This is an optimization exercise on Yosys and OpenROAD, whose aim is small area and a short achievable clock period, not a production implementation.
Only simulation tests tie the RTL to the original design; equivalence was not proved.
Not every run is shown, and edits may drop behaviour that the tests do not exercise.
Power is estimated from default activity; no workload was simulated.

### Signal metal coverage by tile, run 1

Bar = 50 um. 25 x 25 tiles, from white (low) to dark blue (high), scaled to the fullest tile. Values are wire area over tile area, all layers added.
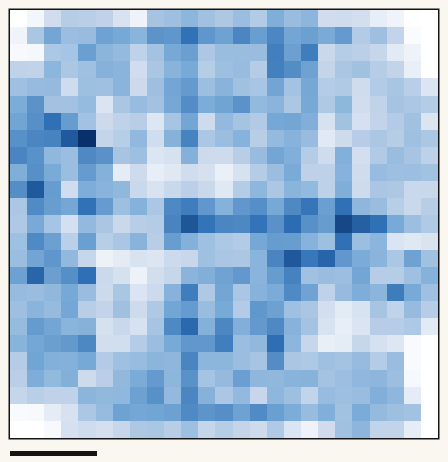
### Signal wires on met4, run 1

Bar = 50 um. Cells faint in the background.
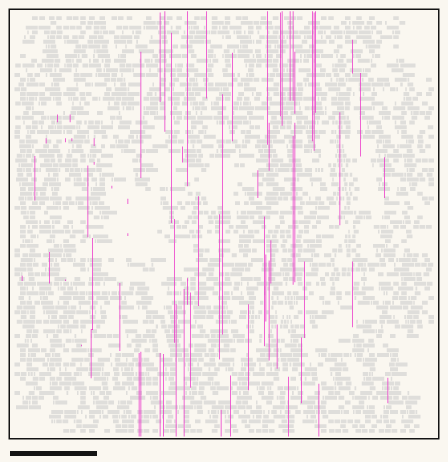
### M2 wires, run 1

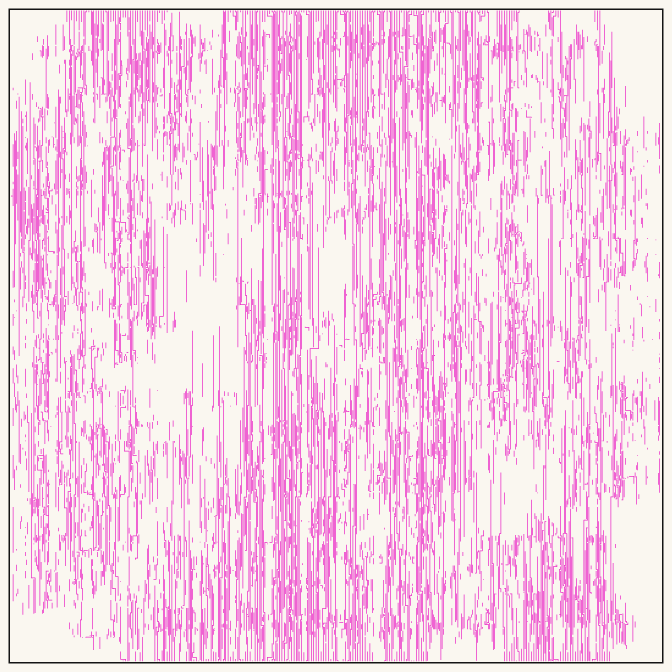
<file path="design/flow/design.v">
module rgst #(
    parameter w=32
)(
    input sl, ss, sh, input [w-1:0] dl, ds, dh, output [w-1:0] d
);
    assign d = ({w{sl}} & dl) | ({w{ss}} & ds) | ({w{sh}} & dh);
endmodule
module rgst2 #(
    parameter w=32
)(
    input ss, sh, input [w-1:0] ds, dh, output [w-1:0] d
);
    assign d = ({w{ss}} & ds) | ({w{sh}} & dh);
endmodule
module mschdpath (
    input clk, rst_b,ld_merg,upd_mreg, input [511:0] blk, output [31:0] m0
);
    function [31:0] RtRot(input [31:0] x, input [4:0] p);
        reg [63:0] tmp; begin
        tmp = {x, x} >> p; RtRot = tmp[31:0];end
    endfunction
    function [31:0] Sgm0(input [31:0]x); begin
        Sgm0=RtRot(x,7)^RtRot(x,18)^(x>>3);end
    endfunction
    function [31:0] Sgm1(input [31:0]x); begin
        Sgm1=RtRot(x,17)^RtRot(x,19)^(x>>10);end
    endfunction
    function [31:0] Word32(input [511:0]blk, input [3:0]idx); begin
        Word32 = blk[511-32*idx -:32];end
    endfunction
    wire sl = upd_mreg & ld_merg;
    wire ss = upd_mreg & ~ld_merg;
    wire sh = ~upd_mreg;
    reg z;
    always @ (posedge clk, negedge rst_b)
        if (!rst_b)   z <= 1'b1;
        else if (sl)  z <= 1'b0;
    reg [31:0] m[0:14];
    reg [31:0] ps, pc;
    wire [31:0] dm[0:14];
    wire [31:0] dps, dpc;
    rgst #(.w(32)) s0(.sl(sl), .ss(ss & ~z), .sh(sh), .dl(Word32(blk,0)), .ds(m[1]), .dh(m[0]), .d(dm[0]));
    always @ (posedge clk, negedge rst_b)
        if (!rst_b) m[0] <= 32'd0;
        else        m[0] <= dm[0];
    genvar k;
    generate
        for (k = 1; k < 14; k = k + 1) begin: wd
            rgst #(.w(32)) sk(.sl(sl), .ss(ss), .sh(sh), .dl(Word32(blk,k)), .ds(m[k+1]), .dh(m[k]), .d(dm[k]));
        end
    endgenerate
    rgst #(.w(32)) s14(.sl(sl), .ss(ss), .sh(sh), .dl(Word32(blk,14)), .ds(ps + pc), .dh(m[14]), .d(dm[14]));
    wire [31:0] a = m[0], b = Sgm0(m[1]), c = m[9], d = Sgm1(m[14]);
    wire [31:0] s1v = a ^ b ^ c;
    wire [31:0] c1v = {(a[30:0] & b[30:0]) | (a[30:0] & c[30:0]) | (b[30:0] & c[30:0]), 1'b0};
    wire [31:0] s2v = s1v ^ c1v ^ d;
    wire [31:0] c2v = {(s1v[30:0] & c1v[30:0]) | (s1v[30:0] & d[30:0]) | (c1v[30:0] & d[30:0]), 1'b0};
    rgst  #(.w(32)) sps(.sl(sl), .ss(ss), .sh(sh), .dl(Word32(blk,15)), .ds(s2v), .dh(ps), .d(dps));
    rgst2 #(.w(32)) spc(.ss(ss), .sh(sh), .ds(c2v), .dh(pc), .d(dpc));
    integer i;
    always @ (posedge clk) begin
        for (i = 1; i < 15; i = i + 1) m[i] <= dm[i];
        ps <= dps;
        pc <= dpc;
    end
    assign m0 = m[0];
endmodule
</file>
<file path="design/flow/config.mk">
export PLATFORM = sky130hd
export DESIGN_NAME = mschdpath
export DESIGN_NICKNAME = mschdpath
export VERILOG_FILES = /design/flow/design.v
export SDC_FILE = /design/flow/constraint.sdc
export NUM_CORES = 4
export LEC_CHECK = 0
export CAP_MARGIN = 20
export CORE_MARGIN = 2
export CORE_UTILIZATION = 40
export SLEW_MARGIN = 20
export SYNTH_HIERARCHICAL = 1
</file>
<file path="design/flow/run.sh">
#!/bin/bash
# synth_recipe.tcl (not shown) runs the flow's synth.tcl, then flattens the netlist and writes it again
# the make line also repeats each setting of config.mk as NAME=value (left out here)
make -C /OpenROAD-flow-scripts/flow DESIGN_CONFIG=/design/flow/config.mk WORK_HOME=/design/flow/orfs CLKGATE_MAP_FILE= SYNTH_SCRIPT=/design/flow/synth_recipe.tcl finish
</file>
<file path="design/flow/constraint.sdc">
create_clock -name core_clock -period 4.5 [get_ports {clk}]
set_input_delay 0.9000 -clock core_clock [delete_from_list [all_inputs] [get_ports {clk}]]
set_output_delay 0.9000 -clock core_clock [all_outputs]
set_load 0.01 [all_outputs]
</file>
==> notes.md, run 1 <==
CP Launch Point ps[0]$_DFF_P_; gr busiest metal met2; Post-Synthesis Mean Instance Area 10.9 um^2; Tot Pwr 17.6 mW; CP Data Required Time 5.00 ns; most common cell after layout, fill and taps aside clkdlybuf4s50_1; HP Class in -> async; WL/cell 25.3 um; Initial Util 0.404; worst-case clock buffer depth 3; Final Non-Filler Cells 3452; final-report hold violation count 0; Clock Skews 0.0158 ns; synthesis-stage register bit count 545; number of flip-flops in the largest register 480; delay-heaviest family, CP compound AO/OA/AOI/OAI gates; area post-placement 29000 um^2; Die Span Y 245 um; leakage 14.4 nW; # diodes 16; most numerous cell in the Yosys netlist inv_1; post-synthesis sequential area ratio 0.475; Inverters 525; FP Rows 88; PwrDens 568 nW/um^2; Commonest cells post-synth inv_1 (525), a222oi_1 (512), dfxtp_1 (512); GP Congestion 0.914; Ys Warns 9; worst skew pair latency 0.62 ns; xor/xnor share of the synthesized area 0.0560; largest registers m x480, pc x32, ps x32; core footprint 57700 um^2; Tapcells 765; peak supply drop 0.287 mV; Critical Path Slowest Stage Cell fa_1; worst r2r dst m[14][30]$_DFF_P_; Seq pwr share 0.405; largest net degree at the start of global routing 203; Net Sw Frac 0.349; status timing/DRC/antenna clean; DRT iter0 DRCs 3937; worst-path cell chain ha_1 -> fa_1 -> a21o_1 -> a21oi_1 -> nor2_1 -> a21o_1 -> nor4b_1 -> nor3_1 -> a21o_1 -> a41oi_1 -> xnor2_1 -> a222oi_1 -> inv_1; hold-fix buffers at CTS 0; flop-to-flop setup slack 1.39 ns; worst setup path end m[14][30]$_DFF_P_; IO Port Bufs 547; Final setup viols 0; PnR worst setup slack 1.39 ns; top-area cell type share of the netlist area 0.440; post-CTS resize count 0; Seq power 7.12 mW; Crit path top cell by count a21o_1; DIE WIDTH 245 um; post-synthesis compound-gate area fraction 0.255; bufs w/o clock 572; total setup buffers inserted after CTS 0; post-route DRC violation count 0; final hold slack 0.390 ns; largest family of logic cells by synthesized area compound AO/OA/AOI/OAI gates; area grow syn2layout 32.9%; most frequent cells in the layout clkdlybuf4s50_1 (546), inv_1 (524), a222oi_1 (512), dfxtp_1 (512), xnor2_1 (124); Die ar. 60200 um^2; fraction of area in multi-input gates 0.296; fmax 0.321 GHz; io pins 548; WP buf/inv 1; Synth area leaders dfxtp_1 (44%), a222oi_1 (22%), inv_1 (8.5%); met3 WL 8920 um; register area 11100 um^2; Adder-Cell Fraction of Synth Area 0.0704; Crit. path cell count 13; CTS tree yes; global route overflow 0; CP Data Arrival Time 3.61 ns; clock share of power 0.272; synth unique cells 46; number of clock buffers in the layout 90; multi-input gates 924; highest-power group sequential cells; setup slack after placement 1.41 ns; Seq/total area 0.358; CTS sink cnt 545; Worst-path clk slew 0.06 ns; Synth area leader dfxtp_1; R2R depth 13; Max-Cap Viols 0; NonClk Buf Share 0.189; critical path peak fanout 3; Multi-input gate area 9170 um^2
Notes on 'Signal metal coverage by tile' above:
tiles over half the peak: 25%
fullest tile: 0.63
nearly empty tiles: 2.2%
mean over tiles: 0.25
GRT Total Usage: 0.275
DR vias: 20100

Notes on 'Signal wires on met4' above:
nets with wire on the layer: 53
longest straight run: 137 um
main direction: vertical
share of all routed wire: 3.4%
wire length on this layer: 2950 um
final WL: 87200 um

Notes on 'M2 wires' above:
share of all routed wire: 46%
main direction: vertical
GR Util met2: 0.439

==> run 2: changes to the inputs <==
--- a/design/flow/config.mk
+++ b/design/flow/config.mk
@@ -10,2 +10,3 @@
 export CORE_UTILIZATION = 40
+export SETUP_SLACK_MARGIN = 2.3
 export SLEW_MARGIN = 20
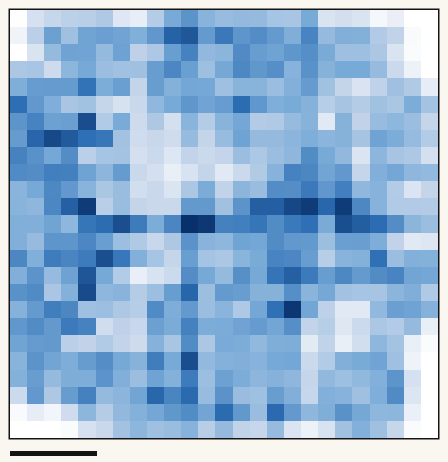
*Signal metal coverage by tile, run 2*
Bar = 50 um. 25 x 25 tiles, from white (low) to dark blue (high), scaled to the fullest tile. Values are wire area over tile area, all layers added.
GRT Total Usage: 0.282
DR vias: 20600
WL/cell: 25.7 um

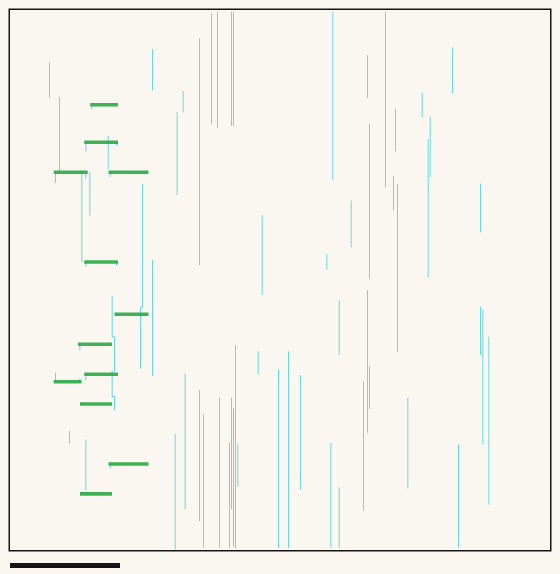
*Wiring by layer, run 2*
Bar = 50 um. Two of the layers only.
legend:
  M5:
    colour: green
    wire_length: 164 um
  M4:
    colour: cyan
    wire_length: 2610 um
final WL: 90600 um

==> notes.md, run 2 <==
Seq/total area 0.345 (-0.0125); peak supply drop 0.438 mV (+53%); Net Sw Frac 0.349 (+0.000674); status timing/DRC/antenna clean; flop-to-flop setup slack 1.68 ns (+0.30 ns); CP Launch Point ps[0]$_DFF_P_; clock share of power 0.265 (-0.007); final hold slack 0.396 ns (+0.00558 ns); Initial Util 0.404 (unchanged); fraction of area in multi-input gates 0.306 (+0.0101); PwrDens 568 nW/um^2 (about the same); gr busiest metal met2; worst setup path end m[14][14]$_DFF_P_; most numerous cell in the Yosys netlist inv_1; DRT iter0 DRCs 4137 (+5.1%); area post-placement 29000 um^2 (about the same); post-synthesis compound-gate area fraction 0.255 (unchanged); R2R depth 14 (+1); io pins 548 (unchanged); FP Rows 88 (unchanged); Ys Warns 9 (unchanged); register area 11200 um^2 (+1.4%); highest-power group sequential cells; Die Span Y 245 um (unchanged); setup slack after placement 1.27 ns (-0.141 ns); Tot Pwr 18.5 mW (+5.1%); CP Data Arrival Time 3.31 ns (-0.30 ns); DIE WIDTH 245 um (unchanged); Tapcells 765 (unchanged); Critical Path Slowest Stage Cell dfxtp_2; Synth area leader dfxtp_1; synth unique cells 46 (unchanged); number of flip-flops in the largest register 480 (unchanged); CTS sink cnt 545 (unchanged); area grow syn2layout 39.6%; post-route DRC violation count 0 (unchanged); # diodes 12 (-4); leakage 15.2 nW (+5.1%); Max-Cap Viols 0 (unchanged); most frequent cells in the layout inv_1 (524), a222oi_1 (512), clkdlybuf4s50_1 (512); NonClk Buf Share 0.198 (+0.00897); Crit path top cell by count a21o_1; Synth area leaders dfxtp_1 (44%), a222oi_1 (22%), inv_1 (8.5%); Crit. path cell count 14 (+1); Seq pwr share 0.389 (-0.016); most common cell after layout, fill and taps aside inv_1; IO Port Bufs 547 (unchanged); bufs w/o clock 642 (+12%); PnR worst setup slack 1.68 ns (+0.296 ns); fmax 0.355 GHz (+10%); largest family of logic cells by synthesized area compound AO/OA/AOI/OAI gates; Commonest cells post-synth inv_1 (525), a222oi_1 (512), dfxtp_1 (512); Multi-input gate area 9960 um^2 (+8.6%); worst r2r dst m[14][14]$_DFF_P_; Inverters 525 (unchanged); synthesis-stage register bit count 545 (unchanged); CP Data Required Time 4.99 ns (about the same); Adder-Cell Fraction of Synth Area 0.0704 (unchanged); Clock Skews 0.0318 ns (+0.0159 ns); Worst-path clk slew 0.06 ns (about the same); post-CTS resize count 269 (+269); WP buf/inv 3 (+2); GR Util met2 0.456 (+0.0174); top-area cell type share of the netlist area 0.440 (unchanged); largest net degree at the start of global routing 172 (-15%)
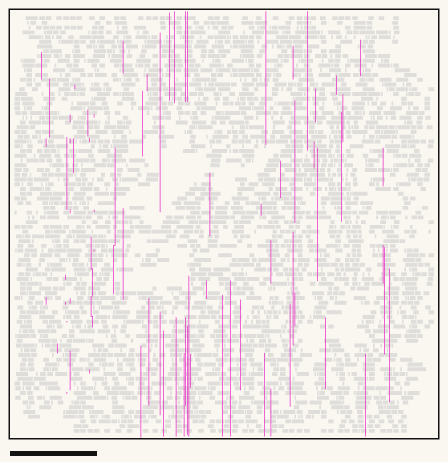
*Signal wires on met4, run 2*
Bar = 50 um. Cells faint in the background.
nets with wire on the layer: 49
wire length on this layer: 2610 um
share of all routed wire: 2.9%

==> run 3: a larger rewrite; changed files in full <==
==> design/flow/design.v <==
module rgst #(
    parameter w=32
)(
    input sl, ss, sh, input [w-1:0] dl, ds, dh, output [w-1:0] d
);
    assign d = ({w{sl}} & dl) | ({w{ss}} & ds) | ({w{sh}} & dh);
endmodule
module selo (input sl, sh, input [31:0] dl, dh, output [31:0] on);
    assign on = ~(({32{sl}} & dl) | ({32{sh}} & dh));
endmodule
module selh (input sh, input [31:0] dh, output [31:0] on);
    assign on = ~({32{sh}} & dh);
endmodule
module sel1 (input sl, sh, input [31:0] dh, output [31:0] on);
    assign on = ~({32{sl}} | ({32{sh}} & dh));
endmodule
module nandb (input s, input [31:0] a, output [31:0] y);
    assign y = ~({32{s}} & a);
endmodule
module nandw (input [31:0] a, b, output [31:0] y);
    assign y = ~(a & b);
endmodule
module norw (input [31:0] a, b, output [31:0] y);
    assign y = ~(a | b);
endmodule
module orw (input [31:0] a, b, output [31:0] y);
    assign y = a | b;
endmodule
module andw (input [31:0] a, b, output [31:0] y);
    assign y = a & b;
endmodule
module xor2w (input [31:0] a, b, output [31:0] y);
    assign y = a ^ b;
endmodule
module andnw (input [31:0] a, b, output [31:0] y);
    assign y = a & ~b;
endmodule
module aow (input [31:0] o, a, b, output [31:0] y);
    assign y = o | (b & a);
endmodule
module maj3w (input [31:0] a, b, c, output [31:0] y);
    assign y = (a & b) | (c & (a | b));
endmodule
module xor3w (input [31:0] a, b, c, output [31:0] y);
    wire [31:0] ab;
    xor2w x0(.a(a), .b(b), .y(ab));
    xor2w x1(.a(ab), .b(c), .y(y));
endmodule
module pfxw #(
    parameter S=1, parameter INV=0
)(
    input [31:0] g, t, output [31:0] go, to
);
    genvar i;
    generate
        for (i = 0; i < 32; i = i + 1) begin: b
            if (i >= S) begin: c
                if (INV) begin: n
                    assign go[i] = ~(g[i] & (t[i] | g[i-S]));
                    assign to[i] = ~(t[i] | t[i-S]);
                end else begin: p
                    assign go[i] = ~(g[i] | (t[i] & g[i-S]));
                    assign to[i] = ~(t[i] & t[i-S]);
                end
            end else begin: l
                assign go[i] = ~g[i];
                assign to[i] = 1'b0;
            end
        end
    endgenerate
endmodule
module addgt (
    input [31:0] gn, tn, output [31:0] s
);
    wire [31:0] x, g1, t1, g2, t2, g3, t3, g4, t4, g5, t5;
    norw  ux(.a(tn), .b(~gn), .y(x));
    pfxw #(.S(1),  .INV(1)) u1(.g(gn), .t(tn), .go(g1), .to(t1));
    pfxw #(.S(2),  .INV(0)) u2(.g(g1), .t(t1), .go(g2), .to(t2));
    pfxw #(.S(4),  .INV(1)) u3(.g(g2), .t(t2), .go(g3), .to(t3));
    pfxw #(.S(8),  .INV(0)) u4(.g(g3), .t(t3), .go(g4), .to(t4));
    pfxw #(.S(16), .INV(1)) u5(.g(g4), .t(t4), .go(g5), .to(t5));
    xor2w us(.a(x), .b({g5[30:0], 1'b0}), .y(s));
endmodule
module csa4 (
    input [31:0] a, b, c, d, output [31:0] gn, tn
);
    wire [31:0] acx, aca, aco, s1, c1, c1s, sc, s, c2, k;
    xor2w x0(.a(a), .b(c), .y(acx));
    andw  a0(.a(a), .b(c), .y(aca));
    orw   o0(.a(a), .b(c), .y(aco));
    xor2w x1(.a(acx), .b(b), .y(s1));
    aow   j1(.o(aca), .a(aco), .b(b), .y(c1));
    assign c1s = {c1[30:0], 1'b0};
    xor2w x2(.a(s1), .b(c1s), .y(sc));
    xor2w x3(.a(sc), .b(d), .y(s));
    maj3w j2(.a(s1), .b(c1s), .c(d), .y(c2));
    assign k = {c2[30:0], 1'b0};
    nandw n0(.a(s), .b(k), .y(gn));
    norw  r0(.a(s), .b(k), .y(tn));
endmodule
module mschdpath (
    input clk, rst_b,ld_merg,upd_mreg, input [511:0] blk, output [31:0] m0
);
    function [31:0] Word32(input [511:0]blk, input [3:0]idx); begin
        Word32 = blk[511-32*idx -:32];end
    endfunction
    wire sl = upd_mreg & ld_merg;
    wire ss = upd_mreg & ~ld_merg;
    wire sh = ~upd_mreg;
    reg z;
    always @ (posedge clk, negedge rst_b)
        if (!rst_b)   z <= 1'b1;
        else if (sl)  z <= 1'b0;
    reg [31:0] m[0:14];
    reg [31:0] pg, pt;
    wire [31:0] dm[0:14];
    wire [31:0] dpg, dpt;
    rgst #(.w(32)) s0(.sl(sl), .ss(ss & ~z), .sh(sh), .dl(Word32(blk,0)), .ds(m[1]), .dh(m[0]), .d(dm[0]));
    always @ (posedge clk, negedge rst_b)
        if (!rst_b) m[0] <= 32'd0;
        else        m[0] <= dm[0];
    genvar k;
    generate
        for (k = 1; k < 14; k = k + 1) begin: wd
            rgst #(.w(32)) sk(.sl(sl), .ss(ss), .sh(sh), .dl(Word32(blk,k)), .ds(m[k+1]), .dh(m[k]), .d(dm[k]));
        end
    endgenerate
    wire [31:0] sum14, o14, n14;
    addgt u_add(.gn(pg), .tn(pt), .s(sum14));
    selo  o_14(.sl(sl), .sh(sh), .dl(Word32(blk,14)), .dh(m[14]), .on(o14));
    nandb n_14(.s(ss), .a(sum14), .y(n14));
    nandw f_14(.a(n14), .b(o14), .y(dm[14]));
    wire [31:0] x1 = m[1], x14 = m[14];
    wire [31:0] sg0, sg1;
    xor3w u_s0(.a({x1[6:0], x1[31:7]}), .b({x1[17:0], x1[31:18]}), .c({3'b000, x1[31:3]}), .y(sg0));
    xor3w u_s1(.a({x14[16:0], x14[31:17]}), .b({x14[18:0], x14[31:19]}), .c({10'd0, x14[31:10]}), .y(sg1));
    wire [31:0] gn, tn;
    csa4 u_csa(.a(m[0]), .b(sg0), .c(m[9]), .d(sg1), .gn(gn), .tn(tn));
    wire [31:0] og, ng, ot, nt;
    sel1  o_g(.sl(sl), .sh(sh), .dh(pg), .on(og));
    nandb n_g(.s(ss), .a(gn), .y(ng));
    nandw f_g(.a(ng), .b(og), .y(dpg));
    selo  o_t(.sl(sl), .sh(sh), .dl(~Word32(blk,15)), .dh(pt), .on(ot));
    nandb n_t(.s(ss), .a(tn), .y(nt));
    nandw f_t(.a(nt), .b(ot), .y(dpt));
    integer i;
    always @ (posedge clk) begin
        for (i = 1; i < 15; i = i + 1) m[i] <= dm[i];
        pg <= dpg;
        pt <= dpt;
    end
    assign m0 = m[0];
endmodule
==> design/flow/config.mk <==
export PLATFORM = sky130hd
export DESIGN_NAME = mschdpath
export DESIGN_NICKNAME = mschdpath
export VERILOG_FILES = /design/flow/design.v
export SDC_FILE = /design/flow/constraint.sdc
export NUM_CORES = 4
export LEC_CHECK = 0
export CAP_MARGIN = 20
export CORE_MARGIN = 2
export CORE_UTILIZATION = 40
export SETUP_SLACK_MARGIN = 2.5
export SLEW_MARGIN = 20
export SYNTH_HIERARCHICAL = 1
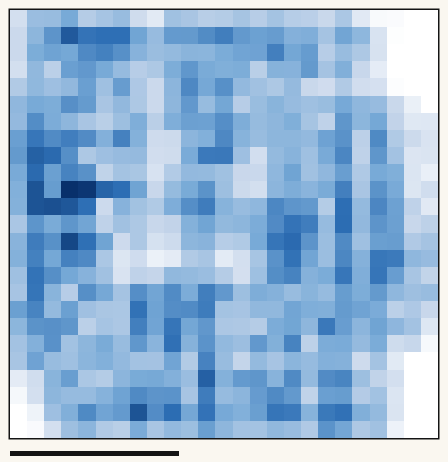
*Signal metal coverage by tile, run 3*
Bar = 100 um. 25 x 25 tiles, from white (low) to dark blue (high), scaled to the fullest tile. Values are wire area over tile area, all layers added.
tiles over half the peak: 33%
mean over tiles: 0.26
emptiest ninth of the die: north-east
nearly empty tiles: 4.3%
fullest tile: 0.60
DR vias: 23500
WL/cell: 24.0 um
final WL: 101000 um
GRT Total Usage: 0.298

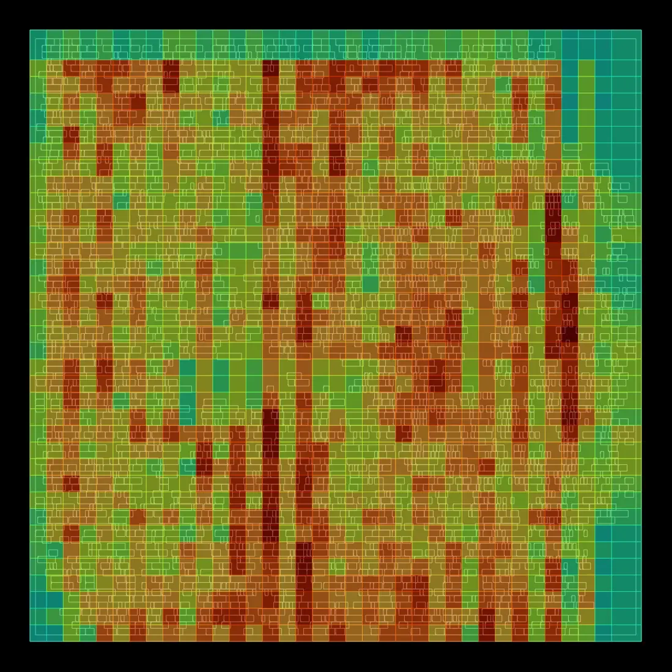
*Routing congestion, run 3*
GR Util met2: 0.501
post-layout util: 0.557
M1 GR Usage: 0.378
met3 Use GR: 0.0551

==> notes.md, run 3 <==
worst r2r dst pt[3]$_DFF_P_; R2R depth 9 (-5); number of flip-flops in the largest register 480 (unchanged); # diodes 17 (+5); Tot Pwr 19.4 mW (+5.0%); met1 WL 40700 um; multi-input gates 1486; DIE WIDTH 254 um (+3.5%); Crit. path cell count 1 (-13); Tmin final 2.11 ns; RSZ-0062 raised after global routing true; count of pins over their slew limit 0; antenna viol nets, final 0; final-report hold violation count 0; core footprint 61700 um^2; Mapped Cells 2711; largest net degree at the start of global routing 133 (-23%); Nets 3805; Seq/total area 0.326 (-0.0189); post-layout instance area 34400 um^2; net switching power 7.50 mW; Seq cells 545; Seq power 7.16 mW; Post-Synthesis Mean Instance Area 9.21 um^2; final hold slack 0.401 ns (+0.00568 ns); Worst setup SP type register; FP Rows 91 (+3.4%); Internal Pwr Total 11.9 mW; global route overflow 0; Ys Warns 9 (unchanged); placed cells 3979; clk pwr 5.04 mW; Final Non-Filler Cells 4191; fmax 0.475 GHz (+34%); NonClk Buf Share 0.192 (-0.00631); delay-heaviest family, CP flip-flops; area grow syn2layout 37.6%; worst skew pair latency 0.63 ns; most frequent cells in the layout inv_1 (543), clkdlybuf4s50_1 (512), dfxtp_1 (480); flop-to-flop setup slack 2.51 ns (+0.83 ns); DRT iter0 DRCs 4257 (+2.9%); PwrDens 565 nW/um^2 (-0.59%); setup slack after placement 1.06 ns (-0.216 ns); largest registers m x480, pg x32, pt x32; CP Capture Type output port; Rel. slew slack 0.378; Reg with most FFs m; worst-case clock buffer depth 3; Critical Path Slowest Stage Cell dfrtp_2; setup TNS 0 ns; worst setup path end m0[15]; Largest cell class multi-input combinational cells; root buffer cell clkbuf_16; CTS tree yes; CP Data Arrival Time 1.21 ns (-2.10 ns); Max-Cap Viols 0 (unchanged); critical path peak fanout 2; fillers 5684; Die ar. 64500 um^2; Die Span Y 254 um (+3.5%); bufs w/o clock 653 (+1.7%); Tapcells 837 (+9.4%); area post-placement 30700 um^2 (+5.9%); Clock Skews 0.0217 ns (-0.0101 ns); gr busiest metal met2; PnR worst setup slack 2.39 ns (+0.711 ns); met3 WL 7630 um; Detailed Place HPWL 72900 um; vias per cell 5.60; post-route DRC violation count 0 (unchanged); peak supply drop 0.310 mV (-29%); CTS buffer count 59; Final setup viols 0; fin crit share 0.468; layout cells sized above 1 0.120; first-pass GRT wire length 143000 um; HP Class in -> async; CTS sink cnt 545 (unchanged); initial antenna violation count 26; fraction of area in multi-input gates 0.332 (+0.0261); worst slew pin tran 0.933 ns; GP Congestion 0.950; vias in the first global route 22400; mapped cell area 25000 um^2; WS Path Type reg -> out; status timing/DRC/antenna clean; most common cell after layout, fill and taps aside inv_1; clock share of power 0.260 (-0.005); hold-fix buffers at CTS 0; Multi-input gate area 11400 um^2 (+15%); highest-power group combinational cells; register area 11200 um^2 (-0.18%); total setup buffers inserted after CTS 41; WP buf/inv 1 (-2); Worst-path clk slew 0.06 ns (about the same); Seq pwr share 0.369 (-0.020); Critical Path Max Stage Delay 0.45 ns; number of clock buffers in the layout 84; CP Data Required Time 3.60 ns (-1.39 ns); post-CTS resize count 278 (+3.3%); io pins 548 (unchanged); met2 WL post-DR 48600 um; leakage 16.6 nW (+9.2%); Net Sw Frac 0.387 (+0.0373); combinational fraction of design power 0.371; Worst R2R Start m[0][3]$_DFF_PN0_; Initial Util 0.405 (+0.000819); Initial DRT Pass Iterations 14; CP Launch Point m[0][15]$_DFF_PN0_; H-tree depth 2; Inverters 544 (+3.6%); P_comb 7.20 mW; Max Used Layer met5; worst-path cell chain buf_6; IO Port Bufs 547 (unchanged); clk cell area share 0.0587
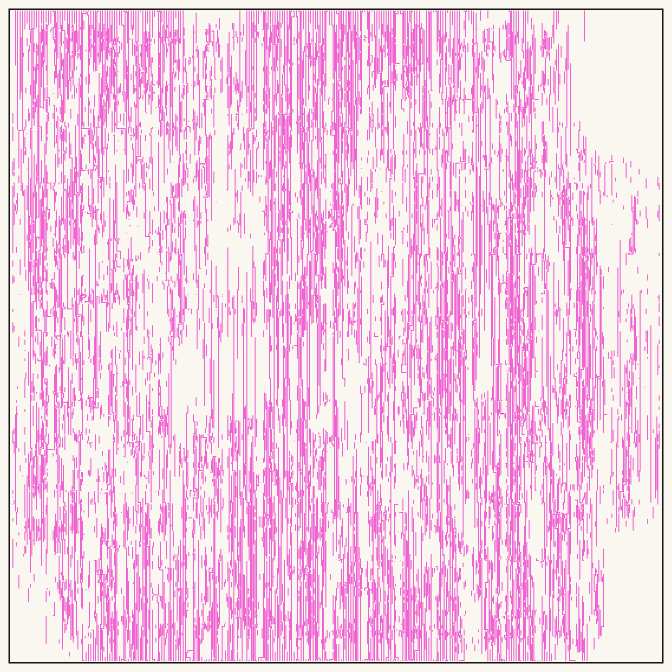
*M2 wires, run 3*
wire length on this layer: 48.6 mm
longest straight run: 93.7 um

==> run 4: changes to the inputs <==
==> design/flow/flow/run.sh (new file) <==
#!/bin/bash
# Standard layout, but the port buffers are the smallest buffer (buf_1)
# rather than the delay cell buffer_ports picks by default.
set -o pipefail
export BUFFER_PORTS_ARGS="-buffer_cell sky130_fd_sc_hd__buf_1"
bash standard.sh > standard_flow.log 2>&1
==> design/flow/standard.sh (new file) <==
#!/bin/bash
# synth_recipe.tcl (not shown) runs the flow's synth.tcl, then flattens the netlist and writes it again
# the make line also repeats each setting of config.mk as NAME=value (left out here)
make -C /OpenROAD-flow-scripts/flow DESIGN_CONFIG=/design/flow/config.mk WORK_HOME=/design/flow/orfs CLKGATE_MAP_FILE= SYNTH_SCRIPT=/design/flow/synth_recipe.tcl "${@:-finish}"
removed: design/flow/run.sh
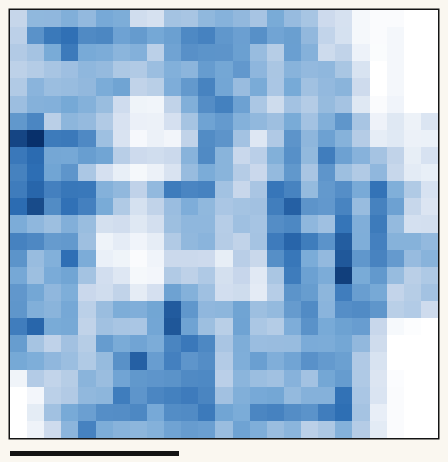
*Signal metal coverage by tile, run 4*
Bar = 100 um. 25 x 25 tiles, from white (low) to dark blue (high), scaled to the fullest tile. Values are wire area over tile area, all layers added.
final WL: 95100 um
GRT Total Usage: 0.279
WL/cell: 22.6 um

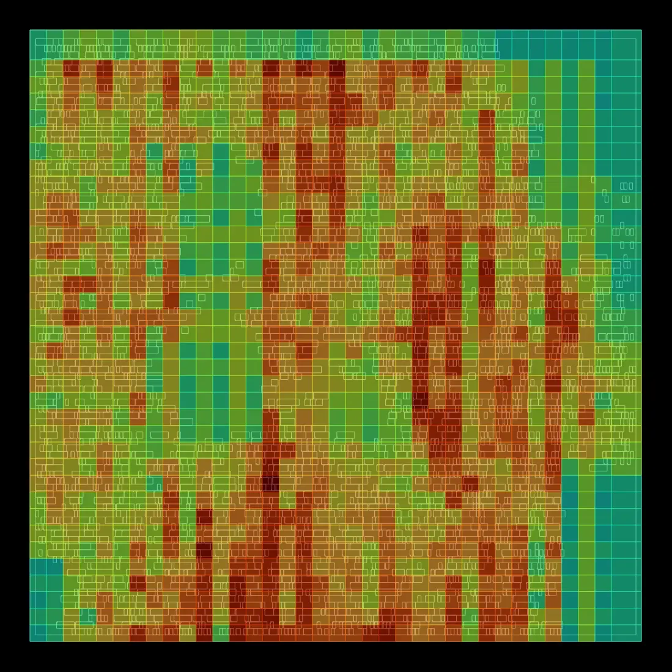
*Routing congestion, run 4*
GR Util met2: 0.453
post-layout util: 0.505
M1 GR Usage: 0.364
met3 Use GR: 0.0503
gr busiest metal: met2

==> notes.md, run 4 <==
clock share of power 0.264 (+0.004); FP Rows 91 (unchanged); IO Port Bufs 547 (unchanged); Worst setup SP type register; total setup buffers inserted after CTS 47 (+15%); Seq cells 545 (unchanged); NonClk Buf Share 0.109 (-0.0827); peak supply drop 0.379 mV (+23%); CTS tree yes; worst setup path end m0[15]; number of clock buffers in the layout 86 (+2.4%); Critical Path Max Stage Delay 0.44 ns (about the same); final hold slack 0.429 ns (+0.0277 ns); Seq power 7.15 mW (about the same); PnR worst setup slack 2.38 ns (-0.0135 ns); Detailed Place HPWL 69200 um (-5.1%); fraction of area in multi-input gates 0.367 (+0.0347); Initial DRT Pass Iterations 14 (unchanged); Nets 3825 (+0.53%); Internal Pwr Total 11.6 mW (-2.8%); io pins 548 (unchanged); count of pins over their slew limit 0 (unchanged); Seq pwr share 0.377 (+0.008); register area 11200 um^2 (about the same); most frequent cells in the layout inv_1 (543), buf_1 (513), dfxtp_1 (480); P_comb 6.81 mW (-5.4%); Tmin final 2.12 ns (+0.0135 ns); RSZ-0062 raised after global routing true; Seq/total area 0.360 (+0.0335); critical path peak fanout 2 (unchanged); Reg with most FFs m; WP buf/inv 1 (unchanged); Critical Path Slowest Stage Cell dfrtp_2; Final setup viols 0 (unchanged); vias in the first global route 21400 (-4.5%); Max-Cap Viols 0 (unchanged); leakage 15.2 nW (-8.3%); bufs w/o clock 673 (+3.1%); Initial Util 0.405 (unchanged); global route overflow 0 (unchanged); delay-heaviest family, CP flip-flops; mapped cell area 25000 um^2 (unchanged); post-route DRC violation count 0 (unchanged); net switching power 7.41 mW (-1.2%); Die Span Y 254 um (unchanged); CP Launch Point m[0][15]$_DFF_PN0_; Worst R2R Start m[1][18]$_DFF_P_; HP Class in -> async; fin crit share 0.471 (+0.00300); worst r2r dst pg[1]$_DFF_P_; most common cell after layout, fill and taps aside inv_1; setup slack after placement 1.77 ns (+0.709 ns); largest net degree at the start of global routing 213 (+60%); Post-Synthesis Mean Instance Area 9.21 um^2 (unchanged); largest registers m x480, pg x32, pt x32; fillers 6020 (+5.9%); placed cells 3986 (+0.18%); WS Path Type reg -> out; area grow syn2layout 24.8%; Ys Warns 9 (unchanged); Rel. slew slack 0.294 (-0.0842); root buffer cell clkbuf_16; Inverters 544 (unchanged); CP Data Arrival Time 1.22 ns (about the same); Die ar. 64500 um^2 (unchanged); Worst-path clk slew 0.06 ns (about the same); post-layout instance area 31200 um^2 (-9.3%); final-report hold violation count 0 (unchanged); Clock Skews 0.0472 ns (+0.0256 ns); post-CTS resize count 151 (-46%); met2 WL post-DR 45200 um (-7.1%); antenna viol nets, final 0 (unchanged); clk pwr 5.01 mW (about the same); combinational fraction of design power 0.359 (-0.012); hold-fix buffers at CTS 0 (unchanged); setup TNS 0 ns (unchanged); worst skew pair latency 0.65 ns (+0.02 ns); initial antenna violation count 22 (-15%); fmax 0.472 GHz (-0.64%); core footprint 61700 um^2 (unchanged); Net Sw Frac 0.391 (+0.00392); Final Non-Filler Cells 4212 (+0.50%); status timing/DRC/antenna clean; Multi-input gate area 11400 um^2 (+0.18%); R2R depth 8 (-1); flop-to-flop setup slack 2.53 ns (+0.02 ns); DRT iter0 DRCs 4292 (+0.82%); PwrDens 609 nW/um^2 (+7.8%); multi-input gates 1486 (unchanged); Mapped Cells 2711 (unchanged); GP Congestion 0.955 (+0.48%); worst-case clock buffer depth 3 (unchanged); Tapcells 837 (unchanged); met3 WL 7230 um (-5.3%); Crit. path cell count 1 (unchanged); Largest cell class multi-input combinational cells; CP Data Required Time 3.60 ns (about the same); # diodes 18 (+1); clk cell area share 0.0638 (+0.00509); highest-power group sequential cells; first-pass GRT wire length 135000 um (-5.8%); worst slew pin tran 1.06 ns (+0.126 ns); vias per cell 5.47 (-2.3%); worst-path cell chain clkbuf_2; layout cells sized above 1 0.122 (+0.00167); DIE WIDTH 254 um (unchanged); met1 WL 39200 um (-3.6%); number of flip-flops in the largest register 480 (unchanged); area post-placement 27400 um^2 (-11%); CP Capture Type output port; Max Used Layer met5; H-tree depth 2 (unchanged); CTS sink cnt 545 (unchanged); CTS buffer count 59 (unchanged); Tot Pwr 19.0 mW (-2.2%)
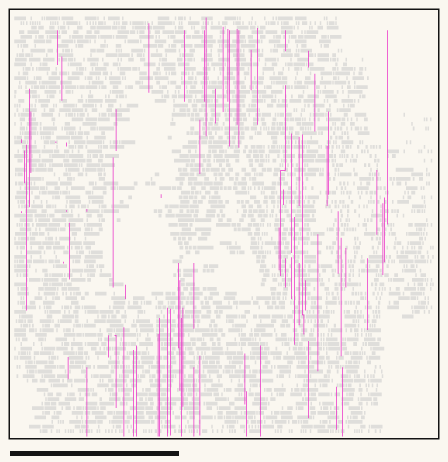
*Signal wires on met4, run 4*
Bar = 100 um. Cells faint in the background.
DR vias: 23000

==> run 5: changes to the inputs <==
--- a/design/flow/config.mk
+++ b/design/flow/config.mk
@@ -10,2 +10,4 @@
 export CORE_UTILIZATION = 40
+export CTS_CLUSTER_DIAMETER = 70
+export CTS_CLUSTER_SIZE = 30
 export SETUP_SLACK_MARGIN = 2.5
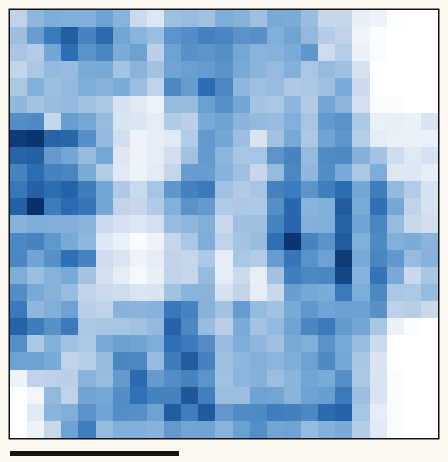
*Signal metal coverage by tile, run 5*
Bar = 100 um. 25 x 25 tiles, from white (low) to dark blue (high), scaled to the fullest tile. Values are wire area over tile area, all layers added.
fullest tile: 0.57
nearly empty tiles: 6.2%
tiles over half the peak: 37%
emptiest ninth of the die: north-east
GRT Total Usage: 0.275
WL/cell: 22.5 um

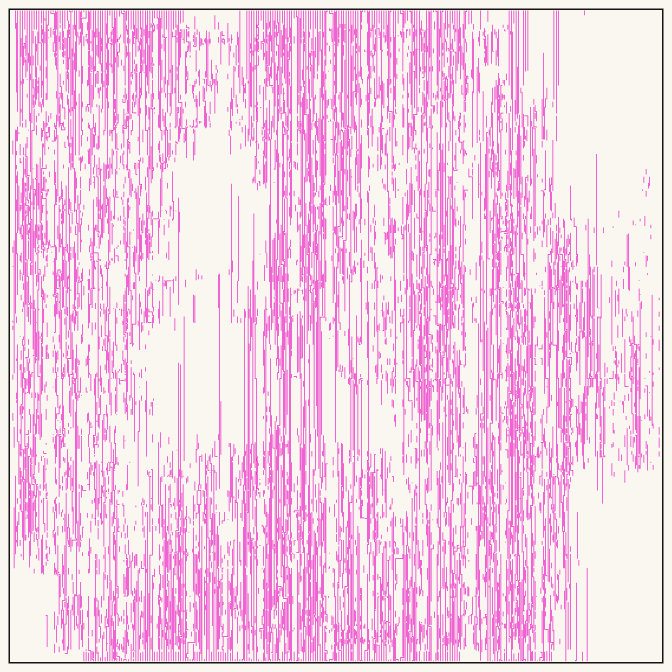
*M2 wires, run 5*
nets with wire on the layer: 3058
main direction: vertical
DR vias: 22700
GR Util met2: 0.451

==> notes.md, run 5 <==
status timing/DRC/antenna clean; worst slew pin tran 1.05 ns (-0.0104 ns); fillers 6114 (+1.6%); Tmin final 2.09 ns (-0.0313 ns); final-report hold violation count 0 (unchanged); Seq pwr share 0.400 (+0.023); post-route DRC violation count 0 (unchanged); Seq cells 545 (unchanged); worst skew pair latency 0.60 ns (-0.05 ns); vias per cell 5.46 (-0.24%); IO Port Bufs 547 (unchanged); Mapped Cells 2711 (unchanged); critical path peak fanout 2 (unchanged); CP Capture Type output port; number of flip-flops in the largest register 480 (unchanged); Die Span Y 254 um (unchanged); area post-placement 27400 um^2 (unchanged); GP Congestion 0.955 (unchanged); worst-case clock buffer depth 3 (unchanged); most common cell after layout, fill and taps aside inv_1; register area 11200 um^2 (about the same); post-layout instance area 30400 um^2 (-2.5%); Clock Skews 0.0325 ns (-0.0147 ns); delay-heaviest family, CP flip-flops; most frequent cells in the layout inv_1 (543), buf_1 (512), dfxtp_1 (480); PnR worst setup slack 2.41 ns (+0.0313 ns); Die ar. 64500 um^2 (unchanged); Net Sw Frac 0.414 (+0.0231); antenna viol nets, final 0 (unchanged); Seq/total area 0.369 (+0.00915); initial antenna violation count 22 (unchanged); worst setup path end m0[14]; clock share of power 0.222 (-0.042); Post-Synthesis Mean Instance Area 9.21 um^2 (unchanged); clk cell area share 0.0461 (-0.0177); RSZ-0062 raised after global routing true; post-CTS resize count 152 (+0.66%); highest-power group sequential cells; Worst-path clk slew 0.11 ns (+0.05 ns); count of pins over their slew limit 0 (unchanged); R2R depth 8 (unchanged); Final Non-Filler Cells 4162 (-1.2%); final hold slack 0.452 ns (+0.0232 ns); core footprint 61700 um^2 (unchanged); worst r2r dst pg[1]$_DFF_P_; clk pwr 3.96 mW (-21%); M1 GR Usage 0.358 (-0.00630); CTS buffer count 37 (-37%); Critical Path Slowest Stage Cell dfrtp_2; Multi-input gate area 11300 um^2 (-1.1%); vias in the first global route 21100 (-1.4%); CTS tree yes; leakage 14.8 nW (-2.4%); WP buf/inv 1 (unchanged); Detailed Place HPWL 69200 um (unchanged); hold-fix buffers at CTS 0 (unchanged); CP Data Arrival Time 1.19 ns (-0.03 ns); H-tree depth 2 (unchanged); placed cells 3986 (unchanged); Rel. slew slack 0.301 (+0.00696); first-pass GRT wire length 133000 um (-1.4%); Worst R2R Start m[1][18]$_DFF_P_; CP Data Required Time 3.60 ns (about the same); HP Class in -> async; Tapcells 837 (unchanged); setup TNS 0 ns (unchanged); met1 WL 38800 um (-1.0%); peak supply drop 0.313 mV (-17%); Inverters 544 (unchanged); CTS sink cnt 545 (unchanged); met3 Use GR 0.0498 (-0.000512); fmax 0.479 GHz (+1.5%); Critical Path Max Stage Delay 0.45 ns (about the same); worst-path cell chain buf_6; DIE WIDTH 254 um (unchanged); multi-input gates 1486 (unchanged); PwrDens 586 nW/um^2 (-3.7%); root buffer cell clkbuf_16
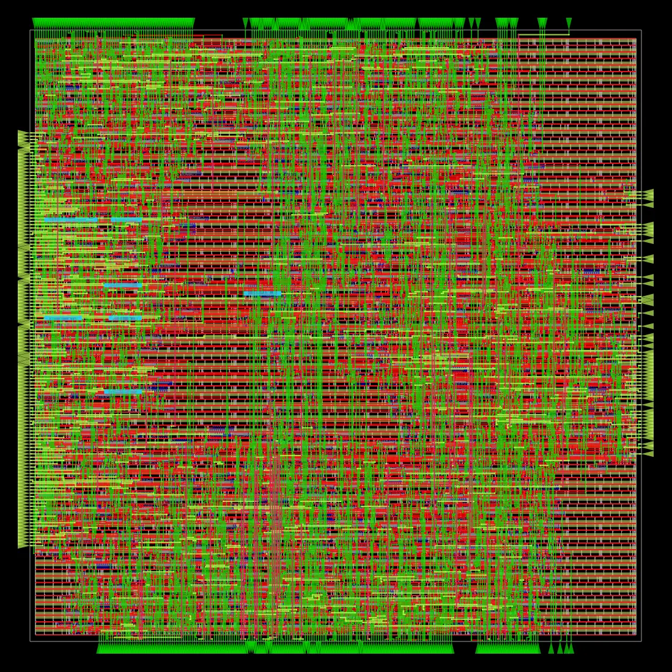
*The routed nets, run 5*
final WL: 93800 um
met3 WL: 6910 um
met2 WL post-DR: 44700 um
Max Used Layer: met5

==> run 6: changes to the inputs <==
--- a/design/flow/config.mk
+++ b/design/flow/config.mk
@@ -9,5 +9,6 @@
 export CORE_MARGIN = 2
-export CORE_UTILIZATION = 40
+export CORE_UTILIZATION = 55
 export CTS_CLUSTER_DIAMETER = 70
 export CTS_CLUSTER_SIZE = 30
+export PLACE_DENSITY = 0.65
 export SETUP_SLACK_MARGIN = 2.5
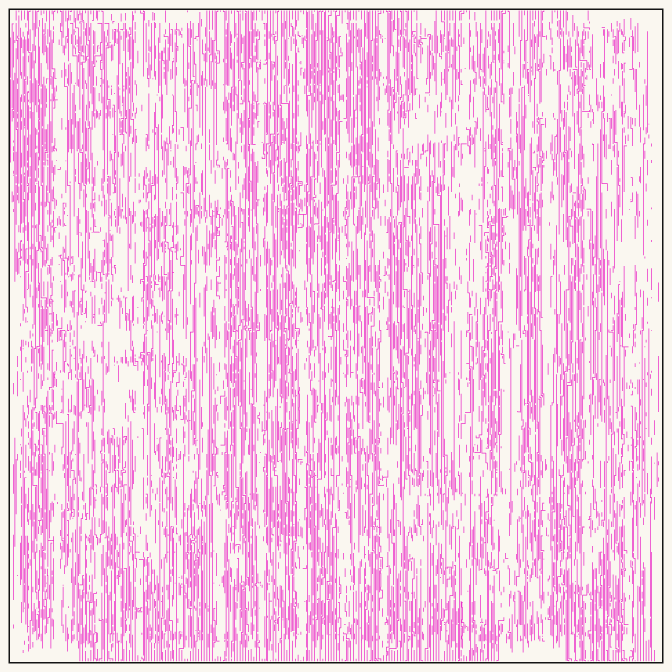
*M2 wires, run 6*
main direction: vertical
share of all routed wire: 47%
GR Util met2: 0.587
DR vias: 23500
final WL: 91100 um

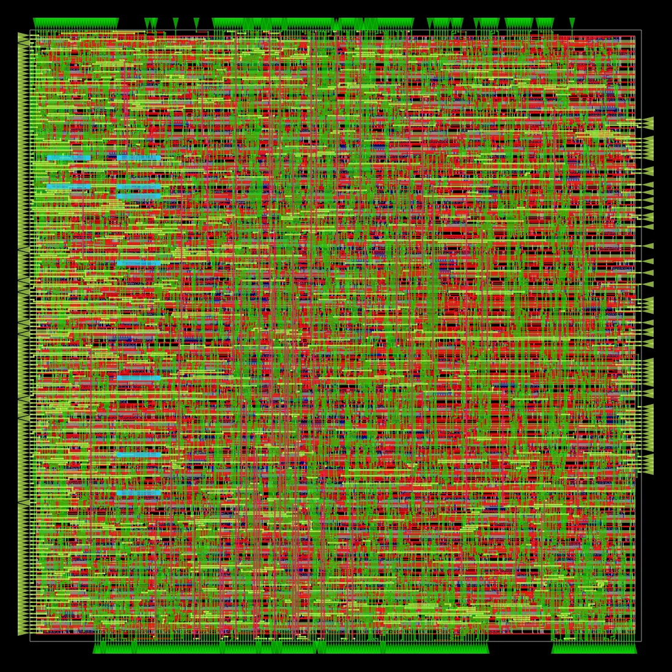
*The routed nets, run 6*
met3 WL: 8960 um
met2 WL post-DR: 42500 um
WL/cell: 23.3 um
GRT Total Usage: 0.364
met1 WL: 36200 um

==> notes.md, run 6 <==
post-route DRC violation count 0 (unchanged); NonClk Buf Share 0.107; vias in the first global route 21700 (+2.8%); worst r2r dst pt[0]$_DFF_P_; largest net degree at the start of global routing 255; CTS sink cnt 545 (unchanged); clk cell area share 0.0461 (about the same); worst-case clock buffer depth 3 (unchanged); RSZ-0062 raised after global routing true; leakage 14.7 nW (-0.96%); Seq pwr share 0.403 (+0.003); largest registers m x480, pg x32, pt x32; final hold slack 0.416 ns (-0.0366 ns); Crit. path cell count 1; critical path peak fanout 2 (unchanged); core footprint 45100 um^2 (-27%); Net Sw Frac 0.418 (+0.00377); most frequent cells in the layout inv_1 (543), buf_1 (514), dfxtp_1 (480); FP Rows 78; Final setup viols 0; Seq power 7.16 mW; WP buf/inv 1 (unchanged); clk pwr 3.86 mW (-3%); Detailed Place HPWL 66100 um (-4.4%); gr busiest metal met2; CTS buffer count 37 (unchanged); Inverters 544 (unchanged); fmax 0.481 GHz (+0.53%); highest-power group sequential cells; PwrDens 596 nW/um^2 (+1.8%); PnR worst setup slack 2.42 ns (+0.0110 ns); post-CTS resize count 139 (-8.6%); DRT iter0 DRCs 4922; Worst R2R Start m[1][18]$_DFF_P_; global route overflow 0; Internal Pwr Total 10.4 mW; fin crit share 0.462; Post-Synthesis Mean Instance Area 9.21 um^2 (unchanged); CP Capture Type output port; Tapcells 600 (-28%); CP Data Arrival Time 1.18 ns (about the same); Nets 3773; delay-heaviest family, CP flip-flops; combinational fraction of design power 0.380; post-layout util 0.661; count of pins over their slew limit 0 (unchanged); peak supply drop 0.495 mV (+58%); placed cells 3738 (-6.2%); Die ar. 47100 um^2 (-27%); IO Port Bufs 547 (unchanged); worst slew pin tran 0.973 ns (-0.0753 ns); post-layout instance area 29800 um^2 (-2.0%); HP Class in -> async; worst-path cell chain buf_6; setup slack after placement 1.74 ns; CTS tree yes; hold-fix buffers at CTS 0 (unchanged); R2R depth 8 (unchanged); CP Data Required Time 3.60 ns (about the same); mapped cell area 25000 um^2; Seq cells 545 (unchanged); Ys Warns 9; Largest cell class sequential cells; number of clock buffers in the layout 38; clock share of power 0.218 (-0.004); most common cell after layout, fill and taps aside inv_1; net switching power 7.42 mW; M1 GR Usage 0.474 (+0.116); worst skew pair latency 0.60 ns (about the same); setup TNS 0 ns (unchanged); Seq/total area 0.376 (+0.00705); WS Path Type reg -> out; Reg with most FFs m; multi-input gates 1484 (-0.13%); met3 Use GR 0.0795 (+0.0297); DIE WIDTH 217 um (-14%); # diodes 19; worst setup path end m0[15]; GP Congestion 0.988 (+3.5%); Worst setup SP type register; Multi-input gate area 11200 um^2 (-1.1%); Rel. slew slack 0.351 (+0.0502); bufs w/o clock 645; antenna viol nets, final 0 (unchanged); Tmin final 2.08 ns (-0.0110 ns); Initial Util 0.554; final-report hold violation count 0 (unchanged); Final Non-Filler Cells 3902 (-6.2%); total setup buffers inserted after CTS 45; Mapped Cells 2711 (unchanged); fillers 3855 (-37%); area post-placement 27000 um^2 (-1.4%); Die Span Y 217 um (-14%); Max-Cap Viols 0; Critical Path Slowest Stage Cell dfrtp_2; Max Used Layer met5; Clock Skews 0.0274 ns (-0.00515 ns); Worst-path clk slew 0.11 ns (about the same); io pins 548; register area 11200 um^2 (about the same); layout cells sized above 1 0.0978; root buffer cell clkbuf_16; status timing/DRC/antenna clean; number of flip-flops in the largest register 480 (unchanged); flop-to-flop setup slack 2.48 ns; first-pass GRT wire length 130000 um (-2.0%); area grow syn2layout 19.3%; H-tree depth 2 (unchanged); Critical Path Max Stage Delay 0.45 ns (about the same); fraction of area in multi-input gates 0.375; CP Launch Point m[0][15]$_DFF_PN0_; Initial DRT Pass Iterations 14; vias per cell 6.02 (+10%); initial antenna violation count 27 (+23%); P_comb 6.75 mW; Tot Pwr 17.8 mW
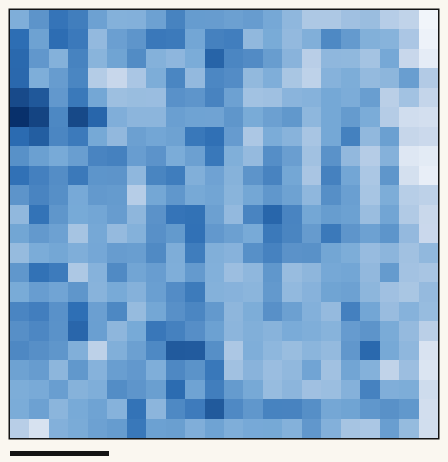
*Signal metal coverage by tile, run 6*
Bar = 50 um. 22 x 22 tiles, from white (low) to dark blue (high), scaled to the fullest tile. Values are wire area over tile area, all layers added.
mean over tiles: 0.33
tiles over half the peak: 56%
emptiest ninth of the die: north-east
fullest tile: 0.64

==> run 7: changes to the inputs <==
--- a/design/flow/config.mk
+++ b/design/flow/config.mk
@@ -9,6 +9,5 @@
 export CORE_MARGIN = 2
-export CORE_UTILIZATION = 55
+export CORE_UTILIZATION = 48
 export CTS_CLUSTER_DIAMETER = 70
 export CTS_CLUSTER_SIZE = 30
-export PLACE_DENSITY = 0.65
 export SETUP_SLACK_MARGIN = 2.5
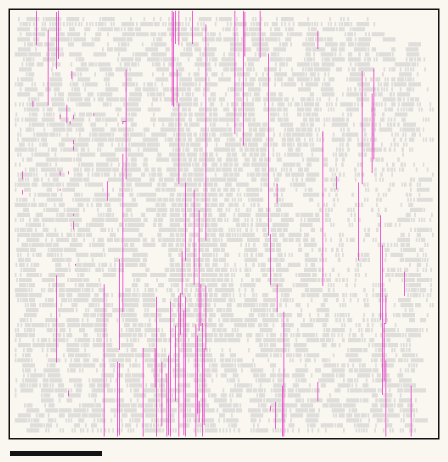
*Signal wires on met4, run 7*
Bar = 50 um. Cells faint in the background.
share of all routed wire: 3.2%
nets with wire on the layer: 71
DR vias: 23500
final WL: 95000 um

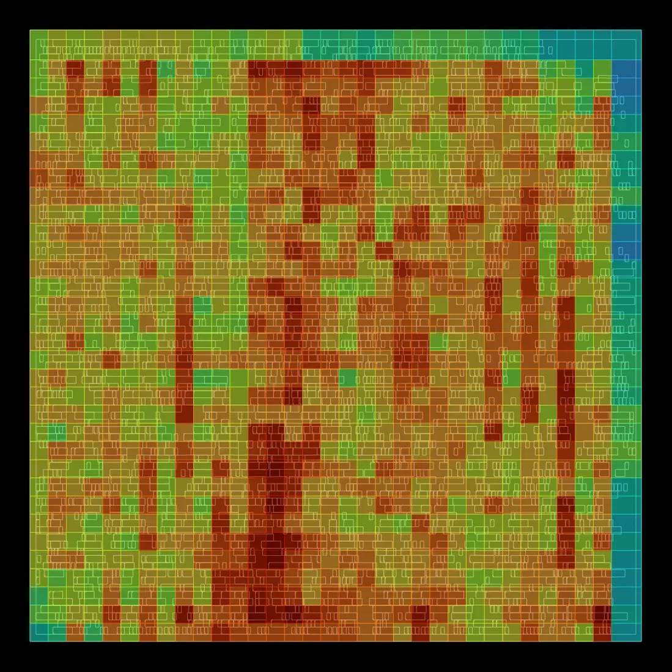
*Routing congestion, run 7*
M1 GR Usage: 0.435
GRT Total Usage: 0.336
WL/cell: 23.7 um
GR Util met2: 0.553

==> notes.md, run 7 <==
CP Launch Point m[0][15]$_DFF_PN0_; WP buf/inv 1 (unchanged); most frequent cells in the layout inv_1 (543), buf_1 (513), dfxtp_1 (479); DRT iter0 DRCs 4322 (-12%); hold-fix buffers at CTS 0 (unchanged); R2R depth 8 (unchanged); fin crit share 0.467 (+0.00505); Ys Warns 9 (unchanged); status timing/DRC/antenna clean; CP Data Arrival Time 1.20 ns (+0.02 ns); peak supply drop 0.317 mV (-36%); Worst R2R Start m[1][7]$_DFF_P_; Critical Path Max Stage Delay 0.47 ns (+0.02 ns); Tapcells 680 (+13%); fraction of area in multi-input gates 0.374 (-0.000828); mapped cell area 25000 um^2 (unchanged); placed cells 3840 (+2.7%); CTS sink cnt 545 (unchanged); worst slew pin tran 0.999 ns (+0.0253 ns); GP Congestion 1.00 (+1.3%); worst setup path end m0[15]; Final setup viols 0 (unchanged); clk cell area share 0.0425 (-0.00358); Die ar. 53900 um^2 (+14%); worst-path cell chain buf_6; CTS tree yes; Post-Synthesis Mean Instance Area 9.21 um^2 (unchanged); CTS buffer count 36 (-2.7%); global route overflow 0 (unchanged); post-CTS resize count 161 (+16%); Detailed Place HPWL 70200 um (+6.1%); initial antenna violation count 29 (+7.4%); Worst-path clk slew 0.10 ns (about the same); Final Non-Filler Cells 4015 (+2.9%); first-pass GRT wire length 136000 um (+4.5%); CP Capture Type output port; total setup buffers inserted after CTS 50 (+11%); NonClk Buf Share 0.115 (+0.00781); vias per cell 5.84 (-2.9%); bufs w/o clock 679 (+5.3%); final-report hold violation count 0 (unchanged); Seq cells 545 (unchanged); CP Data Required Time 3.60 ns (about the same); met1 WL 38500 um (+6.4%); HP Class in -> async; Seq/total area 0.371 (-0.00530); net switching power 7.46 mW (+0.49%); WS Path Type reg -> out; multi-input gates 1487 (+0.20%); Seq pwr share 0.403 (about the same); worst skew pair latency 0.59 ns (about the same); Die Span Y 232 um (+6.9%); Max-Cap Viols 0 (unchanged); Initial Util 0.486 (-0.0681); Seq power 7.16 mW (about the same); Internal Pwr Total 10.3 mW (-0.32%); layout cells sized above 1 0.112 (+0.0142); DIE WIDTH 232 um (+6.9%); fmax 0.476 GHz (-1.1%); highest-power group sequential cells; Inverters 546 (+0.37%); Initial DRT Pass Iterations 14 (unchanged); setup slack after placement 1.34 ns (-0.395 ns); gr busiest metal met2; count of pins over their slew limit 0 (unchanged); vias in the first global route 21800 (+0.67%); worst-case clock buffer depth 3 (unchanged); met3 Use GR 0.0728 (-0.00671); Clock Skews 0.0356 ns (+0.00822 ns); fillers 4757 (+23%); antenna viol nets, final 0 (unchanged); number of flip-flops in the largest register 480 (unchanged); critical path peak fanout 2 (unchanged); clock share of power 0.209 (-0.009); PwrDens 588 nW/um^2 (-1.5%); Worst setup SP type register; Multi-input gate area 11300 um^2 (+1.3%); # diodes 14 (-5); Net Sw Frac 0.419 (+0.00195); number of clock buffers in the layout 38 (unchanged); met2 WL post-DR 45000 um (+6.0%); clk pwr 3.72 mW (-4%); met3 WL 8290 um (-7.5%); Max Used Layer met5; largest registers m x480, pg x32, pt x32; setup TNS 0 ns (unchanged); final hold slack 0.448 ns (+0.0325 ns); post-route DRC violation count 0 (unchanged); P_comb 6.89 mW (+2%); Nets 3811 (+1.0%); largest net degree at the start of global routing 166 (-35%); Reg with most FFs m; area post-placement 27300 um^2 (+1.1%); core footprint 51400 um^2 (+14%); Rel. slew slack 0.334 (-0.0169); Largest cell class multi-input combinational cells; leakage 14.9 nW (+1.2%); Tmin final 2.10 ns (+0.0227 ns); post-layout util 0.588 (-0.0725); register area 11200 um^2 (about the same); flop-to-flop setup slack 2.48 ns (about the same); H-tree depth 2 (unchanged); root buffer cell clkbuf_16; worst r2r dst pt[0]$_DFF_P_; IO Port Bufs 547 (unchanged); Tot Pwr 17.8 mW (about the same); RSZ-0062 raised after global routing true; FP Rows 83 (+6.4%); Critical Path Slowest Stage Cell dfrtp_2; post-layout instance area 30200 um^2 (+1.5%); area grow syn2layout 21.1%; io pins 548 (unchanged); PnR worst setup slack 2.40 ns (-0.0227 ns); Mapped Cells 2711 (unchanged); delay-heaviest family, CP flip-flops; combinational fraction of design power 0.388 (+0.008); Crit. path cell count 1 (unchanged); most common cell after layout, fill and taps aside inv_1
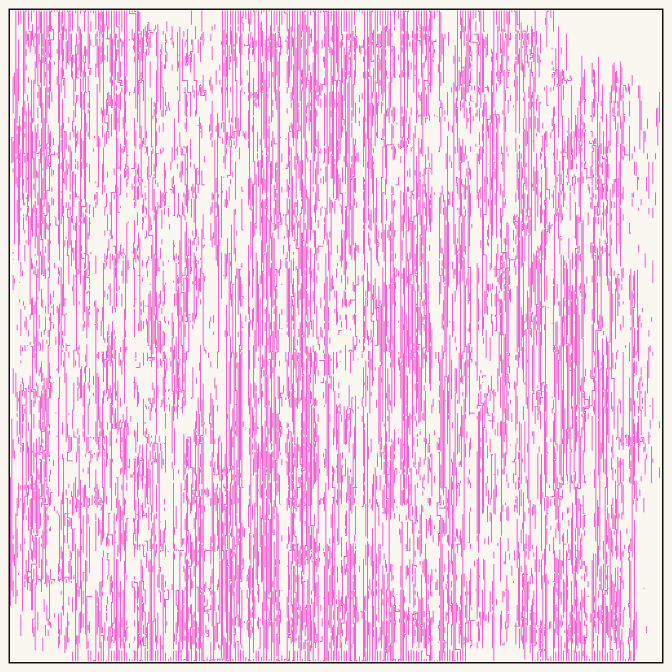
*M2 wires, run 7*

==> run 8: changes to the inputs <==
--- a/design/flow/config.mk
+++ b/design/flow/config.mk
@@ -9,5 +9,6 @@
 export CORE_MARGIN = 2
-export CORE_UTILIZATION = 48
+export CORE_UTILIZATION = 62
 export CTS_CLUSTER_DIAMETER = 70
 export CTS_CLUSTER_SIZE = 30
+export PLACE_DENSITY = 0.72
 export SETUP_SLACK_MARGIN = 2.5
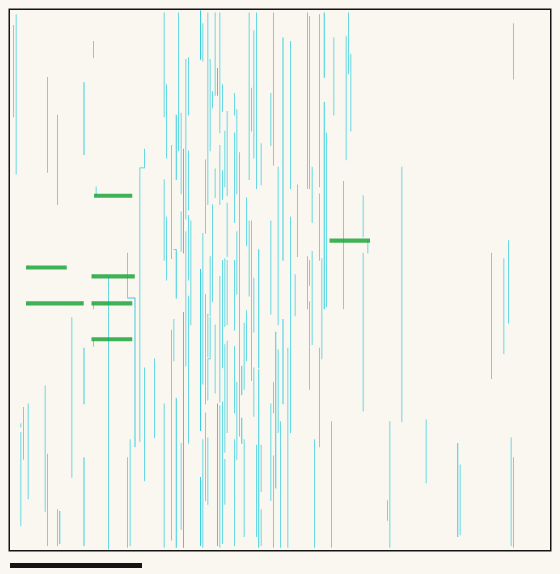
*Wiring by layer, run 8*
Bar = 50 um. Two of the layers only.
legend:
  M4:
    colour: cyan
    wire_length: 6220 um
  M5:
    colour: green
    wire_length: 103 um
WL/cell: 24.8 um
DR vias: 24500
final WL: 95100 um
GRT Total Usage: 0.417

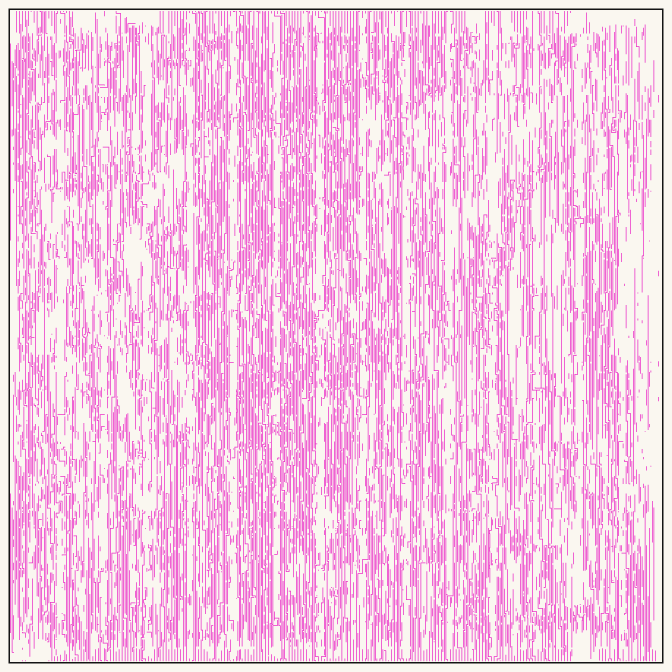
*M2 wires, run 8*
share of all routed wire: 45%
nets with wire on the layer: 3286
GR Util met2: 0.660

==> notes.md, run 8 <==
status timing/DRC/antenna clean; CP Capture Type register; register area 11200 um^2 (-0.16%); Ys Warns 9 (unchanged); Tmin final 2.40 ns (+0.300 ns); Seq cells 545 (unchanged); io pins 548 (unchanged); root buffer cell clkbuf_16; bufs w/o clock 651 (-4.1%); fillers 2924 (-39%); largest net degree at the start of global routing 146 (-12%); highest-power group sequential cells; mapped cell area 25000 um^2 (unchanged); Seq power 7.17 mW (about the same); CTS buffer count 36 (unchanged); Die Span Y 205 um (-12%); post-layout instance area 29900 um^2 (-1.2%); final-report hold violation count 0 (unchanged); R2R depth 8 (unchanged); Mapped Cells 2711 (unchanged); leakage 14.8 nW (-0.60%); Worst setup SP type register; met2 WL post-DR 43000 um (-4.5%); Seq/total area 0.374 (+0.00374); Inverters 545 (-0.18%); final hold slack 0.453 ns (+0.00430 ns); Die ar. 41900 um^2 (-22%); Tot Pwr 17.9 mW (+0.85%); hold-fix buffers at CTS 0 (unchanged); Reg with most FFs m; antenna viol nets, final 0 (unchanged); Largest cell class multi-input combinational cells; Critical Path Max Stage Delay 0.57 ns (+0.10 ns); met3 WL 11500 um (+39%); layout cells sized above 1 0.102 (-0.00992); Final Non-Filler Cells 3833 (-4.5%); worst slew pin tran 0.986 ns (-0.0122 ns); worst r2r dst pt[13]$_DFF_P_; Multi-input gate area 11300 um^2 (-0.24%); Initial DRT Pass Iterations 23 (+9); Detailed Place HPWL 65000 um (-7.4%); fmax 0.417 GHz (-12%); DIE WIDTH 205 um (-12%); net switching power 7.53 mW (+1.1%); total setup buffers inserted after CTS 46 (-8.0%); number of flip-flops in the largest register 480 (unchanged); global route overflow 0 (unchanged); WS Path Type reg -> reg; WP buf/inv 0 (-1); Nets 3781 (-0.79%); most frequent cells in the layout inv_1 (543), buf_1 (512), dfxtp_1 (480); count of pins over their slew limit 0 (unchanged); combinational fraction of design power 0.384 (-0.004); initial antenna violation count 21 (-28%); RSZ-0062 raised after global routing true; Max Used Layer met5; fraction of area in multi-input gates 0.378 (+0.00345); Seq pwr share 0.400 (-0.003); clk cell area share 0.0457 (+0.00318); worst skew pair latency 0.59 ns (about the same); setup slack after placement 1.49 ns (+0.144 ns); CTS tree yes; # diodes 17 (+3); multi-input gates 1486 (-0.067%); DRT iter0 DRCs 5566 (+29%); delay-heaviest family, CP XOR/XNOR gates; flop-to-flop setup slack 2.10 ns (-0.38 ns); IO Port Bufs 547 (unchanged); Initial Util 0.629 (+0.143); setup TNS 0 ns (unchanged)
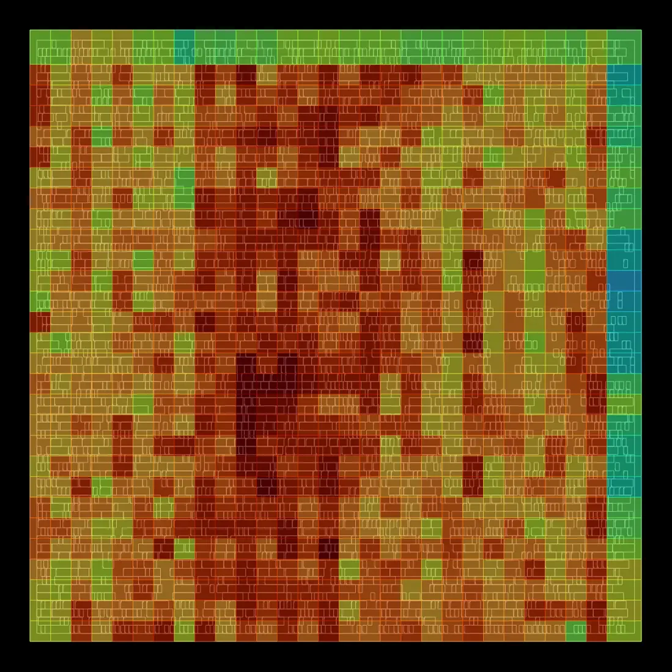
*Routing congestion, run 8*
met3 Use GR: 0.0861
post-layout util: 0.752
M1 GR Usage: 0.539


==> gallery <==
Routing congestion.
Plate I
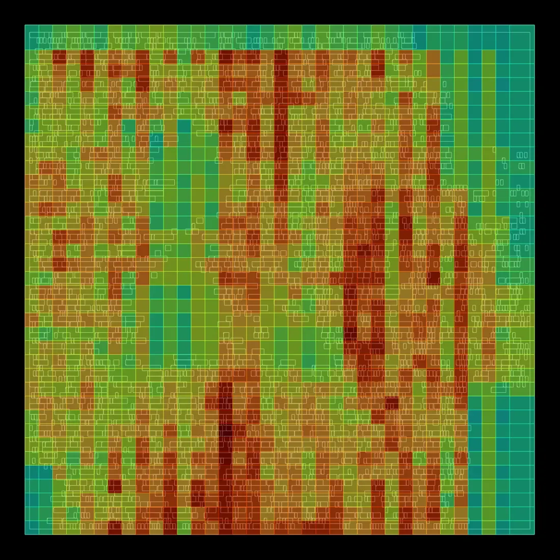
Plate II
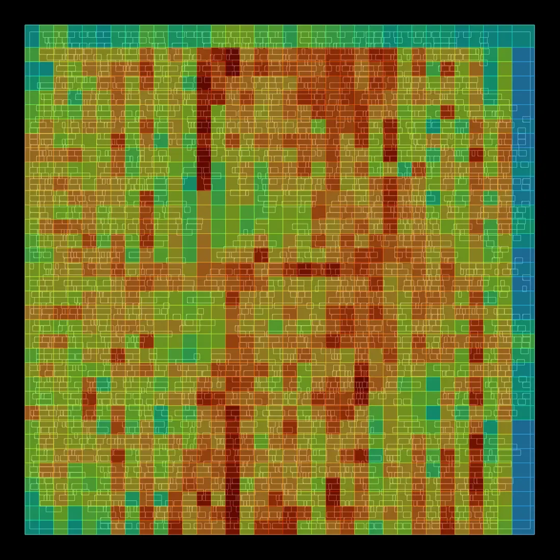
- Plate II = run 2
- Plate I = run 5


==> notes/layouts.md <==
Pictures saved along the way, in no particular order.

Signal wires on met4.
(a)
Bar = 100 um. Cells faint in the background.
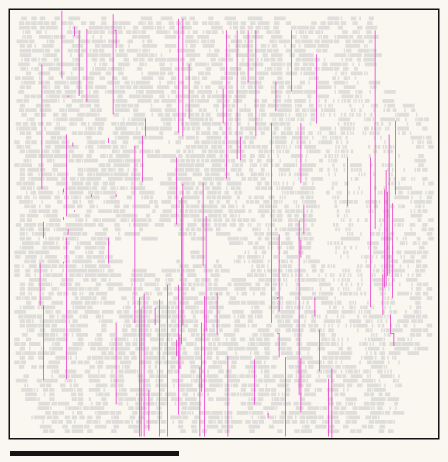
(b)
Bar = 50 um. Cells faint in the background.
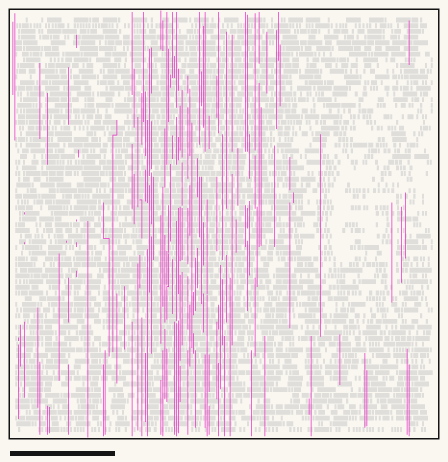
Of these, largest die: (a)
| from | picture |
|---|---|
| run 3 | (a) |
| run 8 | (b) |

[port drivers added, routing unchanged]
In the flow no input, the clock included, has a driving cell. The finished layouts below were timed again as built, in two steps. Step 1 (the two cells are an assumption about what drives the block):
set clk [get_ports {clk}]
set_driving_cell -lib_cell sky130_fd_sc_hd__clkbuf_16 $clk
set_driving_cell -lib_cell sky130_fd_sc_hd__buf_2 [delete_from_list [all_inputs] $clk]
Step 2 also shifts input and output timing later by t, the mid clock arrival at the registers, as if the neighbouring blocks saw the same clock. a / b / c = ideal ports / drivers / drivers and shift; a / b = the first two.
run	t (ns)	slack for setup (ns)	worst hold slack (ns)	cell pins on the clock port's net
run 1	0.673	1.387 / 1.387 / 1.387	0.390 / 0.396 / 0.466	1
run 2	0.683	1.682 / 1.682 / 1.682	0.396 / 0.414 / 0.463	1
run 3	0.680	2.393 / 2.331 / 1.976	0.401 / 0.382 / 0.462	1
run 4	0.688	2.380 / 2.319 / 1.925	0.429 / 0.394 / 0.463	1
run 5	0.643	2.411 / 2.351 / 1.864	0.452 / 0.418 / 0.465	1
run 6	0.647	2.422 / 2.357 / 1.917	0.416 / 0.374 / 0.472	1
run 7	0.641	2.399 / 2.332 / 1.959	0.448 / 0.405 / 0.468	1
run 8	0.641	2.099 / 2.099 / 1.917	0.453 / 0.416 / 0.467	1
After both steps every run listed still meets setup and hold. The setup slack of run 5, which loses most, moves by -0.060 ns with the drivers and by -0.547 ns with both steps.
